Background: an optimization exercise with open tools, aiming at small area, a short achievable clock period and few clock cycles per item. Do not read the settings as production practice. RTL that was checked went through simulation tests only; none was proved equivalent to the original. Some runs may be left out. An edit can pass the tests and still lose a function that they never use. The RTL of runs 2 to 4 and 7 to 10 was laid out without a check of its function. With no activity given, the tool overestimates toggling in this design, so its power and IR-drop figures are unreliable.

Run 1, pin map:
Scale bar: 50 um. Pins as bars across the die edge, other pins in grey.
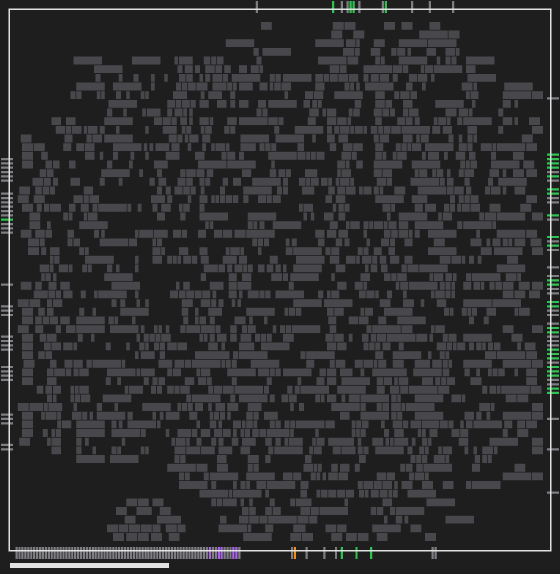
Run 1, selected gate families:
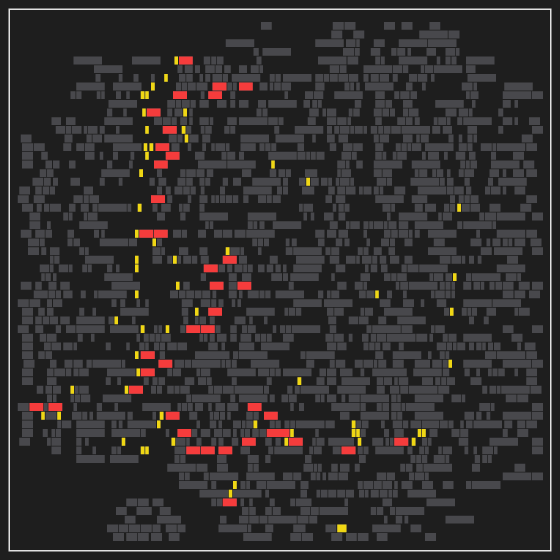
Run 1, signal wires on met3:
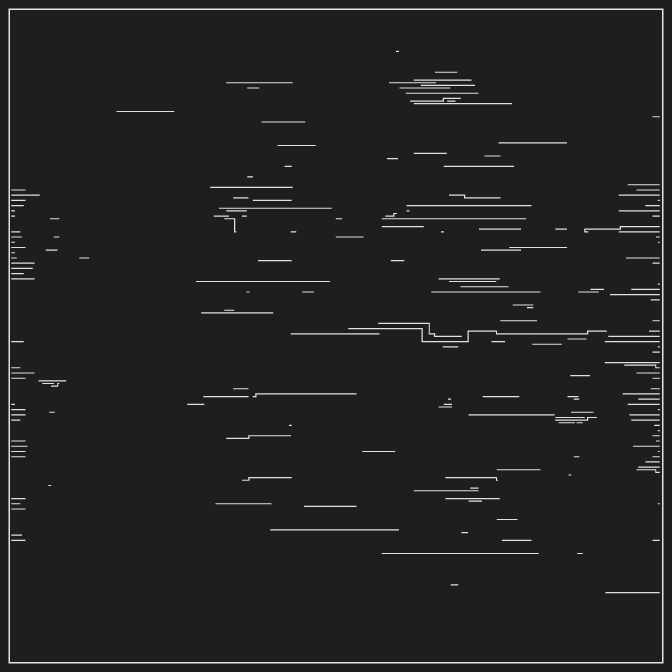
Run 1, wires after detailed routing:
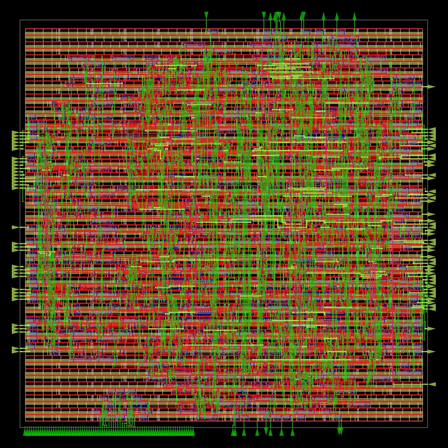
[design.v]
module riscv_base_divider (
    input           clk_i,
    input           rst_i,
    input           opcode_valid_i,      
    input  [31:0]   opcode_opcode_i,     
    input  [31:0]   opcode_pc_i,         
    input           opcode_invalid_i,    
    input  [4:0]    opcode_rd_idx_i,     
    input  [4:0]    opcode_ra_idx_i,     
    input  [4:0]    opcode_rb_idx_i,     
    input  [31:0]   opcode_ra_operand_i, 
    input  [31:0]   opcode_rb_operand_i, 
    output          writeback_valid_o,   
    output [31:0]   writeback_value_o    
);
    wire inst_div_w  = (opcode_opcode_i & 32'hfe00707f) == 32'h2004033;     
    wire inst_divu_w = (opcode_opcode_i & 32'hfe00707f) == 32'h2005033;   
    wire inst_rem_w  = (opcode_opcode_i & 32'hfe00707f) == 32'h2006033;     
    wire inst_remu_w = (opcode_opcode_i & 32'hfe00707f) == 32'h2007033;   
    wire div_rem_inst_w = inst_div_w | inst_divu_w | inst_rem_w | inst_remu_w;
    wire signed_operation_w = inst_div_w | inst_rem_w;
    wire div_operation_w = inst_div_w | inst_divu_w;
    wire div_by_zero_w = (opcode_rb_operand_i == 32'h0);
    wire overflow_w = signed_operation_w & 
                      (opcode_ra_operand_i == 32'h80000000) & 
                      (opcode_rb_operand_i == 32'hFFFFFFFF);
    wire valid_div_req_w = opcode_valid_i & div_rem_inst_w & ~opcode_invalid_i;
    wire div_start_w = valid_div_req_w & ~div_by_zero_w & ~overflow_w & ~div_busy_q;
    wire special_case_w = valid_div_req_w & (div_by_zero_w | overflow_w);
    wire div_complete_w = (cycle_counter_q == 5'd0) & div_busy_q;
    wire dividend_negative_w = signed_operation_w & opcode_ra_operand_i[31];
    wire divisor_negative_w = signed_operation_w & opcode_rb_operand_i[31];
    wire result_negative_w = signed_operation_w & 
                             ((div_operation_w & (opcode_ra_operand_i[31] ^ opcode_rb_operand_i[31])) |
                              (~div_operation_w & opcode_ra_operand_i[31]));  
    wire [31:0] dividend_abs_w = dividend_negative_w ? (~opcode_ra_operand_i + 1'b1) : opcode_ra_operand_i;
    wire [31:0] divisor_abs_w = divisor_negative_w ? (~opcode_rb_operand_i + 1'b1) : opcode_rb_operand_i;
    reg [31:0] remainder_q;      
    reg [31:0] quotient_q;       
    reg [31:0] divisor_q;        
    reg [5:0]  cycle_counter_q;  
    reg        div_busy_q;       
    reg        div_inst_q;       
    reg        invert_result_q;  
    reg        valid_q;          
    reg [31:0] result_q;         
    always @(posedge clk_i or posedge rst_i) begin
        if (rst_i) begin
            div_busy_q <= 1'b0;
        end else begin
            if (div_start_w) begin
                div_busy_q <= 1'b1;
            end else if (div_complete_w) begin
                div_busy_q <= 1'b0;
            end
        end
    end
    always @(posedge clk_i or posedge rst_i) begin
        if (rst_i) begin
            cycle_counter_q <= 6'd0;
        end else begin
            if (div_start_w) begin
                cycle_counter_q <= 6'd32;  
            end else if (div_busy_q & (cycle_counter_q != 6'd0)) begin
                cycle_counter_q <= cycle_counter_q - 1'b1;
            end
        end
    end
    always @(posedge clk_i or posedge rst_i) begin
        if (rst_i) begin
            div_inst_q <= 1'b0;
        end else begin
            if (div_start_w) begin
                div_inst_q <= div_operation_w;
            end
        end
    end
    always @(posedge clk_i or posedge rst_i) begin
        if (rst_i) begin
            invert_result_q <= 1'b0;
        end else begin
            if (div_start_w) begin
                invert_result_q <= result_negative_w & |opcode_rb_operand_i;
            end
        end
    end
    always @(posedge clk_i or posedge rst_i) begin
        if (rst_i) begin
            divisor_q <= 32'h0;
        end else begin
            if (div_start_w) begin
                divisor_q <= divisor_abs_w;
            end
        end
    end
    always @(posedge clk_i or posedge rst_i) begin
        if (rst_i) begin
            remainder_q <= 32'h0;
            quotient_q <= 32'h0;
        end else begin
            if (div_start_w) begin
                remainder_q <= 32'h0;
                quotient_q <= dividend_abs_w;   
            end else if (div_busy_q & (cycle_counter_q != 5'd0)) begin
                remainder_q <= {remainder_q[30:0], quotient_q[31]};
                quotient_q <= quotient_q << 1;
                if ({1'b0, remainder_q[30:0], quotient_q[31]} >= {1'b0, divisor_q}) begin
                    remainder_q <= {remainder_q[30:0], quotient_q[31]} - divisor_q;
                    quotient_q[0] <= 1'b1;   
                end else begin
                    quotient_q[0] <= 1'b0;   
                end
            end
        end
    end
    always @(posedge clk_i or posedge rst_i) begin
        if (rst_i) begin
            valid_q <= 1'b0;
        end else begin
            valid_q <= div_complete_w | special_case_w;
        end
    end
    wire [31:0] final_quotient_w = invert_result_q ? (~quotient_q + 1'b1) : quotient_q;
    wire [31:0] final_remainder_w = invert_result_q ? (~remainder_q + 1'b1) : remainder_q;
    always @(posedge clk_i or posedge rst_i) begin
        if (rst_i) begin
            result_q <= 32'h0;
        end else begin
            if (div_complete_w) begin
                result_q <= div_inst_q ? final_quotient_w : final_remainder_w;
            end else if (special_case_w) begin
                if (div_by_zero_w) begin
                    result_q <= div_operation_w ? 32'hFFFFFFFF : opcode_ra_operand_i;
                end else if (overflow_w) begin
                    result_q <= div_operation_w ? 32'h80000000 : 32'h0;
                end
            end
        end
    end
    assign writeback_valid_o = valid_q;
    assign writeback_value_o = result_q;
endmodule
[run.sh]
#!/bin/bash
# synth_recipe.tcl (not shown) runs the flow's synth.tcl, then flattens the netlist and writes it again
# the make line also repeats each setting of config.mk as NAME=value (left out here)
make -C /OpenROAD-flow-scripts/flow DESIGN_CONFIG=/design/flow/config.mk WORK_HOME=/design/flow/orfs CLKGATE_MAP_FILE= SYNTH_SCRIPT=/design/flow/synth_recipe.tcl finish
[config.mk]
export PLATFORM = sky130hd
export DESIGN_NAME = riscv_base_divider
export DESIGN_NICKNAME = riscv_base_divider
export VERILOG_FILES = /design/flow/design.v
export SDC_FILE = /design/flow/constraint.sdc
export NUM_CORES = 4
export LEC_CHECK = 0
export CAP_MARGIN = 20
export CORE_MARGIN = 2
export CORE_UTILIZATION = 40
export SLEW_MARGIN = 20
[constraint.sdc]
create_clock -name core_clock -period 6.0 [get_ports {clk_i}]
set_input_delay 1.2000 -clock core_clock [delete_from_list [all_inputs] [get_ports {clk_i}]]
set_output_delay 1.2000 -clock core_clock [all_outputs]
set_load 0.01 [all_outputs]
==> notes.md, run 1 <==

Setup path
The worst register-to-register path has a depth of 11. STA classifies the critical path endpoint as a flop. The launch point of the critical path is opcode_ra_operand_i[17]. The cell with the largest stage delay on the worst path is sky130_fd_sc_hd__or4_1. Following the worst setup path forward leads to its endpoint at quotient_q[0]$_DFFE_PP0P_. The element type at the critical path start is an input port. Along the worst path, the maximum fanout reaches 39. The endpoint of the most critical register-to-register path is remainder_q[31]$_DFFE_PP0P_. The endpoint arrival time on the critical path is 4.74 ns. The category of the most critical setup path is in2reg.

The flop-to-flop setup slack is 2.07 ns.

Floorplan
The standard-cell row count is 60. The floorplan step defined a die boundary enclosing 28700 um^2. Measured along the x axis, the die boundary spans 170 um.

For this configuration, the core starts out at a cell density of 40.7%.

GRT
The first-pass GRT wire length is 54300 um. The pin count of the biggest net entering global routing is 95. The number of global-route vias before repair is 9938.

For this run the aggregate overflow at the end of global routing stands at 0. The number of antenna violations at the first check in global routing is 0.

Layout
Cells with a size suffix above 1 make up 4.93% of the layout. The summed area of non-filler cells in the final layout is 13000 um^2. The number of nets in the layout is 1634. The diode insertion count for antenna repair is 0.

Detailed routing
After detailed routing, the number of remaining DRC violations is 0. After the first detailed-routing iteration, the DRC count stood at 765.

Synthesis
The combined area of all synthesized cells is 11000 um^2. The share of synthesized area in the top cell type comes to 31.5%. The synthesized design contains 138 register bits. After synthesis, flip-flops and latches occupy 31.5% of the total area. In the post-synthesis netlist, the biggest area contributors are sky130_fd_sc_hd__dfrtp_1, sky130_fd_sc_hd__o21ai_0, sky130_fd_sc_hd__xnor2_1.

Clock tree
Post-CTS timing repair inserted 0 buffers for setup. The H-tree was split into 4 levels. No sink is reached through more buffers than the 2 on the longest clock path.

The total number of clock tree sinks is 138. The root cell of the clock tree is sky130_fd_sc_hd__clkbuf_16.

Status
The run finished with no timing, DRC or antenna violations.

Timing
The actual slew at the worst max-slew pin is 0.868 ns. The setup violation total in the final timing report is 0. The clock period could shrink to 4.40 ns.

The max-slew violation count is 0. After layout, the worst path uses 73.3% of the clock period.

Place
Buffers placed on the I/O ports in this run total 117. Prior to clock tree synthesis, the placed netlist has a worst setup slack of 1.23 ns. The detailed-placement wirelength estimate is 24400 um.

Flow run
Across the run, the number of max-cap violations was 0.
Testbench counts for the RTL of run 1, summed over its fixed seeds: cycles 108,800, divs 3,200.
About 'pin map':
opcode_valid_i -> orange  # pins 1, direction input, edge south
opcode_ra_operand_i -> green  # pins 32, direction input, edge 24 east, 4 north, 3 south, 1 west
opcode_rd_idx_i -> purple  # pins 5, direction input, edge south
all pins by edge = 87 south, 48 east, 33 west, 12 north

About 'selected gate families':
inv cells -> yellow  # cells 60
fa/ha/maj cells -> red  # cells 39

About 'signal wires on met3':
wire length on this layer = 1470 um
longest straight run = 40.5 um
main direction = horizontal
share of all routed wire = 4.4%
nets with wire on the layer = 156
total wire length: 33500 um
vias post-DR: 10400
met3 GRT Util: 2.57%

About 'wires after detailed routing':
Tot GR Track Use: 23.8%
met2 WL post-DR: 15300 um
top routing layer in use: met4

==> run 1: layer usage <==
metal,routed length (um),track usage [%],vias to the layer above
li1,-,-,5158
met1,16100,33.2,4922
met5,0,0,-
met2,15300,39.3,291
met3,1470,2.57,39
met4,651,6.35,0
==> run 1: final cells by class <==
| cell class | count | area, um^2 |
|---|---|---|
| clock inverters | 7 | 90.1 |
| multi-input cells | 1094 | 6950 |
| well taps | 341 | 427 |
| repair buffers | 137 | 1320 |
| fillers | 2664 | 14000 |
| inverters | 60 | 230 |
| clock buffers | 24 | 492 |
| flip-flops and latches | 138 | 3450 |
==> run 1: metrics by stage <==
| stage | cells | util (%) | hold WS, ns |
|---|---|---|---|
| floorplan | 1371 | - | 0.450 |
| global placement | 1770 | 45.9 | 0.462 |
| detailed placement | 1770 | 45.9 | 0.469 |
| CTS | 1801 | 48.1 | 0.482 |
| global route | 1801 | 48.1 | 0.509 |
| finish | 1801 | 48.1 | 0.478 |
==> run 1: synthesized netlist by cell type (6+ instances only) <==
cell / number
sky130_fd_sc_hd__a211oi_1: 8
sky130_fd_sc_hd__a21boi_0: 7
sky130_fd_sc_hd__a21o_1: 14
sky130_fd_sc_hd__a21oi_1: 102
sky130_fd_sc_hd__a221o_1: 24
sky130_fd_sc_hd__a31oi_1: 15
sky130_fd_sc_hd__and2_1: 12
sky130_fd_sc_hd__and3_1: 10
sky130_fd_sc_hd__buf_1: 7
sky130_fd_sc_hd__buf_2: 6
sky130_fd_sc_hd__clkbuf_1: 60
sky130_fd_sc_hd__dfrtp_1: 138
sky130_fd_sc_hd__ha_1: 38
sky130_fd_sc_hd__inv_1: 58
sky130_fd_sc_hd__mux2i_1: 14
sky130_fd_sc_hd__nand2_1: 155
sky130_fd_sc_hd__nand2b_1: 15
sky130_fd_sc_hd__nand3_1: 46
sky130_fd_sc_hd__nand3b_1: 7
sky130_fd_sc_hd__nand4_1: 20
sky130_fd_sc_hd__nor2_1: 89
sky130_fd_sc_hd__nor2b_1: 6
sky130_fd_sc_hd__nor3_1: 26
sky130_fd_sc_hd__nor4_1: 17
sky130_fd_sc_hd__o211ai_1: 28
sky130_fd_sc_hd__o21a_1: 10
sky130_fd_sc_hd__o21ai_0: 142
sky130_fd_sc_hd__o22ai_1: 7
sky130_fd_sc_hd__o31ai_1: 28
sky130_fd_sc_hd__o41ai_1: 14
sky130_fd_sc_hd__or2_2: 8
sky130_fd_sc_hd__or3_1: 21
sky130_fd_sc_hd__or4_1: 15
sky130_fd_sc_hd__xnor2_1: 72
sky130_fd_sc_hd__xor2_1: 65
==> run 1: tightest hold or removal path, stage by stage, from the launching register on <==
cell and delay (ns):
sky130_fd_sc_hd__dfrtp_1 0.34, sky130_fd_sc_hd__nand2_1 0.05, sky130_fd_sc_hd__nand3_1 0.06
==> run 1: cell families (layout without fill, tap and decap cells) <==
group	after synthesis	count (layout)	synth area share [%]
AND/OR/NAND/NOR	463	463	20.9
multiplexers	16	16	1.59
flip-flops	138	138	31.5
XOR/XNOR	137	137	10.9
AO/OA/AOI/OAI	439	439	25.3
adder cells (fa/ha/maj)	39	39	4.52
buffers and inverters	139	228	5.21
==> run 1: cells in the final DEF, fill, tap and decap left out, drive strengths merged, types with 38 or more instances in the layout <==
master         instances
nand2                155
xor2                  65
nor2                  89
o21ai                146
ha                    38
xnor2                 72
inv                   59
clkdlybuf4s50        117
nand3                 46
a21oi                102
dfrtp                138
==> run 1: worst min-delay path by stage <==
stage                              startpoint                         to  slack (ns)  depth (start not counted)
global placement     result_q[19]$_DFFE_PP0P_   result_q[19]$_DFFE_PP0P_        0.46                          2
finish               result_q[19]$_DFFE_PP0P_   result_q[19]$_DFFE_PP0P_        0.48                          2
detailed placement   result_q[19]$_DFFE_PP0P_   result_q[19]$_DFFE_PP0P_        0.47                          2
global route        divisor_q[11]$_DFFE_PP0P_  divisor_q[11]$_DFFE_PP0P_        0.51                          2
CTS                  result_q[19]$_DFFE_PP0P_   result_q[19]$_DFFE_PP0P_        0.48                          2
floorplan           divisor_q[10]$_DFFE_PP0P_  divisor_q[10]$_DFFE_PP0P_        0.45                          2
==> run 1: flip-flops by register name (all words and copies together) (netlist names) <==
signal	flops
div_inst_q	1
remainder_q	32
cycle_counter_q	6
result_q	32
quotient_q	32
invert_result_q	1
valid_q	1
divisor_q	32
div_busy_q	1
Run 1, nets reached from selected ports:
Scale bar: 50 um.
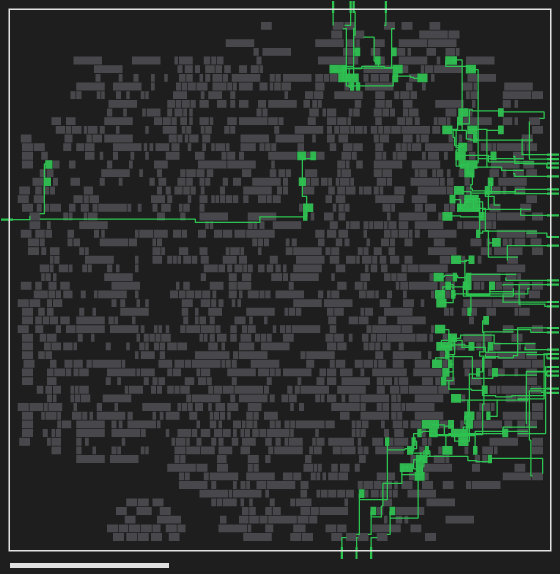

==> run 1 -> run 2 <==
==> design.v (replaced) <==
module riscv_base_divider (
    input           clk_i,
    input           rst_i,
    input           opcode_valid_i,
    input  [31:0]   opcode_opcode_i,
    input  [31:0]   opcode_pc_i,
    input           opcode_invalid_i,
    input  [4:0]    opcode_rd_idx_i,
    input  [4:0]    opcode_ra_idx_i,
    input  [4:0]    opcode_rb_idx_i,
    input  [31:0]   opcode_ra_operand_i,
    input  [31:0]   opcode_rb_operand_i,
    output          writeback_valid_o,
    output [31:0]   writeback_value_o
);
    wire inst_div_w  = (opcode_opcode_i & 32'hfe00707f) == 32'h2004033;
    wire inst_divu_w = (opcode_opcode_i & 32'hfe00707f) == 32'h2005033;
    wire inst_rem_w  = (opcode_opcode_i & 32'hfe00707f) == 32'h2006033;
    wire inst_remu_w = (opcode_opcode_i & 32'hfe00707f) == 32'h2007033;
    wire div_rem_inst_w = inst_div_w | inst_divu_w | inst_rem_w | inst_remu_w;
    wire valid_req_w = opcode_valid_i & div_rem_inst_w & ~opcode_invalid_i;
    localparam [1:0] S_IDLE = 2'd0, S_SETUP = 2'd1, S_ITER = 2'd2, S_FIX = 2'd3;
    reg [1:0]  state_q;
    reg        valid_q;
    reg [32:0] rem_q;      
    reg [32:0] div_q;      
    reg [31:0] quo_q;      
    reg [5:0]  cnt_q;
    reg        is_div_q;
    reg        signed_q;
    reg        an_q;       
    reg        sub_q;      
    function [5:0] bitlen;
        input [31:0] x;
        integer i;
        begin
            bitlen = 6'd0;
            for (i = 0; i < 32; i = i + 1)
                if (x[i]) bitlen = i + 1;
        end
    endfunction
    wire        an_w   = rem_q[32];
    wire        bn_w   = div_q[32];
    wire [5:0]  ma_w   = bitlen(rem_q[31:0] ^ {32{an_w}});
    wire [5:0]  mb_w   = bitlen(div_q[31:0] ^ {32{bn_w}});
    wire        bzero_w = (div_q == 33'd0);
    wire [6:0]  s_w    = {1'b0, ma_w} - {1'b0, mb_w} + {6'd0, an_w};
    wire        sneg_w = s_w[6];
    wire [32:0] dshift_w = div_q << s_w[5:0];
    wire [32:0] t_w    = sub_q ? (rem_q - div_q) : (rem_q + div_q);
    wire        tzero_w = (t_w == 33'd0);
    wire        acc_w  = an_q ? (t_w[32] | tzero_w) : ~t_w[32];
    wire        last_w = (cnt_q == 6'd0);
    wire        fix_w  = is_div_q & ~sub_q;
    always @(posedge clk_i or posedge rst_i) begin
        if (rst_i) begin
            state_q <= S_IDLE;
            valid_q <= 1'b0;
        end else begin
            valid_q <= 1'b0;
            case (state_q)
                S_IDLE:  if (valid_req_w) state_q <= S_SETUP;
                S_SETUP: if (bzero_w | sneg_w) begin
                             state_q <= S_IDLE;
                             valid_q <= 1'b1;
                         end else
                             state_q <= S_ITER;
                S_ITER:  if (last_w) begin
                             if (fix_w) state_q <= S_FIX;
                             else begin
                                 state_q <= S_IDLE;
                                 valid_q <= 1'b1;
                             end
                         end
                default: begin
                             state_q <= S_IDLE;
                             valid_q <= 1'b1;
                         end
            endcase
        end
    end
    always @(posedge clk_i) begin
        case (state_q)
            S_IDLE: begin
                is_div_q <= ~opcode_opcode_i[13];
                signed_q <= ~opcode_opcode_i[12];
                rem_q <= {~opcode_opcode_i[12] & opcode_ra_operand_i[31], opcode_ra_operand_i};
                div_q <= {~opcode_opcode_i[12] & opcode_rb_operand_i[31], opcode_rb_operand_i};
            end
            S_SETUP: begin
                an_q  <= an_w;
                sub_q <= ~(an_w ^ bn_w);
                quo_q <= {32{bzero_w}};
                cnt_q <= s_w[5:0];
                div_q <= dshift_w;
            end
            S_ITER: begin
                if (acc_w) rem_q <= t_w;
                quo_q <= {quo_q[30:0], acc_w};
                div_q <= {div_q[32], div_q[32:1]};
                cnt_q <= cnt_q - 6'd1;
            end
            default: begin
                quo_q <= ~quo_q + 32'd1;
            end
        endcase
    end
    assign writeback_valid_o = valid_q;
    assign writeback_value_o = is_div_q ? quo_q : rem_q[31:0];
endmodule
Run 2, nets reached from selected ports:
Scale bar: 50 um.
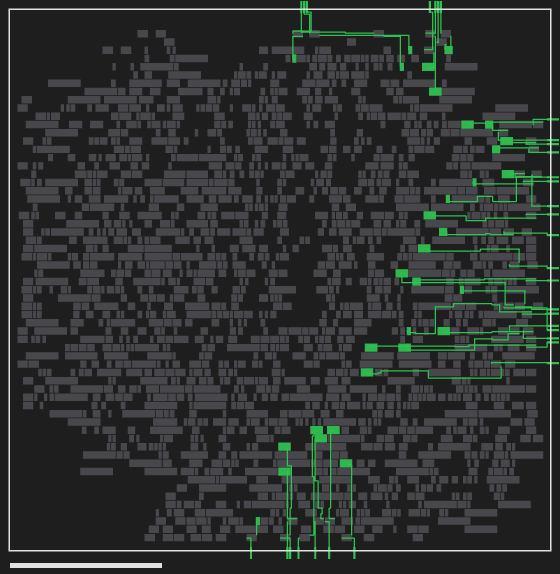
opcode_ra_operand_i -> green  # bits 32, direction input, edge 18 east, 7 south, 7 north, end cells 32, buffers 32, wire 1210 um
# port buffers: 117
Top-Level Pins: 180

Run 2, pin map:
Scale bar: 50 um. Pins as bars across the die edge, other pins in grey.
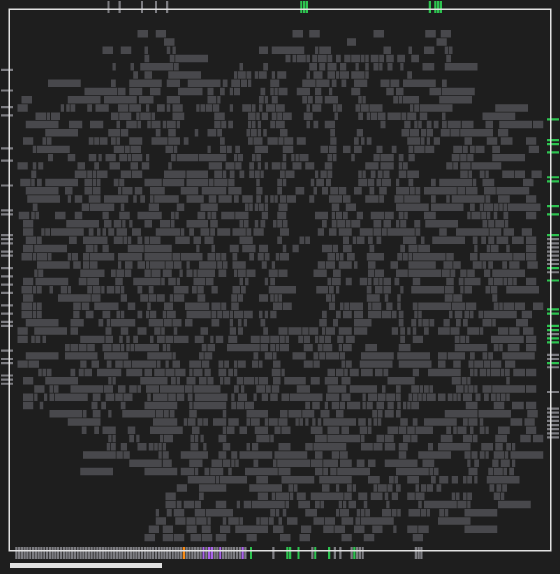
opcode_rd_idx_i -> purple  # pins 5, direction input, edge south
opcode_ra_operand_i -> green  # pins 32, direction input, edge 18 east, 7 south, 7 north
opcode_valid_i -> orange  # pins 1, direction input, edge south
all pins by edge = 101 south, 39 east, 28 west, 12 north

==> notes.md, run 2 <==
Status
The run finished with no timing, DRC or antenna violations.

Layout
The number of nets in the layout is 1852 (+13%). The count of non-filler cells in the finished layout is 2045 (+14%). The share of final-layout standard cells stronger than drive strength 1 is 18.5% (+14 points). The leading cell type in the layout, fill and taps excluded is sky130_fd_sc_hd__nand2_1.

Setup path
The depth of the worst register-to-register path is 28 (+17). The category of the most critical setup path is reg2reg. The element type at the critical path start is a flop. The capturing element type of the critical path is a flop. The flop-to-flop setup slack is 0.26 ns (-1.81 ns).

Synthesis
The combined area of all synthesized cells was 12100 um^2 (+10%). The sequential share of the synthesized area is 27.2% (-4.3 points). Counting instances in the post-synthesis netlist gives the leading cell types as sky130_fd_sc_hd__nand2_1, sky130_fd_sc_hd__nor2_1, sky130_fd_sc_hd__a21oi_1, sky130_fd_sc_hd__edfxtp_1, sky130_fd_sc_hd__clkbuf_1.

Floorplan
The standard-cell row count is 63 (+5.0%). The starting density of the core is 40.7% (about the same). The die footprint was 31600 um^2 (+10%).

Min path
The cell depth of the worst hold path is 1 (-1). The end point of the worst hold path is cnt_q[0]$_DFFE_PN_. The startpoint identified for the worst hold timing path is cnt_q[0]$_DFFE_PN_.

Timing
The final critical-path share of the clock period was 95.7% (+22 points). The actual slew at the worst max-slew pin came to 0.728 ns (-0.139 ns).

Clock tree
The total number of clock tree sinks is 110 (-20%). The root cell of the clock tree is sky130_fd_sc_hd__clkbuf_16.

GRT
The first-pass GRT wire length came to 61400 um (+13%). The number of antenna violations at the first check in global routing is 0 (unchanged). The residual overflow from global routing came to 0 (unchanged).

Detailed routing
The remaining routing DRC violations is 0 (unchanged). The routed wire length is 39700 um (+19%).

Flow run
The number of max-cap violations is 0 (unchanged).

Power and ir drop
Run 2, track usage over the die:
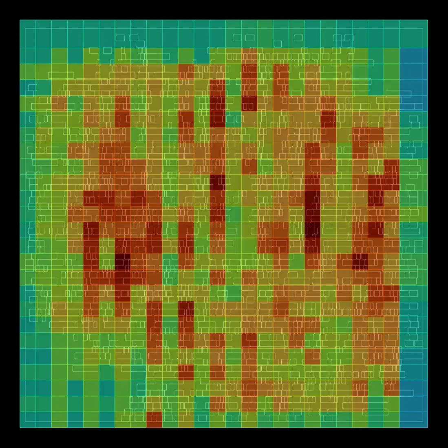
global-route layer with the greatest usage: met2
M1 GR Usage: 33.5%
routed len/inst: 19.4 um
Tot GR Track Use: 24.8%
core utilization of the finished layout: 50.8%

[run 2: area by class of cell]
class | count | area, um^2
fill | 2837 | 14600
inverter | 50 | 188
clock inverter | 7 | 88.8
tap | 390 | 488
sequential | 110 | 3290
multi-input combinational | 1239 | 8590
timing repair buffer | 240 | 2230
clock buffer | 9 | 225
[run 2: kinds of logic after synthesis]
kind of cell / after synthesis / synth area share, %
AO/OA/AOI/OAI: 420 / 22.4
multiplexers: 102 / 10.8
flip-flops: 110 / 27.2
XOR/XNOR: 98 / 7.10
adder cells (fa/ha/maj): 55 / 5.82
AND/OR/NAND/NOR: 564 / 21.6
buffers and inverters: 161 / 5.14
[run 2: layer usage]
layer | global-route usage [%] | vias up | share of wire [%]
met5 | 0 | - | 0
met4 | 6.35 | 0 | 2.5
met3 | 2.74 | 74 | 5.8
met2 | 42.1 | 455 | 48
met1 | 33.5 | 5718 | 44
li1 | - | 5816 | -
[run 2: what timing repair did]
item / CTS / global route
cloned: 1 / 1
resized for setup: 18 / 84
setup buffers: 2 / 8
pin swaps: 5 / 39
setup endpoints to repair: 11 / 66
[run 2: worst max path at each step]
stage / startpoint / end / slack (ns) / cells past startpoint
6_report: rem_q[1]$_DFFE_PP_ / div_q[22]$_DFFE_PP_ / 0.26 / 28
5_1_grt: rem_q[32]$_DFFE_PP_ / div_q[32]$_DFFE_PP_ / -0.09 / 22
4_1_cts: rem_q[1]$_DFFE_PP_ / div_q[20]$_DFFE_PP_ / 0.02 / 26
3_5_place_dp: rem_q[0]$_DFFE_PP_ / div_q[28]$_DFFE_PP_ / -0.07 / 27
3_3_place_gp: rem_q[1]$_DFFE_PP_ / div_q[29]$_DFFE_PP_ / -0.07 / 26
2_1_floorplan: rem_q[1]$_DFFE_PP_ / div_q[30]$_DFFE_PP_ / 0.21 / 26
[run 2: critical path, delay by kind of cell (launching register included)]
kind                       cells  cell delay, ns
buffers and inverters          6            0.81
adders and majority gates      3            1.06
DFF                            1            0.44
AOI/OAI and AO/OA             12            1.58
and+or+nand+nor                5            0.79
muxes                          2            0.77
[run 2: per-stage QoR]
| step | area [um^2] | worst slack (ns) |
|---|---|---|
| final | 15100 | 0.260 |
| after floorplan | 12100 | 0.207 |
| after detailed placement | 14300 | -0.0725 |
| after global placement | 14300 | -0.0718 |
| after global routing | 15100 | -0.0865 |
| after CTS | 14700 | 0.0172 |
Run 2, selected gate families:
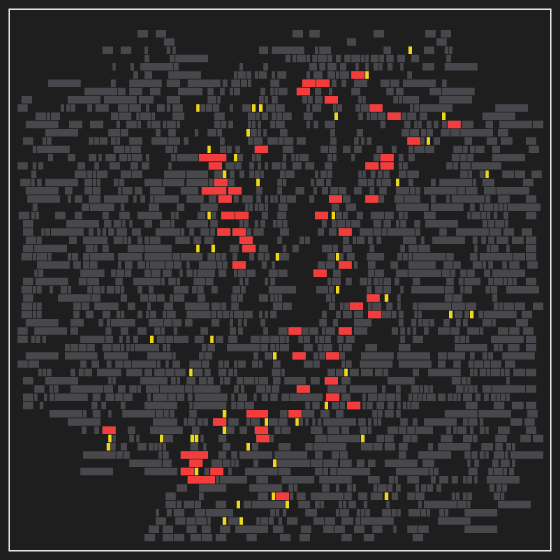

## Run 3: files that changed since run 2, shown whole
==> design.v <==
module riscv_base_divider (
    input           clk_i,
    input           rst_i,
    input           opcode_valid_i,
    input  [31:0]   opcode_opcode_i,
    input  [31:0]   opcode_pc_i,
    input           opcode_invalid_i,
    input  [4:0]    opcode_rd_idx_i,
    input  [4:0]    opcode_ra_idx_i,
    input  [4:0]    opcode_rb_idx_i,
    input  [31:0]   opcode_ra_operand_i,
    input  [31:0]   opcode_rb_operand_i,
    output          writeback_valid_o,
    output [31:0]   writeback_value_o
);
    wire inst_div_w  = (opcode_opcode_i & 32'hfe00707f) == 32'h2004033;
    wire inst_divu_w = (opcode_opcode_i & 32'hfe00707f) == 32'h2005033;
    wire inst_rem_w  = (opcode_opcode_i & 32'hfe00707f) == 32'h2006033;
    wire inst_remu_w = (opcode_opcode_i & 32'hfe00707f) == 32'h2007033;
    wire div_rem_inst_w = inst_div_w | inst_divu_w | inst_rem_w | inst_remu_w;
    wire valid_req_w = opcode_valid_i & div_rem_inst_w & ~opcode_invalid_i;
    localparam [1:0] S_IDLE = 2'd0, S_SETUP = 2'd1, S_ITER = 2'd2;
    reg [1:0]  state_q;
    reg        valid_q;
    reg [33:0] rem_q;      
    reg [33:0] div_q;      
    reg [31:0] quo_q;      
    reg [5:0]  cnt_q;      
    reg        is_div_q;
    reg        an_q;       
    reg        sub_q;      
    reg        inv_q;      
    function [5:0] msb32;
        input [31:0] x;
        reg [15:0] n1; reg [15:0] p1;
        reg [7:0]  n2; reg [15:0] p2;
        reg [3:0]  n3; reg [11:0] p3;
        reg [1:0]  n4; reg [7:0]  p4;
        integer i;
        begin
            for (i = 0; i < 16; i = i + 1) begin
                n1[i] = x[2*i+1] | x[2*i];
                p1[i] = x[2*i+1];
            end
            for (i = 0; i < 8; i = i + 1) begin
                n2[i] = n1[2*i+1] | n1[2*i];
                p2[2*i+:2] = n1[2*i+1] ? {1'b1, p1[2*i+1]} : {1'b0, p1[2*i]};
            end
            for (i = 0; i < 4; i = i + 1) begin
                n3[i] = n2[2*i+1] | n2[2*i];
                p3[3*i+:3] = n2[2*i+1] ? {1'b1, p2[2*(2*i+1)+:2]} : {1'b0, p2[2*(2*i)+:2]};
            end
            for (i = 0; i < 2; i = i + 1) begin
                n4[i] = n3[2*i+1] | n3[2*i];
                p4[4*i+:4] = n3[2*i+1] ? {1'b1, p3[3*(2*i+1)+:3]} : {1'b0, p3[3*(2*i)+:3]};
            end
            msb32 = {n4[1] | n4[0], n4[1] ? {1'b1, p4[7:4]} : {1'b0, p4[3:0]}};
        end
    endfunction
    wire        sgn_w   = ~opcode_opcode_i[12];
    wire        an_in_w = sgn_w & opcode_ra_operand_i[31];
    wire        bn_in_w = sgn_w & opcode_rb_operand_i[31];
    wire [5:0]  ma_w    = msb32(opcode_ra_operand_i ^ {32{an_in_w}});
    wire [5:0]  mb_w    = msb32(opcode_rb_operand_i ^ {32{bn_in_w}});
    wire [5:0]  s_w     = {1'b0, ma_w[4:0]} - {1'b0, mb_w[4:0]}
                          + {5'd0, ma_w[5]} - {5'd0, mb_w[5]} + {5'd0, an_in_w};
    wire [33:0] t_w     = rem_q + (div_q ^ {34{sub_q}}) + {33'd0, sub_q};
    wire        tzero_w = (t_w == 34'd0);
    wire        acc_w   = an_q ? (t_w[33] | tzero_w) : ~t_w[33];
    wire        bzero_w  = (div_q == 34'd0);
    wire        negq_w   = is_div_q & ~sub_q & ~bzero_w;
    wire        presub_w = acc_w & ~(is_div_q & sub_q);
    wire        last_w   = (cnt_q == 6'd0);
    always @(posedge clk_i or posedge rst_i) begin
        if (rst_i) begin
            state_q <= S_IDLE;
            valid_q <= 1'b0;
        end else begin
            valid_q <= 1'b0;
            case (state_q)
                S_IDLE:  if (valid_req_w) state_q <= S_SETUP;
                S_SETUP: if (bzero_w | ~acc_w) begin
                             state_q <= S_IDLE;
                             valid_q <= 1'b1;
                         end else
                             state_q <= S_ITER;
                default: if (last_w) begin
                             state_q <= S_IDLE;
                             valid_q <= 1'b1;
                         end
            endcase
        end
    end
    always @(posedge clk_i) begin
        case (state_q)
            S_IDLE: begin
                is_div_q <= ~opcode_opcode_i[13];
                an_q     <= an_in_w;
                sub_q    <= ~(an_in_w ^ bn_in_w);
                rem_q    <= {{2{an_in_w}}, opcode_ra_operand_i};
                div_q    <= {{2{bn_in_w}}, opcode_rb_operand_i};
                cnt_q    <= s_w;
            end
            S_SETUP: begin
                if (presub_w & ~bzero_w) rem_q <= t_w;
                inv_q <= negq_w;
                quo_q <= {32{bzero_w | (negq_w & acc_w)}};
                div_q <= div_q << cnt_q;
            end
            default: begin
                if (acc_w) rem_q <= t_w;
                quo_q <= {quo_q[30:0], acc_w ^ inv_q};
                div_q <= {div_q[33], div_q[33:1]};
                cnt_q <= cnt_q - 6'd1;
            end
        endcase
    end
    assign writeback_valid_o = valid_q;
    assign writeback_value_o = is_div_q ? quo_q : rem_q[31:0];
endmodule
==> config.mk <==
export PLATFORM = sky130hd
export DESIGN_NAME = riscv_base_divider
export DESIGN_NICKNAME = riscv_base_divider
export VERILOG_FILES = /design/flow/design.v
export SDC_FILE = /design/flow/constraint.sdc
export NUM_CORES = 4
export LEC_CHECK = 0
export CAP_MARGIN = 20
export CORE_MARGIN = 2
export CORE_UTILIZATION = 40
export SETUP_SLACK_MARGIN = 3.0
export SLEW_MARGIN = 20
Run 3, selected gate families:
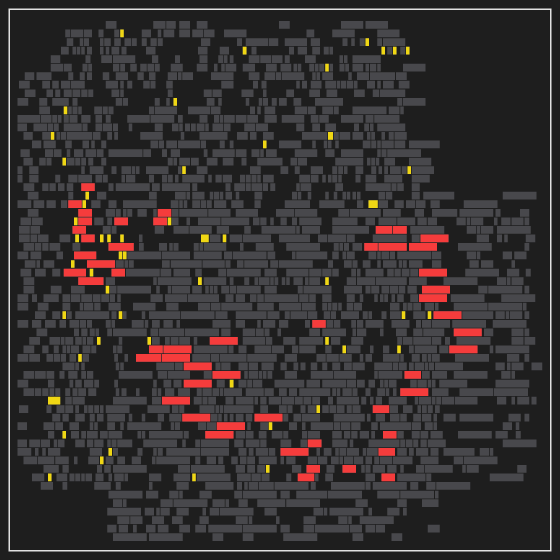
fa/ha/maj cells -> red  # cells 52
inv cells -> yellow  # cells 53, where spread over the die

Run 3, signal wires on met3:
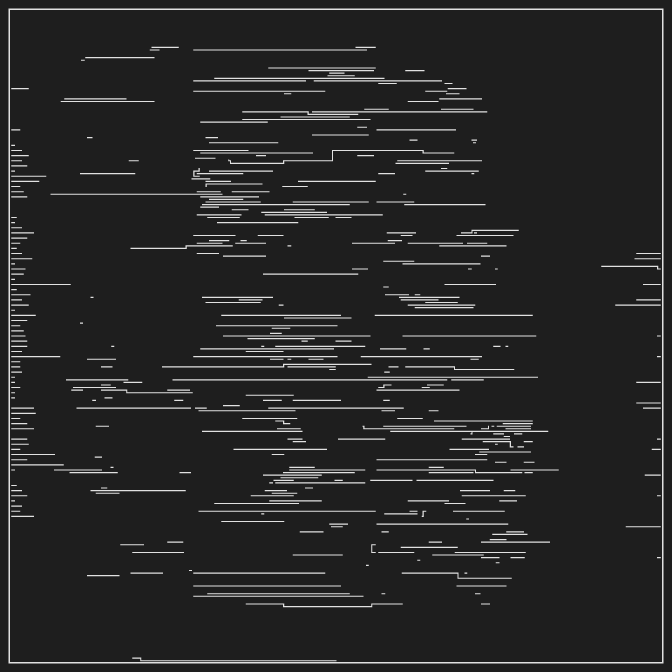
longest straight run = 72.2 um
wire length on this layer = 4020 um
vias post-DR: 12100
met3 GRT Util: 5.01%
total wire length: 43800 um

==> notes.md, run 3 <==
Layout
The share of final-layout standard cells stronger than drive strength 1 is 30.1% (+12 points). The number of fill cells in the layout came to 2528 (-11%). The number of nets in the layout is 1759 (-5.0%).

Setup path
The depth of the worst register-to-register path is 15 (-46%). The last element of the critical path is cnt_q[5]$_DFFE_PN_. The launch point of the critical path is opcode_opcode_i[12].

The capturing element type of the critical path is a flop.

Status
The flow ran to the end and the layout has no timing, DRC or antenna violations.

Synthesis
The sequential share of the synthesized area was 27.0% (-0.23 points). The mux share of post-synthesis cell area is 11.3% (+0.50 points). The post-synthesis share of cell area spent on and, or, nand and nor gates is 20.6% (-1.0 points).

The xor and xnor fraction of the mapped netlist area is 5.25% (-1.9 points). The share of synthesized cell area in full adder, half adder and majority cells is 6.09% (+0.27 points). The combined area of all synthesized cells is 11300 um^2 (-6.5%). By count the netlist is led by sky130_fd_sc_hd__nand2_1, sky130_fd_sc_hd__o21ai_0, sky130_fd_sc_hd__a21oi_1, sky130_fd_sc_hd__nor2_1, sky130_fd_sc_hd__edfxtp_1. The complex-gate fraction of the synthesized area is 25.0% (+2.6 points).

Floorplan
The standard-cell row count is 61 (-3.2%). The top-level port count is 180 (unchanged).

Timing
The actual slew at the worst max-slew pin is 0.878 ns (+0.150 ns). The final critical-path share of the clock period is 77.6% (-18 points).

Clock tree
The total number of clock tree sinks is 113 (+2.7%).

Flow run
The number of max-cap violations is 0 (unchanged).

Place
The instance area after placement is 13000 um^2 (-9.0%).

Detailed routing
The remaining routing DRC violations was 0 (unchanged).

Min path
In this run the most critical hold path is launched from quo_q[13]$_DFFE_PN_.

GRT
The first-pass GRT wire length is 65900 um (+7.4%). The number of antenna violations at the first check in global routing is 1 (+1). The residual overflow from global routing was 0 (unchanged).
Run 3, track usage over the die:
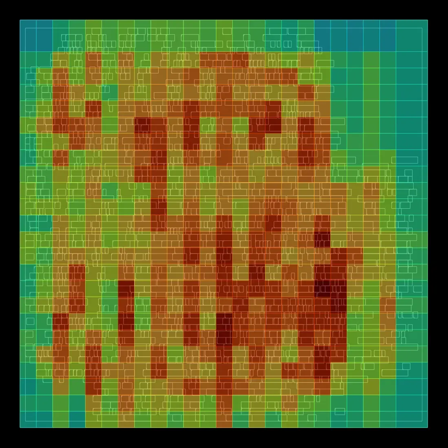
core utilization of the finished layout: 57.3%
Tot GR Track Use: 29.5%
routed len/inst: 22.4 um

## run 3: changes by cell type after synthesis, moves of 16 or more
| cell | previous run | this run |
|---|---|---|
| sky130_fd_sc_hd__a21oi_1 | 150 | 92 |
| sky130_fd_sc_hd__nor2_1 | 164 | 85 |
| sky130_fd_sc_hd__nand2_1 | 180 | 202 |
| sky130_fd_sc_hd__o21ai_0 | 81 | 98 |
| sky130_fd_sc_hd__edfxtp_1 | 107 | 77 |
| sky130_fd_sc_hd__mux2i_1 | 32 | 48 |
| sky130_fd_sc_hd__dfxtp_1 | 0 | 33 |
| sky130_fd_sc_hd__o21ai_2 | 1 | 30 |
| sky130_fd_sc_hd__xnor2_1 | 71 | 19 |
| sky130_fd_sc_hd__xor2_1 | 27 | 46 |
| sky130_fd_sc_hd__nor3_1 | 55 | 38 |
| sky130_fd_sc_hd__clkbuf_1 | 97 | 57 |
## run 3: worst min path at each step
stage | to | slack (ns) | cells after the start
3_3_place_gp | quo_q[8]$_DFFE_PN_ | 0.52 | 2
3_5_place_dp | quo_q[12]$_DFFE_PN_ | 0.53 | 2
5_1_grt | quo_q[15]$_DFFE_PN_ | 0.56 | 2
6_report | quo_q[14]$_DFFE_PN_ | 0.54 | 2
4_1_cts | div_q[27]$_DFF_P_ | 0.54 | 2
2_1_floorplan | div_q[28]$_DFF_P_ | 0.48 | 2
## run 3: final cells by class
class                      count  area [um^2]  share of cell area, %
timing repair buffer         231         2370                   14.9
tap                          378          473                   2.97
clock buffer                  20          467                   2.93
inverter                      53          216                   1.36
multi-input combinational   1144         9220                   57.9
sequential                   113         3050                   19.1
clock inverter                12          133                  0.833
## run 3: metal layers
layer | vias to the layer above | global-route usage, % | share of wire (%)
li1 | 5553 | - | -
met1 | 5783 | 42.8 | 45
met2 | 660 | 43.8 | 43
met3 | 87 | 5.01 | 9.2
met4 | 2 | 10.8 | 3.2
met5 | - | 0 | 0.023
## run 3: repair_timing
action                                  CTS  global route
endpoints found under the setup margin  132           110
resized for setup                       296           137
cloned                                   10             0
buffers inserted                         58            23
pin swaps                                68            59
## run 3: cells by family (layout without fill, tap and decap cells)
family          after synthesis  after routing
simple gates                494            494
buf+inv                     136            316
compound gates              422            423
flops                       113            113
fa+ha+maj                    52             52
xor+xnor                     66             66
mux                         109            109
## run 3: stage by stage
step                      worst slack (ns)  hold slack (ns)
after floorplan                       1.17            0.477
after global placement               0.193            0.521
after detailed placement             0.130            0.530
after CTS                             1.34            0.543
after global routing                  1.20            0.563
final                                 1.34            0.543
## run 3: critical path: stages
cell,delay [ns]
sky130_fd_sc_hd__buf_12,0.10
sky130_fd_sc_hd__nand2b_4,0.16
sky130_fd_sc_hd__inv_8,0.09
sky130_fd_sc_hd__buf_6,0.12
sky130_fd_sc_hd__a31oi_4,0.08
sky130_fd_sc_hd__o22ai_2,0.22
sky130_fd_sc_hd__a21oi_1,0.09
sky130_fd_sc_hd__or3_1,0.32
sky130_fd_sc_hd__a21oi_2,0.17
sky130_fd_sc_hd__o21ai_2,0.07
sky130_fd_sc_hd__a222oi_1,0.32
sky130_fd_sc_hd__fa_1,0.52
sky130_fd_sc_hd__fa_2,0.37
sky130_fd_sc_hd__inv_2,0.07
sky130_fd_sc_hd__ha_4,0.12
sky130_fd_sc_hd__inv_2,0.03
sky130_fd_sc_hd__fa_2,0.32
sky130_fd_sc_hd__inv_2,0.06
sky130_fd_sc_hd__a21o_1,0.11
sky130_fd_sc_hd__a21oi_2,0.05
sky130_fd_sc_hd__xnor2_1,0.13
sky130_fd_sc_hd__a21oi_1,0.08
Run 3, wires after detailed routing:
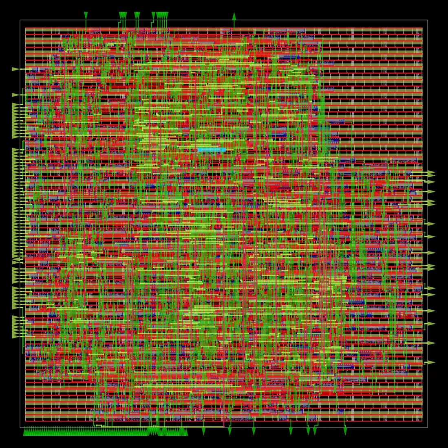

==> run 3 -> run 4 <==
--- a/config.mk
+++ b/config.mk
@@ -8,5 +8,5 @@
 export CAP_MARGIN = 20
 export CORE_MARGIN = 2
 export CORE_UTILIZATION = 40
-export SETUP_SLACK_MARGIN = 3.0
+export SETUP_SLACK_MARGIN = 3.6
 export SLEW_MARGIN = 20
Run 4, wires after detailed routing:
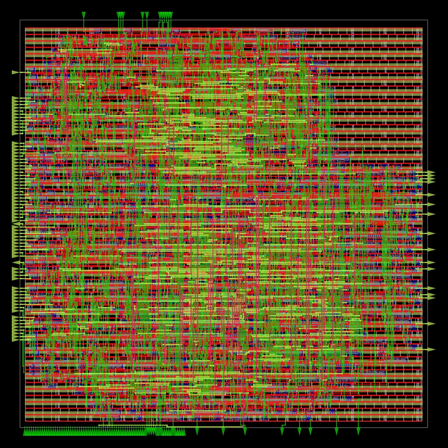
detailed-route wire length on metal 1: 19700 um
vias post-DR: 12700
Tot GR Track Use: 30.7%
detailed route wirelength on metal3: 5010 um
total wire length: 47800 um

Run 4, selected gate families:
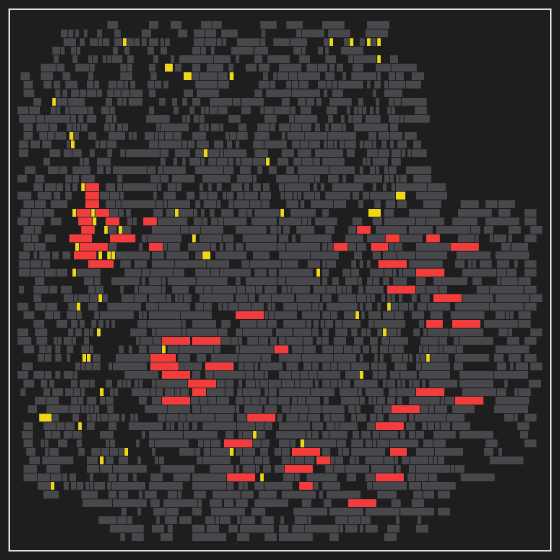
fa/ha/maj cells -> red  # cells 52
inv cells -> yellow  # cells 53

Run 4, signal wires on met3:
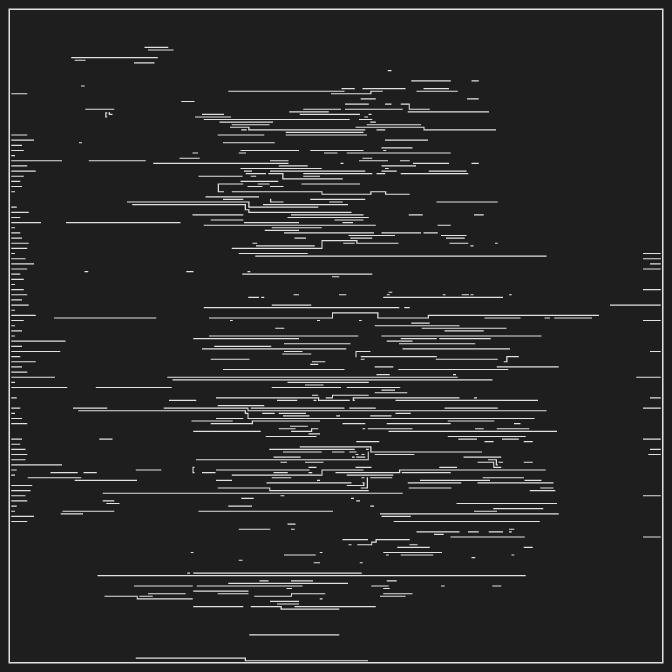
share of all routed wire = 10%
wire length on this layer = 5010 um

==> notes.md, run 4 <==
Setup path
The maximum fanout encountered on the critical timing path is 5. The endpoint of the most critical register-to-register path is quo_q[28]$_DFFE_PN_. The worst setup path is captured at a flop. The depth of the worst register-to-register path was 16 (+1). The element type at the critical path start is an input port.

Timing
The actual slew at the worst max-slew pin is 0.846 ns (-0.0323 ns). The number of hold violations in the final report came to 0. The max-slew violation count is 0. The final critical-path setup slack is 1.37 ns (+0.0236 ns).

The worst hold slack across all endpoints came to 0.546 ns (+0.00286 ns). Setup repair after global routing could not meet its margin everywhere. The final critical-path share of the clock period came to 77.2% (-0.39 points).

Synthesis
The sequential share of the synthesized area is 27.0% (unchanged). The synthesized flop and latch total is 113. After synthesis, the most frequently instantiated cells are sky130_fd_sc_hd__nand2_1, sky130_fd_sc_hd__o21ai_0, sky130_fd_sc_hd__a21oi_1, sky130_fd_sc_hd__nor2_1, sky130_fd_sc_hd__edfxtp_1. Counting flops with an async set or reset pin after synthesis yields a share of 2.65%.

Counting every instance in the synthesized netlist gives 1392. Synthesis produced a netlist with a net count of 1591. The combined area of all synthesized cells came to 11300 um^2 (unchanged). Summed over all instances, the cell type with the most area after synthesis is sky130_fd_sc_hd__edfxtp_1. The netlist uses 83 different library cells. The number of synthesized flops with an enable pin is 77.

Status
The flow ran to the end and the layout has no timing, DRC or antenna violations.

Layout
The register cell area after layout was 3050 um^2 (about the same). The leading cell type in the layout, fill and taps excluded is sky130_fd_sc_hd__nand2_1. Compared with the post-synthesis result, the final layout area differs by 55.4%. The number of nets in the layout is 1828 (+3.9%). The share of final-layout standard cells stronger than drive strength 1 came to 38.8% (+8.7 points). The number of fill cells in the layout is 2259 (-11%). The area of the multi-input gates was 9990 um^2 (+8.4%).

Min path
The worst hold path terminates at quo_q[12]$_DFFE_PN_. The cell depth of the worst hold path is 2 (unchanged). The worst hold path begins at quo_q[11]$_DFFE_PN_. The class of the worst hold path is reg2reg.

Place
The minimum setup slack after placement is 0.217 ns (+0.0864 ns). The instance area after placement is 13100 um^2 (+0.75%).

Detailed routing
The number of detailed-routing iterations run before antenna repair is 6. The routed wire length per instance is 23.7 um (+5.5%). The antenna violation net count after detailed routing is 0.

The remaining routing DRC violations is 0 (unchanged).

GRT
The first-pass GRT wire length is 67900 um (+3.0%). The number of antenna violations at the first check in global routing was 0 (-1). The met2 track demand over resource came to 46.7% (+2.9 points). The fraction of met3 tracks used by global routing is 6.39% (+1.4 points). The residual overflow from global routing came to 0 (unchanged). In this run the most used layer during global routing was met2. The met1 routing resource usage after global routing is 42.9% (+0.11 points).

Clock tree
For the worst-skew pair, the clock arrives at the later sink with an insertion delay of 0.44 ns. The total number of clock tree sinks came to 113 (unchanged).

Flow run
The number of max-cap violations is 0 (unchanged).

Floorplan
The die covers 29600 um^2. From left edge to right edge, the die measures 172 um. The standard-cell row count is 61 (unchanged). The top-level port count came to 180 (unchanged).
[run 4: cell counts after synthesis]
Identical to the previous run, type by type.
[run 4: cell families (layout without fill, tap and decap cells)]
family / Yosys count / in the layout / share of synthesized area (%)
adder cells (fa/ha/maj): 52 / 52 / 6.09
buffers and inverters: 136 / 384 / 4.82
AND/OR/NAND/NOR: 494 / 495 / 20.6
AO/OA/AOI/OAI: 422 / 423 / 25.0
multiplexers: 109 / 109 / 11.3
XOR/XNOR: 66 / 66 / 5.25
flip-flops: 113 / 113 / 27.0
[run 4: layer usage]
metal / vias to the layer above / wire [um]
met3: 144 / 5010
met5: - / 0
met4: 0 / 1910
met1: 6063 / 19700
li1: 5707 / -
met2: 738 / 21200
[run 4: worst max path at each step]
stage	start	to	slack [ns]	cells past startpoint
2_1_floorplan	opcode_opcode_i[12]	cnt_q[5]$_DFFE_PN_	1.17	22
3_3_place_gp	opcode_opcode_i[12]	cnt_q[5]$_DFFE_PN_	0.23	22
3_5_place_dp	opcode_opcode_i[12]	cnt_q[5]$_DFFE_PN_	0.22	22
4_1_cts	opcode_opcode_i[12]	cnt_q[5]$_DFFE_PN_	1.32	22
5_1_grt	opcode_ra_operand_i[3]	cnt_q[5]$_DFFE_PN_	1.10	20
6_report	opcode_ra_operand_i[3]	cnt_q[5]$_DFFE_PN_	1.37	20
[run 4: stage by stage]
stage | instances | utilization (%)
after floorplan | 1392 | -
after global placement | 1831 | 47.2
after detailed placement | 1831 | 47.2
after CTS | 1974 | 59.2
after global routing | 2020 | 63.2
final | 2020 | 63.2
[run 4: worst max-delay path, cell delays in order]
cell	delay (ns)
sky130_fd_sc_hd__clkdlybuf4s15_1	0.25
sky130_fd_sc_hd__nor3_2	0.22
sky130_fd_sc_hd__a31oi_1	0.08
sky130_fd_sc_hd__o22ai_2	0.22
sky130_fd_sc_hd__a21oi_2	0.07
sky130_fd_sc_hd__or3_1	0.33
sky130_fd_sc_hd__a21oi_2	0.17
sky130_fd_sc_hd__o21ai_2	0.07
sky130_fd_sc_hd__a222oi_1	0.32
sky130_fd_sc_hd__fa_1	0.51
sky130_fd_sc_hd__fa_2	0.37
sky130_fd_sc_hd__inv_2	0.07
sky130_fd_sc_hd__ha_4	0.12
sky130_fd_sc_hd__inv_2	0.03
sky130_fd_sc_hd__fa_2	0.32
sky130_fd_sc_hd__inv_2	0.07
sky130_fd_sc_hd__a21o_1	0.11
sky130_fd_sc_hd__a21oi_2	0.05
sky130_fd_sc_hd__xnor2_1	0.13
sky130_fd_sc_hd__a21oi_1	0.08
[run 4: final cells by class]
| cell class | count | share of cell area (%) |
|---|---|---|
| tap | 378 | 2.69 |
| clock inverter | 12 | 0.805 |
| sequential | 113 | 17.4 |
| inverter | 53 | 1.31 |
| multi-input combinational | 1145 | 56.9 |
| clock buffer | 20 | 2.49 |
| timing repair buffer | 299 | 18.4 |
[run 4: timing repair]
item | in CTS | in global routing
endpoints found under the hold margin | 0 | 0
cloned | 13 | 1
resized for setup | 526 | 163
buffers inserted | 98 | 45
endpoints found under the setup margin | 175 | 159
pin swaps | 80 | 91
Run 4, nets reached from selected ports:
Scale bar: 50 um.
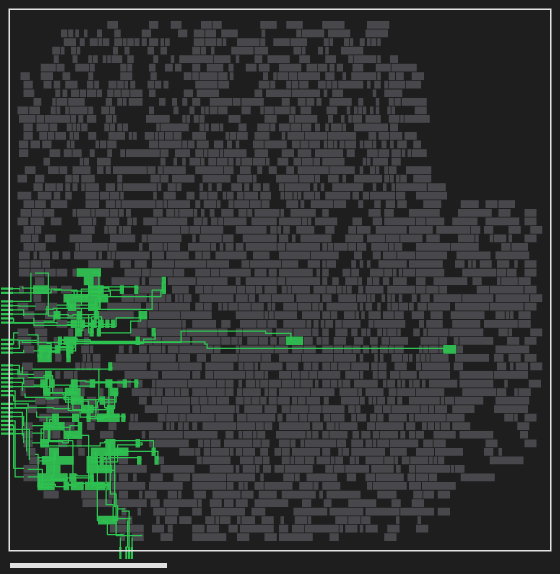

## Run 5: files that changed since run 4, shown whole
==> design.v <==
module riscv_base_divider (
    input           clk_i,
    input           rst_i,
    input           opcode_valid_i,
    input  [31:0]   opcode_opcode_i,
    input  [31:0]   opcode_pc_i,
    input           opcode_invalid_i,
    input  [4:0]    opcode_rd_idx_i,
    input  [4:0]    opcode_ra_idx_i,
    input  [4:0]    opcode_rb_idx_i,
    input  [31:0]   opcode_ra_operand_i,
    input  [31:0]   opcode_rb_operand_i,
    output          writeback_valid_o,
    output [31:0]   writeback_value_o
);
    wire inst_div_w  = (opcode_opcode_i & 32'hfe00707f) == 32'h2004033;
    wire inst_divu_w = (opcode_opcode_i & 32'hfe00707f) == 32'h2005033;
    wire inst_rem_w  = (opcode_opcode_i & 32'hfe00707f) == 32'h2006033;
    wire inst_remu_w = (opcode_opcode_i & 32'hfe00707f) == 32'h2007033;
    wire div_rem_inst_w = inst_div_w | inst_divu_w | inst_rem_w | inst_remu_w;
    wire valid_req_w = opcode_valid_i & div_rem_inst_w & ~opcode_invalid_i;
    localparam [1:0] S_IDLE = 2'd0, S_SETUP = 2'd1, S_ITER = 2'd2;
    reg [1:0]  state_q;
    reg        valid_q;
    reg [33:0] rem_q;      
    reg [33:0] div_q;      
    reg [31:0] quo_q;      
    reg [5:0]  cnt_q;      
    reg [5:0]  mb_q;       
    reg        is_div_q;
    reg        an_q;       
    reg        sub_q;      
    reg        bzero_q;    
    reg        inv_q;      
    function [5:0] sigbits;
        input [31:0] v;
        input        top;
        reg [31:0] y;
        reg [15:0] n1; reg [15:0] p1;
        reg [7:0]  n2; reg [15:0] p2;
        reg [3:0]  n3; reg [11:0] p3;
        reg [1:0]  n4; reg [7:0]  p4;
        integer i;
        begin
            y = v ^ {top, v[31:1]};
            for (i = 0; i < 16; i = i + 1) begin
                n1[i] = y[2*i+1] | y[2*i];
                p1[i] = y[2*i+1];
            end
            for (i = 0; i < 8; i = i + 1) begin
                n2[i] = n1[2*i+1] | n1[2*i];
                p2[2*i+:2] = n1[2*i+1] ? {1'b1, p1[2*i+1]} : {1'b0, p1[2*i]};
            end
            for (i = 0; i < 4; i = i + 1) begin
                n3[i] = n2[2*i+1] | n2[2*i];
                p3[3*i+:3] = n2[2*i+1] ? {1'b1, p2[2*(2*i+1)+:2]} : {1'b0, p2[2*(2*i)+:2]};
            end
            for (i = 0; i < 2; i = i + 1) begin
                n4[i] = n3[2*i+1] | n3[2*i];
                p4[4*i+:4] = n3[2*i+1] ? {1'b1, p3[3*(2*i+1)+:3]} : {1'b0, p3[3*(2*i)+:3]};
            end
            sigbits = {n4[1] | n4[0], n4[1] ? {1'b1, p4[7:4]} : {1'b0, p4[3:0]}};
        end
    endfunction
    wire        sgn_w   = ~opcode_opcode_i[12];
    wire        an_in_w = sgn_w & opcode_ra_operand_i[31];
    wire        bn_in_w = sgn_w & opcode_rb_operand_i[31];
    wire        sub_in_w = ~(an_in_w ^ bn_in_w);
    reg  [34:0] pg_g, pg_p;
    integer     k, d;
    always @* begin
        pg_g = {rem_q & div_q, sub_q};
        pg_p = {rem_q ^ div_q, 1'b0};
        for (d = 1; d < 64; d = d * 2)
            for (k = 0; k < 35; k = k + 1)
                if (k % (2*d) == 2*d-1) begin
                    pg_g[k] = pg_g[k] | (pg_p[k] & pg_g[k-d]);
                    pg_p[k] = pg_p[k] & pg_p[k-d];
                end
        for (d = 16; d >= 1; d = d / 2)
            for (k = 0; k < 35; k = k + 1)
                if (k >= 3*d-1 && (k - (3*d-1)) % (2*d) == 0) begin
                    pg_g[k] = pg_g[k] | (pg_p[k] & pg_g[k-d]);
                    pg_p[k] = pg_p[k] & pg_p[k-d];
                end
    end
    wire [33:0] hp_w    = rem_q ^ div_q;
    wire [33:0] t_w     = hp_w ^ pg_g[33:0];
    wire [33:0] zb_w    = ~(hp_w ^ {rem_q[32:0] | div_q[32:0], sub_q});
    wire        tzero_w = &zb_w;
    wire        acc_w   = an_q ? (t_w[33] | tzero_w) : ~t_w[33];
    wire [5:0]  s_w      = cnt_q - mb_q + {5'd0, an_q};
    reg  [33:0] dsh_w;
    integer     j;
    always @* begin
        dsh_w = div_q;
        for (j = 0; j < 6; j = j + 1)
            if (s_w[j]) dsh_w = (dsh_w << (1 << j)) | ({34{sub_q}} & ((34'd1 << (1 << j)) - 34'd1));
    end
    wire        negq_w   = is_div_q & ~sub_q & ~bzero_q;
    wire        presub_w = acc_w & ~(is_div_q & sub_q);
    wire        last_w   = (cnt_q == 6'd0);
    always @(posedge clk_i or posedge rst_i) begin
        if (rst_i) begin
            state_q <= S_IDLE;
            valid_q <= 1'b0;
        end else begin
            valid_q <= 1'b0;
            case (state_q)
                S_IDLE:  if (valid_req_w) state_q <= S_SETUP;
                S_SETUP: if (bzero_q | ~acc_w) begin
                             state_q <= S_IDLE;
                             valid_q <= 1'b1;
                         end else
                             state_q <= S_ITER;
                default: if (last_w) begin
                             state_q <= S_IDLE;
                             valid_q <= 1'b1;
                         end
            endcase
        end
    end
    wire [5:0] ma_in_w = sigbits(opcode_ra_operand_i, an_in_w);
    wire [5:0] mb_in_w = sigbits(opcode_rb_operand_i, bn_in_w);
    always @(posedge clk_i) begin
        case (state_q)
            S_IDLE: begin
                is_div_q <= ~opcode_opcode_i[13];
                an_q     <= an_in_w;
                sub_q    <= sub_in_w;
                bzero_q  <= (opcode_rb_operand_i == 32'd0);
                rem_q    <= {{2{an_in_w}}, opcode_ra_operand_i};
                div_q    <= {{2{bn_in_w}}, opcode_rb_operand_i} ^ {34{sub_in_w}};
                cnt_q    <= {1'b0, ma_in_w[4:0]} + {5'd0, ma_in_w[5]};
                mb_q     <= {1'b0, mb_in_w[4:0]} + {5'd0, mb_in_w[5]};
            end
            S_SETUP: begin
                if (presub_w & ~bzero_q) rem_q <= t_w;
                inv_q <= negq_w;
                quo_q <= {32{bzero_q | (negq_w & acc_w)}};
                div_q <= dsh_w;
                cnt_q <= s_w;
            end
            default: begin
                if (acc_w) rem_q <= t_w;
                quo_q <= {quo_q[30:0], acc_w ^ inv_q};
                div_q <= {div_q[33], div_q[33:1]};
                cnt_q <= cnt_q - 6'd1;
            end
        endcase
    end
    assign writeback_valid_o = valid_q;
    assign writeback_value_o = is_div_q ? quo_q : rem_q[31:0];
endmodule
==> config.mk <==
export PLATFORM = sky130hd
export DESIGN_NAME = riscv_base_divider
export DESIGN_NICKNAME = riscv_base_divider
export VERILOG_FILES = /design/flow/design.v
export SDC_FILE = /design/flow/constraint.sdc
export NUM_CORES = 4
export LEC_CHECK = 0
export CAP_MARGIN = 20
export CORE_MARGIN = 2
export CORE_UTILIZATION = 40
export SETUP_SLACK_MARGIN = 3.2
export SLEW_MARGIN = 20
Run 5, nets reached from selected ports:
Scale bar: 50 um.
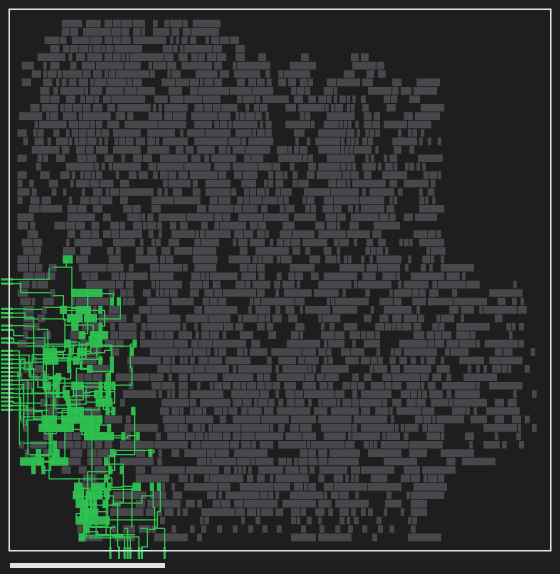
opcode_ra_operand_i -> green  # bits 32, direction input, edge 24 west, 8 south, end cells 112, buffers 33, wire 1940 um

Run 5, selected gate families:
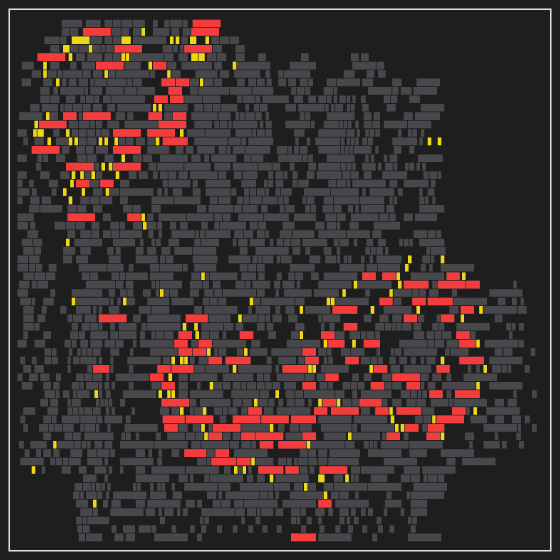
fa/ha/maj cells -> red  # cells 114, where spread over the die
inv cells -> yellow  # cells 130, where spread over the die

==> notes.md, run 5 <==
Detailed routing
The antenna violation net count after detailed routing is 0 (unchanged). The number of detailed-routing iterations run before antenna repair came to 6 (unchanged).

Synthesis
The synthesized net count is 1603 (+0.75%). The synthesized flop and latch total is 120 (+6.2%). The number of synthesized flops with an enable pin was 79 (+2.6%). After synthesis, the largest area contributor takes up 20.4% of total cell area. The count of mapped cells out of synthesis is 1342 (-3.6%).

Counting instances in the post-synthesis netlist gives the leading cell types as sky130_fd_sc_hd__nand2_1, sky130_fd_sc_hd__inv_1, sky130_fd_sc_hd__o21ai_0, sky130_fd_sc_hd__a21oi_1, sky130_fd_sc_hd__ha_1. The number of distinct library cells after synthesis came to 72 (-13%). The share of flip-flops with an asynchronous set or reset is 2.50% (-0.15 points). The biggest area contributor in the post-synthesis netlist is sky130_fd_sc_hd__edfxtp_1.

The sequential share of the synthesized area is 27.6% (+0.66 points).

Layout
The share of final-layout standard cells stronger than drive strength 1 came to 39.6% (+0.83 points). From synthesis to final layout, the design area changed by 43.5%. Leaving out fill and tap cells, the most frequent cell in the layout is sky130_fd_sc_hd__nand2_1. The number of fill cells in the layout is 2454 (+8.6%). The area of the multi-input gates is 9080 um^2 (-9.1%).

The number of nets in the layout came to 1843 (+0.82%). The register cell area after layout is 3270 um^2 (+7.3%). The final core utilization came to 58.2% (-5.0 points).

Timing
The number of hold violations in the final report is 0 (unchanged). The final critical-path share of the clock period is 58.2% (-19 points). The max-slew violation count came to 0 (unchanged).

The actual slew at the worst max-slew pin is 0.977 ns (+0.131 ns). The worst hold slack across all endpoints was 0.543 ns (-0.00269 ns). Setup repair after global routing could not meet its margin everywhere.

The setup TNS is 0 ns.

Setup path
The category of the most critical setup path is reg2reg. The maximum fanout encountered on the critical timing path is 4 (-1). The depth of the worst register-to-register path is 11 (-5). The endpoint of the most critical register-to-register path is rem_q[26]$_DFFE_PP_. STA classifies the critical path startpoint as a flop.

The capturing element type of the critical path is a flop.

Min path
The cell depth of the worst hold path is 1 (-1). The worst hold path terminates at div_q[31]$_DFF_P_. The worst hold path begins at div_q[32]$_DFFE_PP_. The class of the worst hold path is reg2reg.

Floorplan
The die width was 174 um (+1.3%). The top-level port count came to 180 (unchanged). The die footprint is 30400 um^2 (+2.7%).

GRT
The number of global-route vias before repair is 10900. The first-pass GRT wire length is 65900 um (-2.9%). The number of antenna violations at the first check in global routing is 0 (unchanged).

Flow run
The number of max-cap violations is 0 (unchanged).

Clock tree
The clock passes through at most 2 buffers. The H-tree was split into 4 levels. The total number of clock tree sinks is 120 (+6.2%). The insertion delay to the later sink of the worst-skew pair is 0.44 ns (about the same).

Status
The run finished with no timing, DRC or antenna violations.
Testbench counts for the RTL of run 5, summed over its fixed seeds: cycles 24,731, divs 3,200.
Run 5, wires after detailed routing:
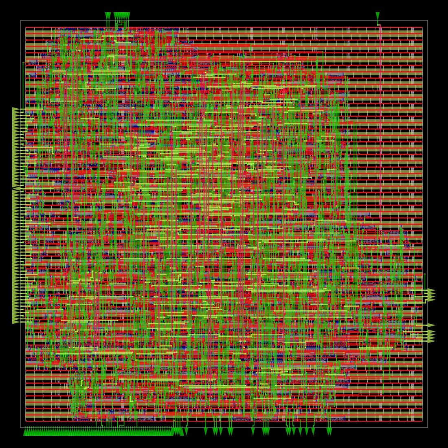
routed len/inst: 23.0 um
Tot GR Track Use: 28.5%
total wire length: 45500 um
vias post-DR: 11700
detailed route wirelength on metal3: 3710 um

## run 5: final cells by class
class | count | share of cell area [%]
Clock buffer | 18 | 2.58
Timing Repair Buffer | 293 | 16.0
Clock inverter | 14 | 1.23
Multi-Input combinational cell | 1020 | 54.5
Tap cell | 384 | 2.89
Sequential cell | 120 | 19.7
Inverter | 130 | 3.13
## run 5: kinds of logic after synthesis
| logic type | count (synthesis) | synth area share, % |
|---|---|---|
| AOI/OAI and AO/OA | 373 | 21.2 |
| and+or+nand+nor | 366 | 14.5 |
| buffers and inverters | 203 | 6.79 |
| DFF | 120 | 27.6 |
| xor gates and xnor gates | 114 | 8.60 |
| adders and majority gates | 114 | 13.5 |
| muxes | 52 | 7.76 |
## run 5: worst max path at each step
stage / start / endpoint / slack, ns
2_1_floorplan: div_q[12]$_DFF_P_ / rem_q[0]$_DFFE_PP_ / 0.80
3_3_place_gp: opcode_rb_operand_i[31] / mb_q[4]$_DFFE_PP_ / 1.66
3_5_place_dp: opcode_rb_operand_i[31] / mb_q[4]$_DFFE_PP_ / 1.63
4_1_cts: an_q$_DFFE_PP_ / div_q[32]$_DFFE_PP_ / 2.60
5_1_grt: sub_q$_DFFE_PP_ / rem_q[26]$_DFFE_PP_ / 2.43
6_report: sub_q$_DFFE_PP_ / rem_q[26]$_DFFE_PP_ / 2.51
## run 5: what timing repair did
action | CTS | global route
resized for setup | 521 | 233
cloned | 7 | 6
endpoints found under the setup margin | 172 | 168
setup buffers | 80 | 66
hold buffers | 0 | 0
pin swaps | 55 | 98
## run 5: through the flow
step,cells,instance area (um^2),setup slack (ns)
floorplan,1342,12000,0.803
CTS,1907,15400,2.60
detailed placement,1788,13400,1.63
global route,1979,16700,2.43
global placement,1788,13400,1.66
finish,1979,16700,2.51
## run 5: critical path: stages, from the launching register on
cell	delay, ns
sky130_fd_sc_hd__edfxtp_1	0.51
sky130_fd_sc_hd__fa_2	0.45
sky130_fd_sc_hd__a21o_1	0.18
sky130_fd_sc_hd__a41o_1	0.23
sky130_fd_sc_hd__o31ai_4	0.36
sky130_fd_sc_hd__a21oi_2	0.15
sky130_fd_sc_hd__a211o_1	0.39
sky130_fd_sc_hd__a21o_1	0.18
sky130_fd_sc_hd__a21o_1	0.18
sky130_fd_sc_hd__fa_2	0.41
sky130_fd_sc_hd__xnor2_2	0.13
sky130_fd_sc_hd__o21ai_1	0.07
## run 5: metal layers
metal	wire, um	vias up	global-route usage [%]	share of wire [%]
li1	-	5271	-	-
met1	18700	5704	39.0	41
met2	20900	643	45.3	46
met3	3710	119	3.87	8.2
met4	2110	0	12.1	4.6
met5	0	-	0	0
Run 5, track usage over the die:
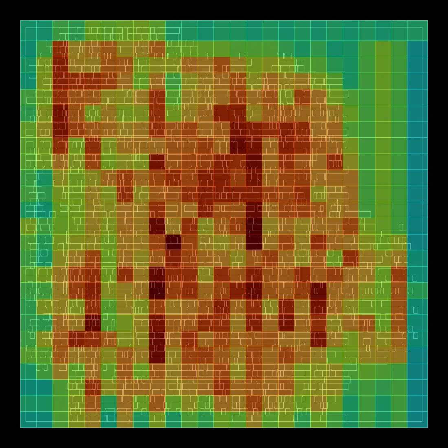

==> run 5 -> run 6 <==
--- a/config.mk
+++ b/config.mk
@@ -8,5 +8,5 @@
 export CAP_MARGIN = 20
 export CORE_MARGIN = 2
 export CORE_UTILIZATION = 40
-export SETUP_SLACK_MARGIN = 3.2
+export SETUP_SLACK_MARGIN = 2.0
 export SLEW_MARGIN = 20
Run 6, track usage over the die:
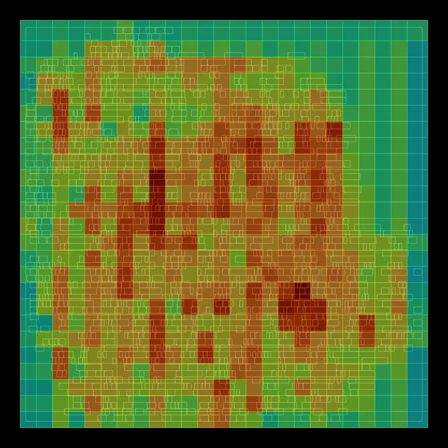
met3 GRT Util: 3.06%
GR Util met2: 39.8%
Tot GR Track Use: 24.6%
M1 GR Usage: 34.2%
routed len/inst: 20.5 um

Run 6, signal wires on met3:
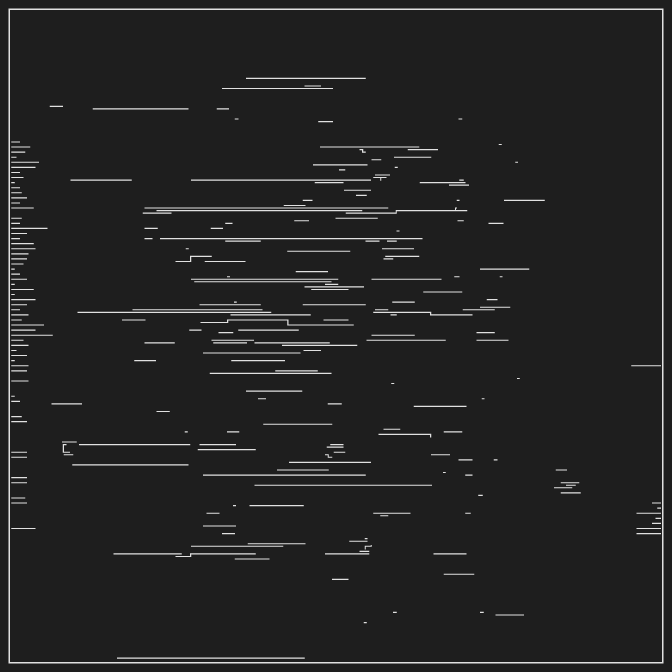
longest straight run = 69.9 um
share of all routed wire = 5.6%
wire length on this layer = 2090 um

==> notes.md, run 6 <==
Floorplan
The die width was 174 um (unchanged). The die footprint is 30400 um^2 (unchanged). The top-level port count is 180 (unchanged).

The placeable core area is 28600 um^2.

Synthesis
The biggest area contributor in the post-synthesis netlist is sky130_fd_sc_hd__edfxtp_1. By count the netlist is led by sky130_fd_sc_hd__nand2_1, sky130_fd_sc_hd__inv_1, sky130_fd_sc_hd__o21ai_0, sky130_fd_sc_hd__a21oi_1, sky130_fd_sc_hd__ha_1. The sequential share of the synthesized area is 27.6% (unchanged). The count of mapped cells out of synthesis came to 1342 (unchanged). The synthesized flop and latch total came to 120 (unchanged). The area share of the leading cell type in the synthesized netlist came to 20.4% (unchanged). The share of flip-flops with an asynchronous set or reset is 2.50% (unchanged). The number of synthesized flops with an enable pin came to 79 (unchanged).

The synthesized net count is 1603 (unchanged). The number of distinct library cells after synthesis is 72 (unchanged).

Setup path
The critical path starts at div_q[10]$_DFF_P_. The capturing element type of the critical path is a flop. The maximum fanout encountered on the critical timing path was 7 (+3). STA classifies the critical path startpoint as a flop.

Timing
The max-slew violation count was 0 (unchanged). The setup TNS is 0 ns (unchanged). Setup repair after global routing left no endpoint under its margin.

The final critical-path share of the clock period is 64.6% (+6.4 points). The number of hold violations in the final report was 0 (unchanged).

Layout
The leading cell type in the layout, fill and taps excluded is sky130_fd_sc_hd__nand2_1. The summed area of non-filler cells in the final layout is 14000 um^2 (-16%). The area of the multi-input gates is 7840 um^2 (-14%). The number of nets in the layout is 1695 (-8.0%). The register cell area after layout is 3210 um^2 (-1.8%). The final core utilization is 49.0% (-9.2 points).

Detailed routing
The vias after detailed routing is 10300 (-12%). The routed wire length was 37500 um (-18%). The number of detailed-routing iterations run before antenna repair is 5 (-1).

Place
The minimum setup slack after placement is 1.16 ns (-0.471 ns). The instance area after placement was 13300 um^2 (-1.2%).

Min path
The startpoint of the lowest-slack hold path is cnt_q[0]$_DFF_P_. In this run the worst hold path is classified as reg2reg.

Clock tree
The insertion delay to the later sink of the worst-skew pair is 0.44 ns (about the same). The number of levels in the clock H-tree is 4 (unchanged). The number of clock buffers inserted by TritonCTS is 17. The maximum count of clock buffers along a single path is 2 (unchanged). The total number of clock tree sinks is 120 (unchanged).

GRT
The first-pass GRT wire length is 57700 um (-12%). The number of global-route vias before repair is 10000 (-8.7%). The number of antenna violations at the first check in global routing is 0 (unchanged).

Status
The run finished with no timing, DRC or antenna violations.

Flow run
The number of max-cap violations was 0 (unchanged).
Run 6, nets reached from selected ports:
Scale bar: 50 um.
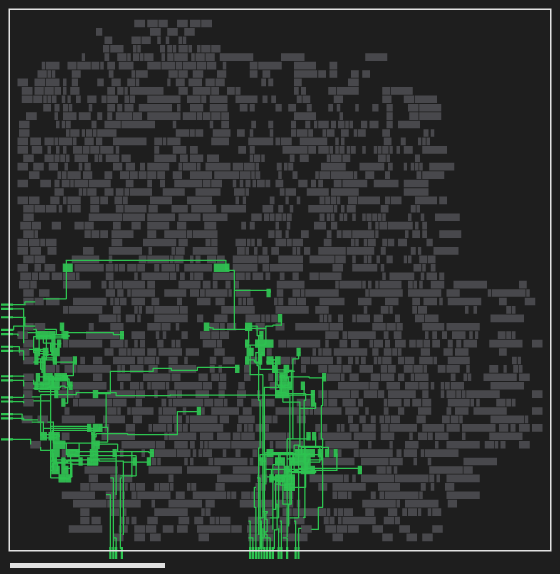
opcode_ra_operand_i -> green  # bits 32, direction input, edge 18 south, 14 west, end cells 112, buffers 32, wire 2190 um

run 6: cell type report:
class                           count  share of cell area [%]
Clock buffer                       17                    3.03
Tap cell                          384                    3.43
Sequential cell                   120                    22.9
Clock inverter                     15                    1.19
Multi-Input combinational cell   1019                    55.9
Inverter                          130                    3.48
Timing Repair Buffer              146                    10.0
run 6: kinds of logic after synthesis:
| family | synth area share (%) |
|---|---|
| AO/OA/AOI/OAI | 21.2 |
| AND/OR/NAND/NOR | 14.5 |
| buffers and inverters | 6.79 |
| flip-flops | 27.6 |
| XOR/XNOR | 8.60 |
| adder cells (fa/ha/maj) | 13.5 |
| multiplexers | 7.76 |
run 6: routing by layer:
metal | routed length [um] | track usage, % | up-vias
met1 | 17100 | 34.2 | 4924
met3 | 2090 | 3.06 | 59
met5 | 0 | 0 | -
li1 | - | - | 4942
met4 | 934 | 8.37 | 0
met2 | 17400 | 39.8 | 372
run 6: path summary, 6_finish.rpt:
kind | endpoint | cells after the start
hold reg to reg | cnt_q[0]$_DFF_P_ | 1
setup / recovery | rem_q[32]$_DFFE_PP_ | 11
hold / removal | cnt_q[0]$_DFF_P_ | 1
min in group asynchronous | valid_q$_DFF_PP0_ | 2
max in group asynchronous | state_q[1]$_DFFE_PP0P_ | 2
setup reg to reg | rem_q[32]$_DFFE_PP_ | 11
run 6: worst max-delay path, cell delays in order, from the launching register on:
cell	delay, ns
sky130_fd_sc_hd__dfxtp_1	0.55
sky130_fd_sc_hd__inv_1	0.08
sky130_fd_sc_hd__ha_1	0.36
sky130_fd_sc_hd__a21oi_1	0.21
sky130_fd_sc_hd__o21ai_0	0.17
sky130_fd_sc_hd__a221oi_2	0.58
sky130_fd_sc_hd__a21oi_1	0.20
sky130_fd_sc_hd__a211o_1	0.41
sky130_fd_sc_hd__a221o_1	0.35
sky130_fd_sc_hd__fa_1	0.39
sky130_fd_sc_hd__xnor2_1	0.20
sky130_fd_sc_hd__a21oi_1	0.10
run 6: what timing repair did:
action                     CTS  global route
gates resized for setup     12            15
cloned                       0             0
setup buffers                1             4
pin swaps                    1             1
setup endpoints to repair   32            26
run 6: metrics by stage:
stage	cells	hold WS, ns
6_report	1831	0.538
2_1_floorplan	1342	0.465
5_1_grt	1831	0.571
3_3_place_gp	1793	0.524
3_5_place_dp	1793	0.515
4_1_cts	1826	0.534
Run 6, pin map:
Scale bar: 50 um. Pins as bars across the die edge, other pins in grey.
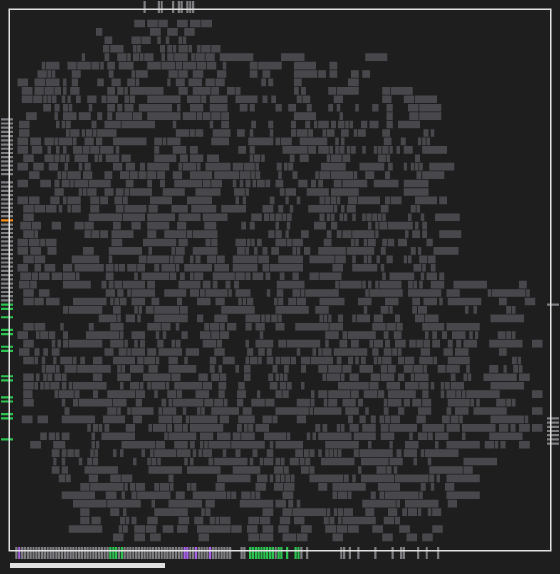

==> run 6 -> run 7 <==
--- a/design.v
+++ b/design.v
@@ -107,7 +107,10 @@
         end else begin
             valid_q <= 1'b0;
             case (state_q)
-                S_IDLE:  if (valid_req_w) state_q <= S_SETUP;
+                S_IDLE:  if (valid_req_w) begin
+                             if (early_w) valid_q <= 1'b1;
+                             else         state_q <= S_SETUP;
+                         end
                 S_SETUP: if (bzero_q | ~acc_w) begin
                              state_q <= S_IDLE;
                              valid_q <= 1'b1;
@@ -122,9 +125,13 @@
     end
     wire [5:0] ma_in_w = sigbits(opcode_ra_operand_i, an_in_w);
     wire [5:0] mb_in_w = sigbits(opcode_rb_operand_i, bn_in_w);
+    wire [6:0] ma_cnt_w = {2'b0, ma_in_w[4:0]} + {6'd0, ma_in_w[5]} + {6'd0, an_in_w};
+    wire [6:0] mb_cnt_w = {2'b0, mb_in_w[4:0]} + {6'd0, mb_in_w[5]};
+    wire       early_w  = ma_cnt_w < mb_cnt_w;
     always @(posedge clk_i) begin
         case (state_q)
             S_IDLE: begin
+                quo_q    <= 32'd0;
                 is_div_q <= ~opcode_opcode_i[13];
                 an_q     <= an_in_w;
                 sub_q    <= sub_in_w;
--- a/config.mk
+++ b/config.mk
@@ -7,6 +7,6 @@
 export LEC_CHECK = 0
 export CAP_MARGIN = 20
 export CORE_MARGIN = 2
-export CORE_UTILIZATION = 40
+export CORE_UTILIZATION = 60
 export SETUP_SLACK_MARGIN = 2.0
 export SLEW_MARGIN = 20
Run 7, pin map:
Scale bar: 50 um. Pins as bars across the die edge, other pins in grey.
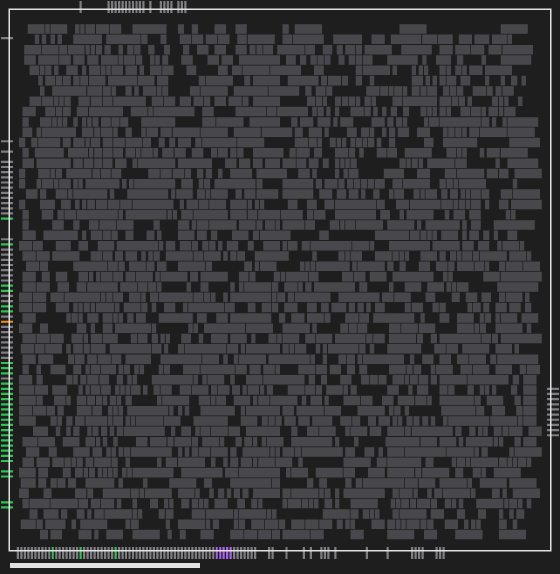
opcode_ra_operand_i -> green  # pins 32, direction input, edge 29 west, 3 south
opcode_valid_i -> orange  # pins 1, direction input, edge west
opcode_rd_idx_i -> purple  # pins 5, direction input, edge south
all pins by edge = 87 south, 63 west, 20 north, 10 east

Run 7, nets reached from selected ports:
Scale bar: 50 um.
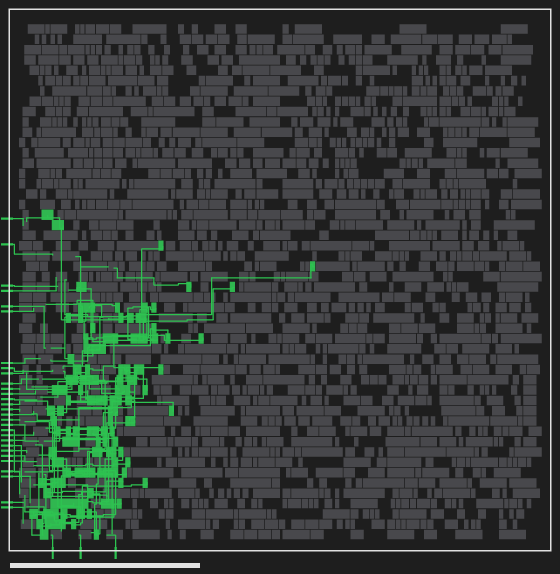
opcode_ra_operand_i -> green  # bits 32, direction input, edge 29 west, 3 south, end cells 115, buffers 35, wire 1960 um

Run 7, signal wires on met3:
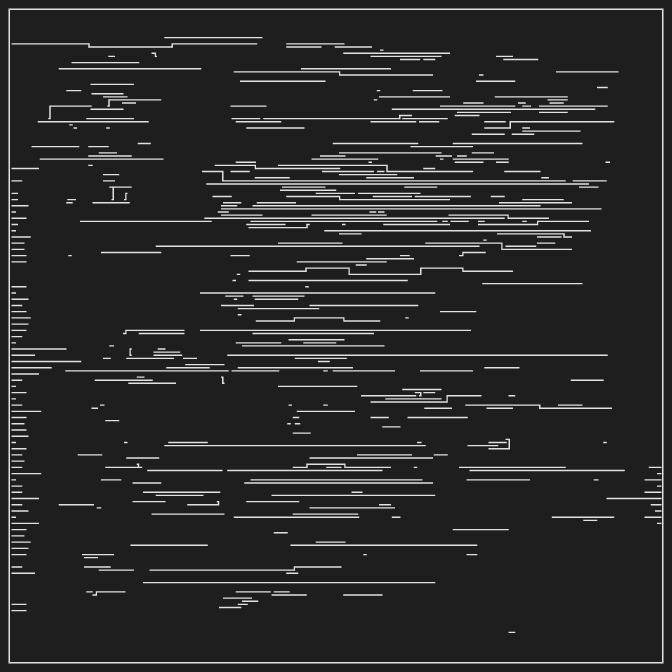
nets with wire on the layer = 281
main direction = horizontal
share of all routed wire = 11%
wire length on this layer = 4010 um
longest straight run = 83.3 um

==> notes.md, run 7 <==
Status
The run finished with no timing, DRC or antenna violations.

Detailed routing
The vias after detailed routing is 11200 (+8.3%). The routed wire length per instance was 21.2 um (+3.3%). The total met2 wirelength after detailed routing came to 16700 um (-4.1%).

The number of detailed-routing iterations run before antenna repair is 5 (unchanged). The top layer reached by signal wires is met4.

Synthesis
The synthesized design spends more area on one cell type than any other, namely sky130_fd_sc_hd__edfxtp_1. The count of mapped cells out of synthesis is 1406 (+4.8%). The number of distinct library cells after synthesis is 75 (+4.2%). The share of flip-flops with an asynchronous set or reset is 2.50% (unchanged). The synthesized flop and latch total was 120 (unchanged).

Layout
The area of the multi-input gates is 8300 um^2 (+6.0%). The register cell area after layout is 2890 um^2 (-10%). The count of non-filler cells in the finished layout is 1771 (-3.3%). The summed area of non-filler cells in the final layout is 14100 um^2 (+0.64%). Leaving out fill and tap cells, the most frequent cell in the layout is sky130_fd_sc_hd__nand2_1. The number of nets in the layout was 1793 (+5.8%).

Setup path
The maximum fanout encountered on the critical timing path is 3 (-4). The endpoint of the most critical register-to-register path is rem_q[29]$_DFFE_PP_. The cell with the largest stage delay on the worst path is sky130_fd_sc_hd__clkdlybuf4s15_1.

STA classifies the critical path startpoint as an input port. The number of buffers and inverters on the critical path is 3 (+2). The depth of the worst register-to-register path is 13 (+2). The largest incremental delay on the critical path is 0.25 ns (-0.33 ns). The capturing element type of the critical path is a flop.

Min path
The startpoint of the lowest-slack hold path is quo_q[5]$_DFF_P_. The end point of the worst hold path is quo_q[6]$_DFF_P_.

GRT
The overall routing resource usage is 37.0% (+12 points). The number of global-route vias before repair came to 10400 (+4.2%). The first-pass GRT wire length is 57400 um (-0.51%).

Floorplan
The top-level port count came to 180 (unchanged). The die width came to 142 um (-18%).

Clock tree
The maximum count of clock buffers along a single path is 2 (unchanged). The number of levels in the clock H-tree is 4 (unchanged).

Timing
Setup repair after global routing could not meet its margin everywhere. The worst hold slack across all endpoints is 0.463 ns (-0.0752 ns). The max-slew violation count is 0 (unchanged).

The setup TNS is 0 ns (unchanged). The final critical-path share of the clock period was 67.9% (+3.3 points).

Place
The post-placement cell count was 1700 (-5.2%).

Flow run
The number of max-cap violations was 0 (unchanged).
run 7: cell count changes in the layout (fill, tap and decap cells not counted), moves of 26 or more:
cell	before	now
sky130_fd_sc_hd__a21o_2	28	2
sky130_fd_sc_hd__dfxtp_1	35	69
sky130_fd_sc_hd__nand2_2	0	32
sky130_fd_sc_hd__clkdlybuf4s50_1	111	60
sky130_fd_sc_hd__buf_4	27	55
sky130_fd_sc_hd__edfxtp_1	79	47
run 7: kinds of logic after synthesis:
logic type | synth area share (%)
compound gates | 20.4
simple gates | 16.6
mux | 7.31
xor+xnor | 8.84
buf+inv | 7.19
fa+ha+maj | 14.5
flops | 25.1
run 7: what timing repair did:
action,in CTS,in global routing
endpoints found under the setup margin,21,12
hold buffers,0,0
pin swaps,30,30
resized for setup,130,102
setup buffers,27,12
run 7: worst max-delay path by stage:
stage / slack (ns) / start / cells past startpoint / to
final: 1.92 / opcode_rb_operand_i[23] / 21 / valid_q$_DFF_PP0_
after detailed placement: 0.91 / opcode_rb_operand_i[22] / 16 / valid_q$_DFF_PP0_
after floorplan: 1.89 / opcode_ra_operand_i[26] / 16 / valid_q$_DFF_PP0_
after global placement: 0.95 / opcode_rb_operand_i[31] / 18 / valid_q$_DFF_PP0_
after global routing: 1.61 / opcode_rb_operand_i[23] / 21 / valid_q$_DFF_PP0_
after CTS: 1.81 / opcode_ra_operand_i[11] / 17 / valid_q$_DFF_PP0_
run 7: layout make-up:
type	count	share of cell area [%]
well taps	234	2.08
flip-flops and latches	120	20.5
clock inverters	11	0.931
inverters	134	3.56
clock buffers	21	3.57
multi-input cells	1079	58.9
repair buffers	172	10.5
run 7: worst register-to-register path: stages, from the launching register on:
cell and delay, ns:
sky130_fd_sc_hd__dfxtp_1 0.51, sky130_fd_sc_hd__inv_1 0.14, sky130_fd_sc_hd__ha_1 0.40, sky130_fd_sc_hd__and4_1 0.28, sky130_fd_sc_hd__nand3_1 0.12, sky130_fd_sc_hd__a311o_1 0.44
sky130_fd_sc_hd__a211oi_4 0.37, sky130_fd_sc_hd__and2b_2 0.30, sky130_fd_sc_hd__o21bai_1 0.19, sky130_fd_sc_hd__a21o_1 0.14, sky130_fd_sc_hd__a21o_1 0.12, sky130_fd_sc_hd__fa_1 0.42
sky130_fd_sc_hd__nand2_1 0.07, sky130_fd_sc_hd__o21ai_0 0.09
run 7: stage by stage:
step,setup WS [ns],util (%)
floorplan,1.89,-
global placement,0.949,68.9
detailed placement,0.914,68.9
CTS,1.81,74.1
global route,1.61,75.2
finish,1.92,75.2
run 7: layer usage:
metal	vias up	GRT usage [%]
li1	5183	-
met1	5227	50.9
met2	642	56.6
met3	100	8.51
met4	0	14.3
met5	-	0
Run 7, selected gate families:
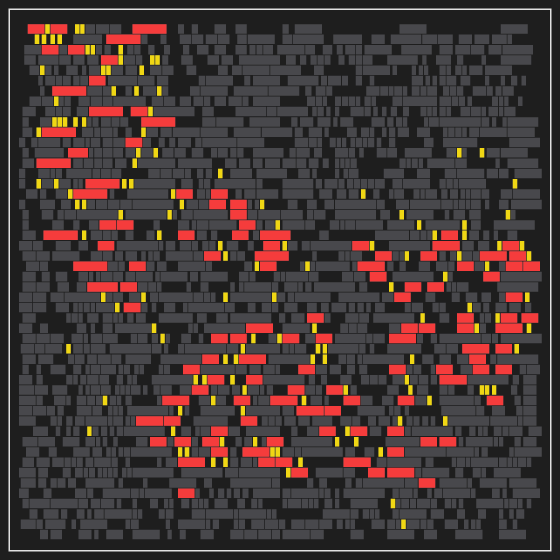

==> run 7 -> run 8 <==
--- a/design.v
+++ b/design.v
@@ -87,7 +87,7 @@
     wire [33:0] hp_w    = rem_q ^ div_q;
     wire [33:0] t_w     = hp_w ^ pg_g[33:0];
     wire [33:0] zb_w    = ~(hp_w ^ {rem_q[32:0] | div_q[32:0], sub_q});
-    wire        tzero_w = &zb_w;
+    wire        tzero_w = (t_w == 34'd0);
     wire        acc_w   = an_q ? (t_w[33] | tzero_w) : ~t_w[33];
     wire [5:0]  s_w      = cnt_q - mb_q + {5'd0, an_q};
     reg  [33:0] dsh_w;
Run 8, selected gate families:
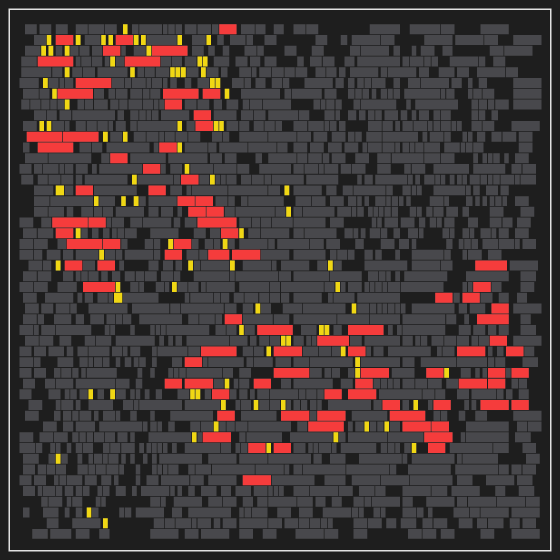
inv cells -> yellow  # cells 89
fa/ha/maj cells -> red  # cells 89

Run 8, nets reached from selected ports:
Scale bar: 50 um.
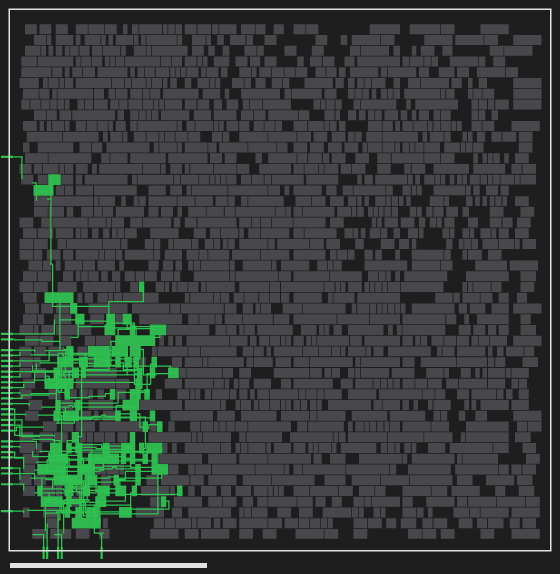
opcode_ra_operand_i -> green  # bits 32, direction input, edge 27 west, 5 south, end cells 115, buffers 35, wire 1680 um

==> notes.md, run 8 <==
Synthesis
The count of mapped cells out of synthesis is 1247 (-11%). The share of synthesized cell area in full adder, half adder and majority cells was 11.9% (-2.7 points). The xor and xnor fraction of the mapped netlist area is 6.95% (-1.9 points).

The post-synthesis share of cell area spent on and, or, nand and nor gates is 14.9% (-1.7 points). The complex-gate fraction of the synthesized area came to 21.7% (+1.4 points). The synthesized flop and latch total came to 120 (unchanged).

The synthesized design spends more area on one cell type than any other, namely sky130_fd_sc_hd__edfxtp_1. Dividing the synthesized area by the synthesized cell count gives 8.49 um^2. The combinational family with the most area after synthesis is compound AO/OA/AOI/OAI gates.

The share of flip-flops with an asynchronous set or reset is 2.50% (unchanged). The mux share of post-synthesis cell area is 11.4% (+4.1 points). The number of distinct library cells after synthesis was 71 (-5.3%).

Setup path
The element type at the critical path start is a flop. The maximum fanout encountered on the critical timing path was 3 (unchanged). The flop-to-flop setup slack is 0.85 ns. The worst register-to-register path ends at quo_q[0]$_DFF_P_. The depth of the worst register-to-register path is 19 (+6). The worst reg2reg path startpoint is sub_q$_DFFE_PP_. The capturing element type of the critical path is a flop.

The most critical setup path has its endpoint at quo_q[0]$_DFF_P_. The launch point of the critical path is sub_q$_DFFE_PP_.

Flow run
The number of max-cap violations is 0 (unchanged).

Detailed routing
The vias after detailed routing was 10900 (-2.7%). The number of detailed-routing iterations run before antenna repair is 7 (+2). The routed wire length per instance was 23.5 um (+11%). After detailed routing, the number of vias per cell comes to 6.61.

Layout
The summed area of non-filler cells in the final layout came to 14000 um^2 (-1.1%). The library cell used most frequently in the layout, excluding fill and tap cells, is sky130_fd_sc_hd__nand2_1. The share of final-layout standard cells stronger than drive strength 1 is 22.0%. The area growth from synthesis to layout is 31.8%. The number of nets in the layout is 1641 (-8.5%).

GRT
The number of global-route vias before repair came to 9923 (-4.8%). The first-pass GRT wire length is 54300 um (-5.5%). Summed over all layers, the global routing overflow is 0.

The overall routing resource usage is 38.7% (+1.8 points).

Clock tree
The maximum count of clock buffers along a single path is 2 (unchanged). The root cell of the clock tree is sky130_fd_sc_hd__clkbuf_16. The number of levels in the clock H-tree is 4 (unchanged).

Floorplan
The placeable core area is 17300 um^2. Row generation in the floorplan step produced 48 rows. The die width is 137 um (-3.9%).

The top-level port count was 180 (unchanged).

Timing
Setup repair after global routing could not meet its margin everywhere. The max-slew violation count is 0 (unchanged). The worst clock skew is 0.0143 ns.

In this run the tightest slew margin relative to its limit is 44.3%. The setup TNS is 0 ns (unchanged). Based on the critical path, the design can be clocked at up to 194 MHz. The final critical-path share of the clock period came to 85.8% (+18 points).

Place
Once detailed placement completed, the half-perimeter wirelength came to 25600 um. Once placement finished, the instance area stood at 12100 um^2. Routability-driven placement finished with a final weighted congestion of 0.992.

Status
The flow ran to the end and the layout has no timing, DRC or antenna violations.
Run 8, signal wires on met3:
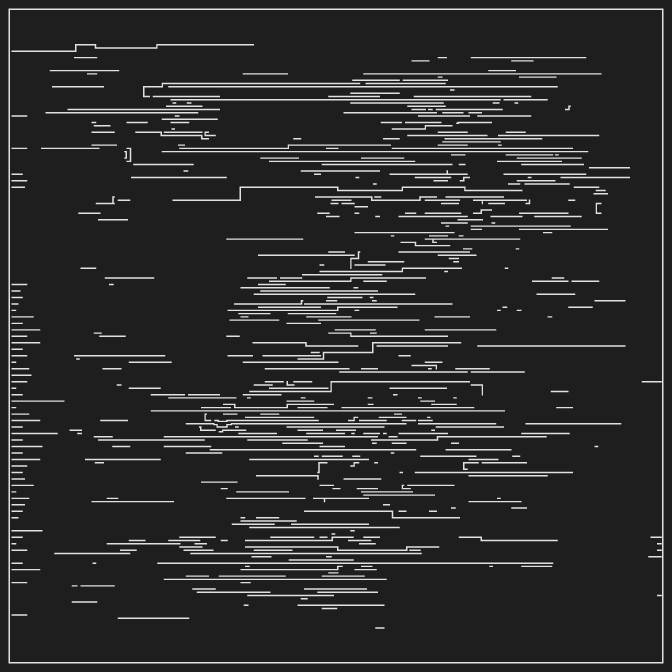
main direction = horizontal
longest straight run = 89.2 um
nets with wire on the layer = 311

## run 8: cell count changes after synthesis, moves of 12 or more
cell / delta
sky130_fd_sc_hd__a21o_1: +24
sky130_fd_sc_hd__a21oi_1: -12
sky130_fd_sc_hd__ha_1: -33
sky130_fd_sc_hd__inv_1: -45
sky130_fd_sc_hd__mux2_2: +26
sky130_fd_sc_hd__mux2i_1: +26
sky130_fd_sc_hd__nand2_1: -37
sky130_fd_sc_hd__nand2_2: -31
sky130_fd_sc_hd__o21ai_0: -29
sky130_fd_sc_hd__xnor2_1: -31
## run 8: cell families (layout without fill, tap and decap cells)
group / count (synthesis) / after routing
simple gates: 346 / 346
buf+inv: 155 / 325
fa+ha+maj: 89 / 89
mux: 97 / 97
xor+xnor: 84 / 84
flops: 120 / 120
compound gates: 356 / 356
## run 8: what timing repair did
action / in CTS / in global routing
setup buffers: 35 / 18
hold buffers: 0 / 0
setup endpoints to repair: 82 / 83
cloned: 3 / 4
resized for setup: 222 / 49
pin swaps: 38 / 29
## run 8: worst max-delay path, cell delays in order, from the launching register on
cell	delay, ns
sky130_fd_sc_hd__edfxtp_1	0.43
sky130_fd_sc_hd__fa_2	0.46
sky130_fd_sc_hd__a211oi_4	0.30
sky130_fd_sc_hd__o211ai_1	0.18
sky130_fd_sc_hd__or4b_4	0.27
sky130_fd_sc_hd__a21oi_4	0.06
sky130_fd_sc_hd__or2_4	0.25
sky130_fd_sc_hd__a31o_4	0.24
sky130_fd_sc_hd__fa_2	0.47
sky130_fd_sc_hd__nand2b_4	0.16
sky130_fd_sc_hd__or4_4	0.50
sky130_fd_sc_hd__nor4_4	0.24
sky130_fd_sc_hd__nand4_1	0.22
sky130_fd_sc_hd__nand3_2	0.15
sky130_fd_sc_hd__mux2i_4	0.09
sky130_fd_sc_hd__buf_4	0.16
sky130_fd_sc_hd__buf_6	0.12
sky130_fd_sc_hd__buf_4	0.14
sky130_fd_sc_hd__nor4_1	0.44
sky130_fd_sc_hd__a211o_1	0.20
## run 8: how the worst min path moves through the flow
stage | startpoint | endpoint | slack, ns | cells after the start
after floorplan | quo_q[10]$_DFF_P_ | quo_q[11]$_DFF_P_ | 0.42 | 1
after global placement | quo_q[14]$_DFF_P_ | quo_q[15]$_DFF_P_ | 0.43 | 1
after detailed placement | quo_q[23]$_DFF_P_ | quo_q[24]$_DFF_P_ | 0.44 | 1
after CTS | quo_q[16]$_DFF_P_ | quo_q[17]$_DFF_P_ | 0.45 | 1
after global routing | quo_q[12]$_DFF_P_ | quo_q[13]$_DFF_P_ | 0.47 | 1
final | quo_q[20]$_DFF_P_ | quo_q[21]$_DFF_P_ | 0.45 | 1
## run 8: metrics by stage
| stage | hold WS (ns) | util [%] | worst slack [ns] | std cells |
|---|---|---|---|---|
| final | 0.452 | 80.7 | 0.853 | 1642 |
| after global routing | 0.466 | 80.7 | 0.779 | 1642 |
| after CTS | 0.454 | 77.9 | 0.997 | 1619 |
| after detailed placement | 0.437 | 70.0 | 0.452 | 1550 |
| after global placement | 0.430 | 70.0 | 0.552 | 1550 |
| after floorplan | 0.424 | - | 1.20 | 1247 |
## run 8: cell type report
cell class / count / area [um^2]
Clock buffer: 19 / 475
Multi-Input combinational cell: 972 / 7830
Fill cell: 1111 / 3340
Clock inverter: 12 / 160
Inverter: 89 / 339
Timing Repair Buffer: 205 / 1970
Tap cell: 225 / 282
Sequential cell: 120 / 2890
## run 8: routing by layer
| metal | part of all wire, % | track usage [%] |
|---|---|---|
| met3 | 11 | 10.1 |
| met1 | 39 | 51.6 |
| met4 | 5.4 | 16.4 |
| met2 | 44 | 59.8 |
| met5 | 0 | 0 |
Run 8, pin map:
Scale bar: 50 um. Pins as bars across the die edge, other pins in grey.
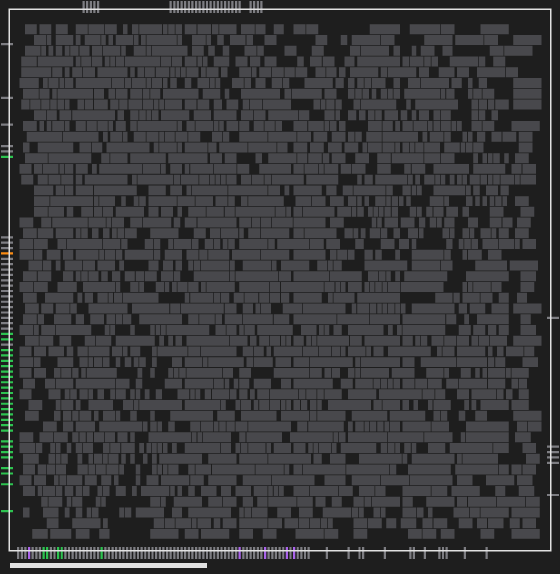

==> run 8 -> run 9 <==
--- a/design.v
+++ b/design.v
@@ -87,7 +87,7 @@
     wire [33:0] hp_w    = rem_q ^ div_q;
     wire [33:0] t_w     = hp_w ^ pg_g[33:0];
     wire [33:0] zb_w    = ~(hp_w ^ {rem_q[32:0] | div_q[32:0], sub_q});
-    wire        tzero_w = (t_w == 34'd0);
+    wire        tzero_w = &zb_w;
     wire        acc_w   = an_q ? (t_w[33] | tzero_w) : ~t_w[33];
     wire [5:0]  s_w      = cnt_q - mb_q + {5'd0, an_q};
     reg  [33:0] dsh_w;
--- a/config.mk
+++ b/config.mk
@@ -7,6 +7,6 @@
 export LEC_CHECK = 0
 export CAP_MARGIN = 20
 export CORE_MARGIN = 2
-export CORE_UTILIZATION = 60
+export CORE_UTILIZATION = 40
 export SETUP_SLACK_MARGIN = 2.0
 export SLEW_MARGIN = 20
Run 9, pin map:
Scale bar: 50 um. Pins as bars across the die edge, other pins in grey.
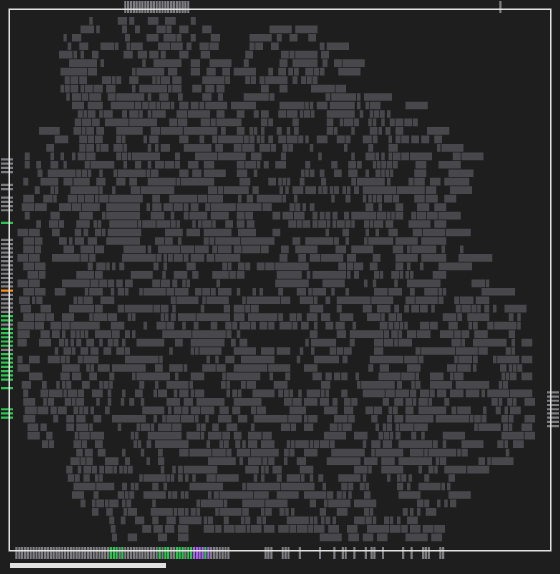
opcode_rd_idx_i -> purple  # pins 5, direction input, edge south
opcode_valid_i -> orange  # pins 1, direction input, edge west
opcode_ra_operand_i -> green  # pins 32, direction input, edge 19 west, 13 south
all pins by edge = 98 south, 49 west, 24 north, 9 east

Run 9, wires after detailed routing:
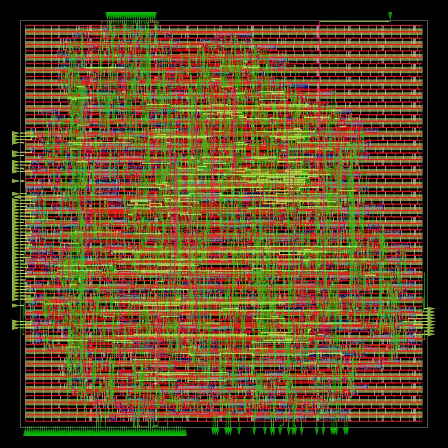
met2 WL post-DR: 17300 um
total wire length: 38600 um
routed len/inst: 20.0 um
Tot GR Track Use: 25.4%

==> notes.md, run 9 <==
Setup path
The endpoint of the most critical register-to-register path is rem_q[17]$_DFFE_PP_. The largest incremental delay on the critical path is 0.39 ns (-0.11 ns). The worst reg2reg path startpoint is div_q[14]$_DFF_P_. In this design, the largest share of critical-path delay is due to simple AND/OR/NAND/NOR gates. The critical path goes through buf_6 -> or3_4 -> or3_4 -> o21ai_4 -> nor2b_4 -> a21boi_2 -> a221oi_2 -> buf_4 -> fa_2 -> ha_4 -> ha_4 -> a21o_1 -> a21oi_2 -> nor2b_1 -> o21ai_1 -> nand2b_1 -> a211oi_2 -> a211o_1.

For this design, the slowest cell found on the critical path is sky130_fd_sc_hd__fa_2. The worst setup path is captured at a flop. The element type at the critical path start is an input port. The critical path starts at opcode_ra_operand_i[26].

The critical path ends at valid_q$_DFF_PP0_. The depth of the worst register-to-register path is 10 (-9). The flop-to-flop setup slack came to 2.08 ns (+1.23 ns).

The count of cell instances traversed by the critical path came to 18 (-1). The number of buffers and inverters on the critical path came to 2 (-1).

Layout
The leading cell type in the layout, fill and taps excluded is sky130_fd_sc_hd__nand2_1. The number of nets in the layout is 1800 (+9.7%).

Timing
Setup repair after global routing could not meet its margin everywhere. The worst clock skew is 0.0140 ns (-0.000246 ns). The worst hold slack across all endpoints is 0.450 ns (-0.00181 ns). The max-slew violation count came to 0 (unchanged). After layout, the minimum clock period comes to 4.04 ns. The final critical-path share of the clock period is 67.3% (-19 points). The timing-limited maximum frequency is 248 MHz (+28%).

Clock tree
The root cell of the clock tree is sky130_fd_sc_hd__clkbuf_16. The number of levels in the clock H-tree is 4 (unchanged). The number of buffers inserted for hold repair after clock tree synthesis is 0 (unchanged).

The maximum count of clock buffers along a single path is 2 (unchanged).

Synthesis
The predominant post-synthesis flop cell is sky130_fd_sc_hd__dfxtp_1. The number of distinct library cells after synthesis is 75 (+5.6%). The most area-hungry cell type in the Yosys netlist is sky130_fd_sc_hd__edfxtp_1.

The synthesized flop and latch total is 120 (unchanged). The count of mapped cells out of synthesis was 1406 (+13%). The average size of a mapped cell is 8.17 um^2 (-3.7%). The share of flip-flops with an asynchronous set or reset is 2.50% (unchanged).

Place
The detailed-placement wirelength estimate is 29800 um (+16%). The routability congestion estimate is 0.943 (-5.0%).

Detailed routing
The number of detailed-routing iterations run before antenna repair is 6 (-1). The vias after detailed routing is 10800 (-0.14%). The average vias per placed instance is 5.62 (-15%).

Floorplan
The die width is 173 um (+27%). The placeable core area came to 28500 um^2 (+65%). The top-level port count is 180 (unchanged).

Min path
The cell depth of the worst hold path is 2 (+1).

Status
The flow ran to the end and the layout has no timing, DRC or antenna violations.

GRT
The number of global-route vias before repair is 10400 (+5.1%). The residual overflow from global routing is 0 (unchanged). The first-pass GRT wire length was 59300 um (+9.2%).

Flow run
The number of max-cap violations came to 0 (unchanged).
Run 9, track usage over the die:
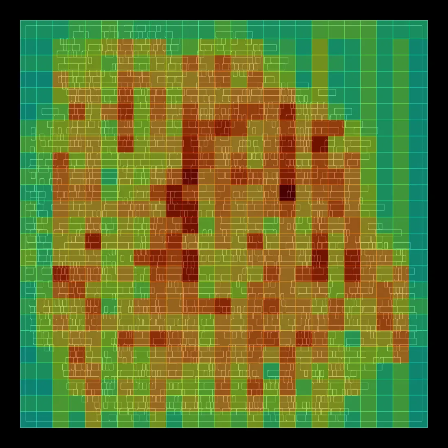
M1 GR Usage: 34.4%
core utilization of the finished layout: 50.1%
met3 GRT Util: 6.18%
GR Util met2: 39.5%

[run 9: cell types whose count changed in the layout (fill, tap and decap cells not counted), sizes merged, moves of 11 or more]
cell | before | now
xnor2 | 56 | 87
buf | 99 | 83
inv | 92 | 133
ha | 70 | 103
nand2 | 158 | 226
a21oi | 86 | 97
o21ai | 98 | 130
mux2 | 34 | 7
a21o | 42 | 19
mux2i | 48 | 22
[run 9: worst min path at each step]
| stage | startpoint | end | slack [ns] |
|---|---|---|---|
| global placement | quo_q[4]$_DFF_P_ | quo_q[5]$_DFF_P_ | 0.43 |
| CTS | quo_q[4]$_DFF_P_ | quo_q[5]$_DFF_P_ | 0.45 |
| detailed placement | quo_q[4]$_DFF_P_ | quo_q[5]$_DFF_P_ | 0.44 |
| global route | quo_q[11]$_DFF_P_ | quo_q[12]$_DFF_P_ | 0.48 |
| finish | quo_q[4]$_DFF_P_ | quo_q[5]$_DFF_P_ | 0.45 |
| floorplan | quo_q[4]$_DFF_P_ | quo_q[5]$_DFF_P_ | 0.43 |
[run 9: worst min-delay path, cell delays in order, from the launching register on]
cell and delay [ns]:
sky130_fd_sc_hd__dfxtp_1 0.31, sky130_fd_sc_hd__nand2_1 0.06, sky130_fd_sc_hd__nand2_1 0.04
[run 9: layout make-up]
type | count | area [um^2]
antenna | 1 | 2.50
clock buffer | 23 | 468
clock inverter | 9 | 101
fill | 2762 | 14200
inverter | 134 | 503
multi-input combinational | 1080 | 8300
sequential | 120 | 2890
tap | 384 | 480
timing repair buffer | 178 | 1510
[run 9: cell families after synthesis]
| logic type | after synthesis | synth area share, % |
|---|---|---|
| buf+inv | 207 | 7.19 |
| compound gates | 376 | 20.4 |
| fa+ha+maj | 122 | 14.5 |
| simple gates | 412 | 16.6 |
| mux | 53 | 7.31 |
| xor+xnor | 116 | 8.84 |
| flops | 120 | 25.1 |
[run 9: per-stage QoR]
step	worst slack [ns]	utilization, %	cell area [um^2]	instances
detailed placement	0.846	46.2	13100	1853
finish	1.96	50.1	14300	1929
global placement	0.870	46.2	13100	1853
CTS	1.91	49.6	14100	1912
global route	1.83	50.1	14300	1928
floorplan	1.89	-	11600	1406
[run 9: what timing repair did]
item / in CTS / in global routing
cloned: 1 / 0
resized for setup: 188 / 45
buffers inserted: 26 / 16
pin swaps: 28 / 19
endpoints found under the setup margin: 15 / 24
[run 9: layer usage]
layer / GRT usage (%) / up-vias / wire (um)
met5: 0 / - / 0
met4: 8.86 / 0 / 1260
met3: 6.18 / 65 / 2980
met2: 39.5 / 425 / 17300
met1: 34.4 / 5166 / 17100
li1: - / 5183 / -
Run 9, nets reached from selected ports:
Scale bar: 50 um.
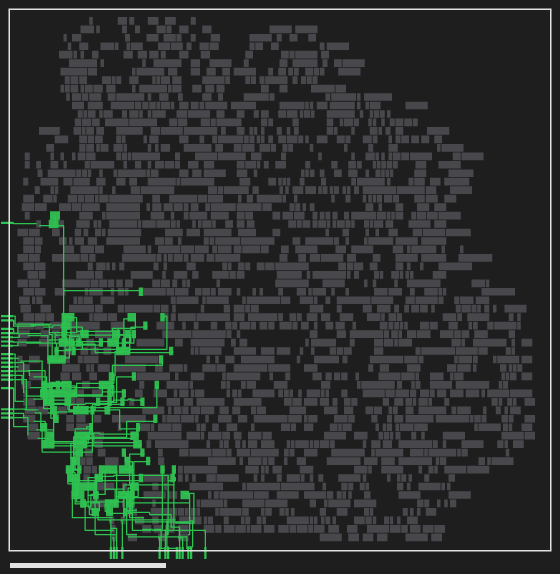

==> run 9 -> run 10 <==
--- a/design.v
+++ b/design.v
@@ -66,10 +66,21 @@
     wire        an_in_w = sgn_w & opcode_ra_operand_i[31];
     wire        bn_in_w = sgn_w & opcode_rb_operand_i[31];
     wire        sub_in_w = ~(an_in_w ^ bn_in_w);
+    reg  [33:0] lowz_w;
+    integer     m, e;
+    always @* begin
+        lowz_w = {~bn_in_w, ~opcode_rb_operand_i, 1'b1};
+        for (e = 1; e < 64; e = e * 2)
+            for (m = 0; m < 34; m = m + 1)
+                if (m % (2*e) == 2*e-1) lowz_w[m] = lowz_w[m] & lowz_w[m-e];
+        for (e = 16; e >= 1; e = e / 2)
+            for (m = 0; m < 34; m = m + 1)
+                if (m >= 3*e-1 && (m - (3*e-1)) % (2*e) == 0) lowz_w[m] = lowz_w[m] & lowz_w[m-e];
+    end
     reg  [34:0] pg_g, pg_p;
     integer     k, d;
     always @* begin
-        pg_g = {rem_q & div_q, sub_q};
+        pg_g = {rem_q & div_q, 1'b1};
         pg_p = {rem_q ^ div_q, 1'b0};
         for (d = 1; d < 64; d = d * 2)
             for (k = 0; k < 35; k = k + 1)
@@ -86,8 +97,7 @@
     end
     wire [33:0] hp_w    = rem_q ^ div_q;
     wire [33:0] t_w     = hp_w ^ pg_g[33:0];
-    wire [33:0] zb_w    = ~(hp_w ^ {rem_q[32:0] | div_q[32:0], sub_q});
-    wire        tzero_w = &zb_w;
+    wire        tzero_w = &hp_w;
     wire        acc_w   = an_q ? (t_w[33] | tzero_w) : ~t_w[33];
     wire [5:0]  s_w      = cnt_q - mb_q + {5'd0, an_q};
     reg  [33:0] dsh_w;
@@ -95,7 +105,7 @@
     always @* begin
         dsh_w = div_q;
         for (j = 0; j < 6; j = j + 1)
-            if (s_w[j]) dsh_w = (dsh_w << (1 << j)) | ({34{sub_q}} & ((34'd1 << (1 << j)) - 34'd1));
+            if (s_w[j]) dsh_w = (dsh_w << (1 << j)) | ((34'd1 << (1 << j)) - 34'd1);
     end
     wire        negq_w   = is_div_q & ~sub_q & ~bzero_q;
     wire        presub_w = acc_w & ~(is_div_q & sub_q);
@@ -107,10 +117,7 @@
         end else begin
             valid_q <= 1'b0;
             case (state_q)
-                S_IDLE:  if (valid_req_w) begin
-                             if (early_w) valid_q <= 1'b1;
-                             else         state_q <= S_SETUP;
-                         end
+                S_IDLE:  if (valid_req_w) state_q <= S_SETUP;
                 S_SETUP: if (bzero_q | ~acc_w) begin
                              state_q <= S_IDLE;
                              valid_q <= 1'b1;
@@ -125,19 +132,15 @@
     end
     wire [5:0] ma_in_w = sigbits(opcode_ra_operand_i, an_in_w);
     wire [5:0] mb_in_w = sigbits(opcode_rb_operand_i, bn_in_w);
-    wire [6:0] ma_cnt_w = {2'b0, ma_in_w[4:0]} + {6'd0, ma_in_w[5]} + {6'd0, an_in_w};
-    wire [6:0] mb_cnt_w = {2'b0, mb_in_w[4:0]} + {6'd0, mb_in_w[5]};
-    wire       early_w  = ma_cnt_w < mb_cnt_w;
     always @(posedge clk_i) begin
         case (state_q)
             S_IDLE: begin
-                quo_q    <= 32'd0;
                 is_div_q <= ~opcode_opcode_i[13];
                 an_q     <= an_in_w;
                 sub_q    <= sub_in_w;
                 bzero_q  <= (opcode_rb_operand_i == 32'd0);
                 rem_q    <= {{2{an_in_w}}, opcode_ra_operand_i};
-                div_q    <= {{2{bn_in_w}}, opcode_rb_operand_i} ^ {34{sub_in_w}};
+                div_q    <= {{2{bn_in_w}}, opcode_rb_operand_i} ^ ({34{sub_in_w}} | lowz_w);
                 cnt_q    <= {1'b0, ma_in_w[4:0]} + {5'd0, ma_in_w[5]};
                 mb_q     <= {1'b0, mb_in_w[4:0]} + {5'd0, mb_in_w[5]};
             end
Run 10, nets reached from selected ports:
Scale bar: 50 um.
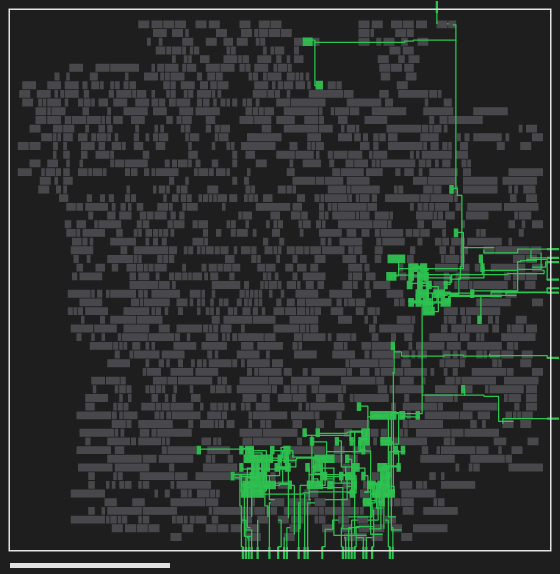
opcode_ra_operand_i -> green  # bits 32, direction input, edge 23 south, 8 east, 1 north, end cells 119, buffers 33, wire 2130 um

Run 10, track usage over the die:
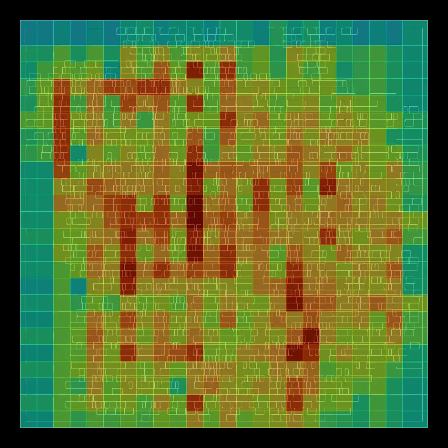
routed len/inst: 18.5 um
core utilization of the finished layout: 49.1%
met3 GRT Util: 4.84%
GR Util met2: 36.2%

==> notes.md, run 10 <==
Clock tree
The maximum count of clock buffers along a single path is 2 (unchanged).

Setup path
The number of buffers and inverters on the critical path is 2 (unchanged). The endpoint identified for the worst register-to-register timing path is div_q[32]$_DFFE_PP_. STA classifies the critical path endpoint as a flop.

The depth of the worst register-to-register path is 12 (+2). The cell with the largest stage delay on the worst path is sky130_fd_sc_hd__xnor2_2. STA classifies the critical path startpoint as a flop.

Synthesis
The post-synthesis share of cell area spent on and, or, nand and nor gates is 20.0% (+3.4 points).

Timing
The max-slew violation count came to 0 (unchanged).

Status
The run finished with no timing, DRC or antenna violations.

GRT
The overall routing resource usage came to 22.7% (-2.7 points).
Run 10, pin map:
Scale bar: 50 um. Pins as bars across the die edge, other pins in grey.
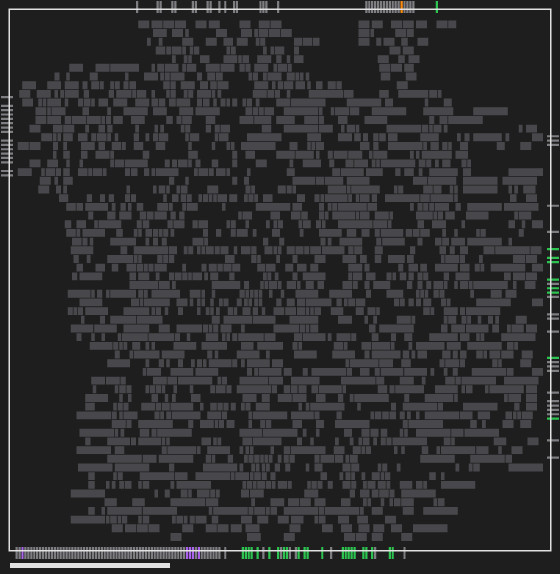
opcode_rd_idx_i -> purple  # pins 5, direction input, edge south
opcode_valid_i -> orange  # pins 1, direction input, edge north
opcode_ra_operand_i -> green  # pins 32, direction input, edge 23 south, 8 east, 1 north

[run 10: cell families after synthesis]
kind of cell,after synthesis
buffers and inverters,176
flip-flops,120
AO/OA/AOI/OAI,340
multiplexers,59
XOR/XNOR,64
AND/OR/NAND/NOR,477
adder cells (fa/ha/maj),97
[run 10: final cells by class]
class / count / area (um^2)
Fill cell: 2594 / 13700
Multi-Input combinational cell: 1038 / 7220
Sequential cell: 120 / 3210
Timing Repair Buffer: 142 / 1380
Clock buffer: 19 / 433
Tap cell: 341 / 427
Inverter: 102 / 387
Clock inverter: 13 / 154
[run 10: repair_timing]
item / 4_1_cts / 5_1_grt
hold buffers: 0 / 0
gates cloned: 0 / 1
endpoints found under the setup margin: 16 / 35
gates resized for setup: 6 / 28
pin swaps: 2 / 4
buffers inserted: 1 / 4
[run 10: through the flow]
step / utilization (%) / hold WS [ns]
after global routing: 49.1 / 0.563
after global placement: 46.3 / 0.494
final: 49.1 / 0.527
after detailed placement: 46.3 / 0.515
after floorplan: - / 0.462
after CTS: 48.6 / 0.525

==> notes/layouts.md <==
Pictures saved along the way, in no particular order.

Track usage over the die.
image #1
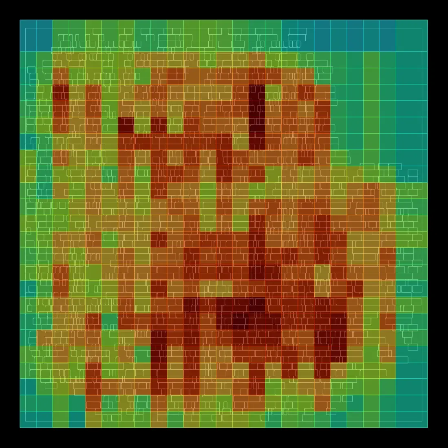
image #2
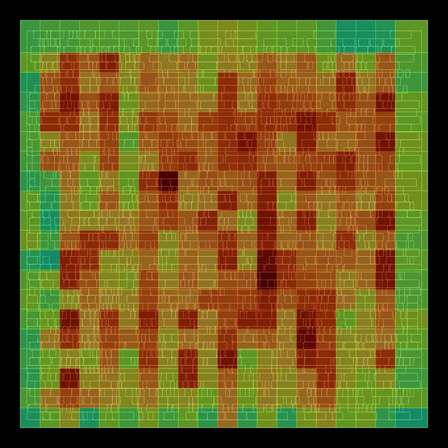
image #3
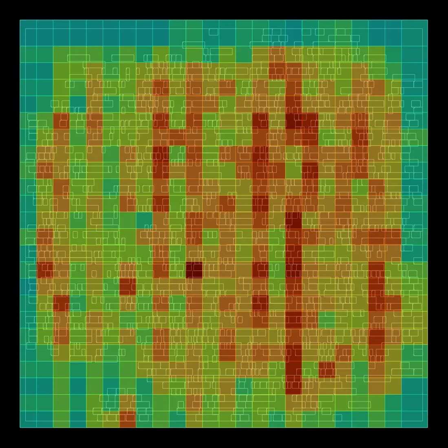
image #4
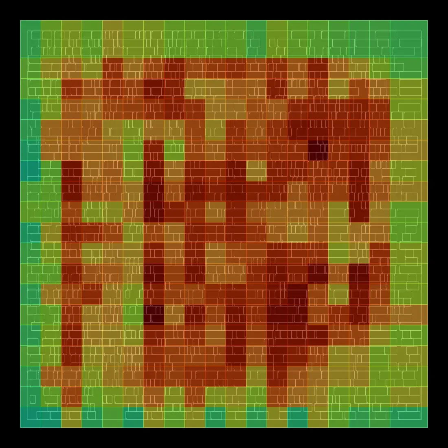
The one with the lowest track usage is image #3.
- run 7 = image #2
- run 1 = image #3
- run 4 = image #1
- run 8 = image #4


==> screenshots <==
Wires after detailed routing.
picture 1
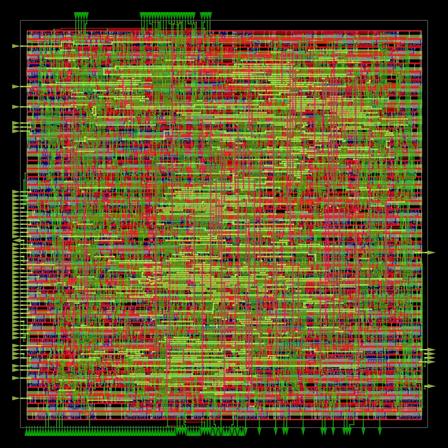
picture 2
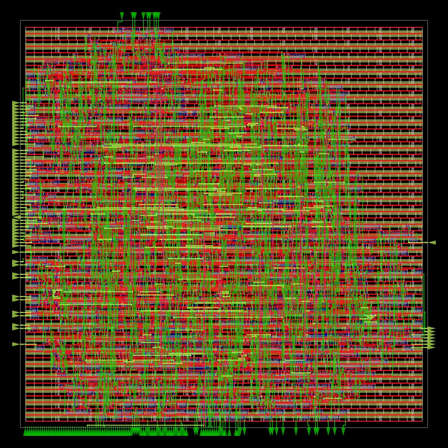
picture 3
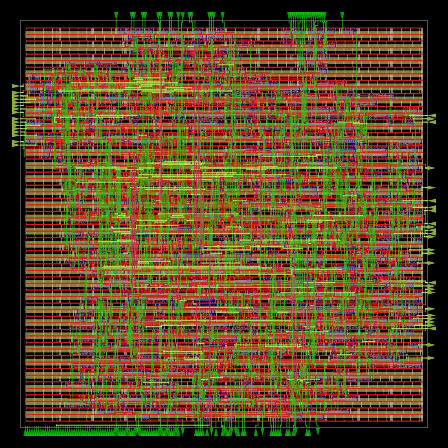
picture 4
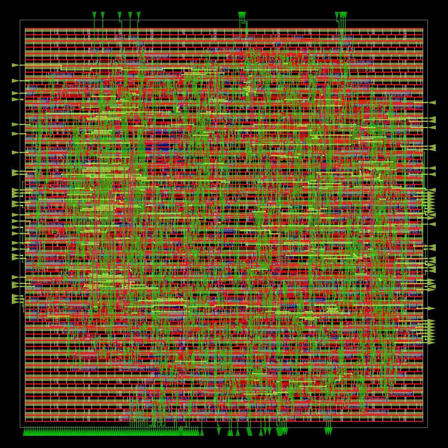
Run 8 is picture 1.
Run 10 is picture 3.
Run 6 is picture 2.
Run 2 is picture 4.
- highest track usage: picture 1

port drivers added, routing unchanged:
No port has a modelled driver above. Below, the same layouts with a new extraction and two added sets of constraints. Step 1 sets driving cells, clkbuf_16 on the clock port and buf_2 on the other inputs (assumed; they add their load-dependent delay and slew). Step 2 moves the port delays by t, midway between the first and last clock arrival at a register: inputs arrive t later, outputs are due t later. That takes back most of the time a late clock gives input paths. Slacks: ideal ports / drivers / drivers and shift; pairs: ideal ports / drivers.
run	t (ns)	slack for setup (ns)	hold WS [ns]	latest minus earliest clock arrival (ns)	worst register clock-pin slew, ns
run 1	0.473	1.601 / 1.630 / 1.157	0.478 / 0.478 / 0.478	0.009 / 0.009	0.06 / 0.06
run 2	0.421	0.260 / 0.260 / 0.260	0.618 / 0.618 / 0.618	0.018 / 0.017	0.10 / 0.10
run 3	0.485	1.343 / 1.345 / 0.860	0.543 / 0.543 / 0.543	0.013 / 0.013	0.07 / 0.07
run 4	0.486	1.367 / 1.381 / 0.895	0.546 / 0.546 / 0.546	0.009 / 0.009	0.06 / 0.06
run 5	0.479	2.509 / 2.509 / 2.406	0.543 / 0.543 / 0.543	0.019 / 0.019	0.07 / 0.07
run 6	0.476	2.125 / 2.125 / 1.669	0.538 / 0.538 / 0.538	0.012 / 0.013	0.07 / 0.07
run 7	0.475	1.925 / 1.942 / 1.468	0.463 / 0.463 / 0.463	0.014 / 0.013	0.06 / 0.06
run 8	0.487	0.853 / 0.853 / 0.853	0.452 / 0.452 / 0.452	0.014 / 0.014	0.07 / 0.07
run 9	0.468	1.965 / 1.975 / 1.507	0.450 / 0.450 / 0.450	0.014 / 0.014	0.06 / 0.06
run 10	0.463	2.119 / 2.119 / 1.699	0.527 / 0.527 / 0.527	0.017 / 0.016	0.07 / 0.07
After both steps setup and hold are still met in every run listed. For run 3, which loses most, drivers alone change the setup slack by +0.002 ns; drivers and shift together by -0.483 ns.
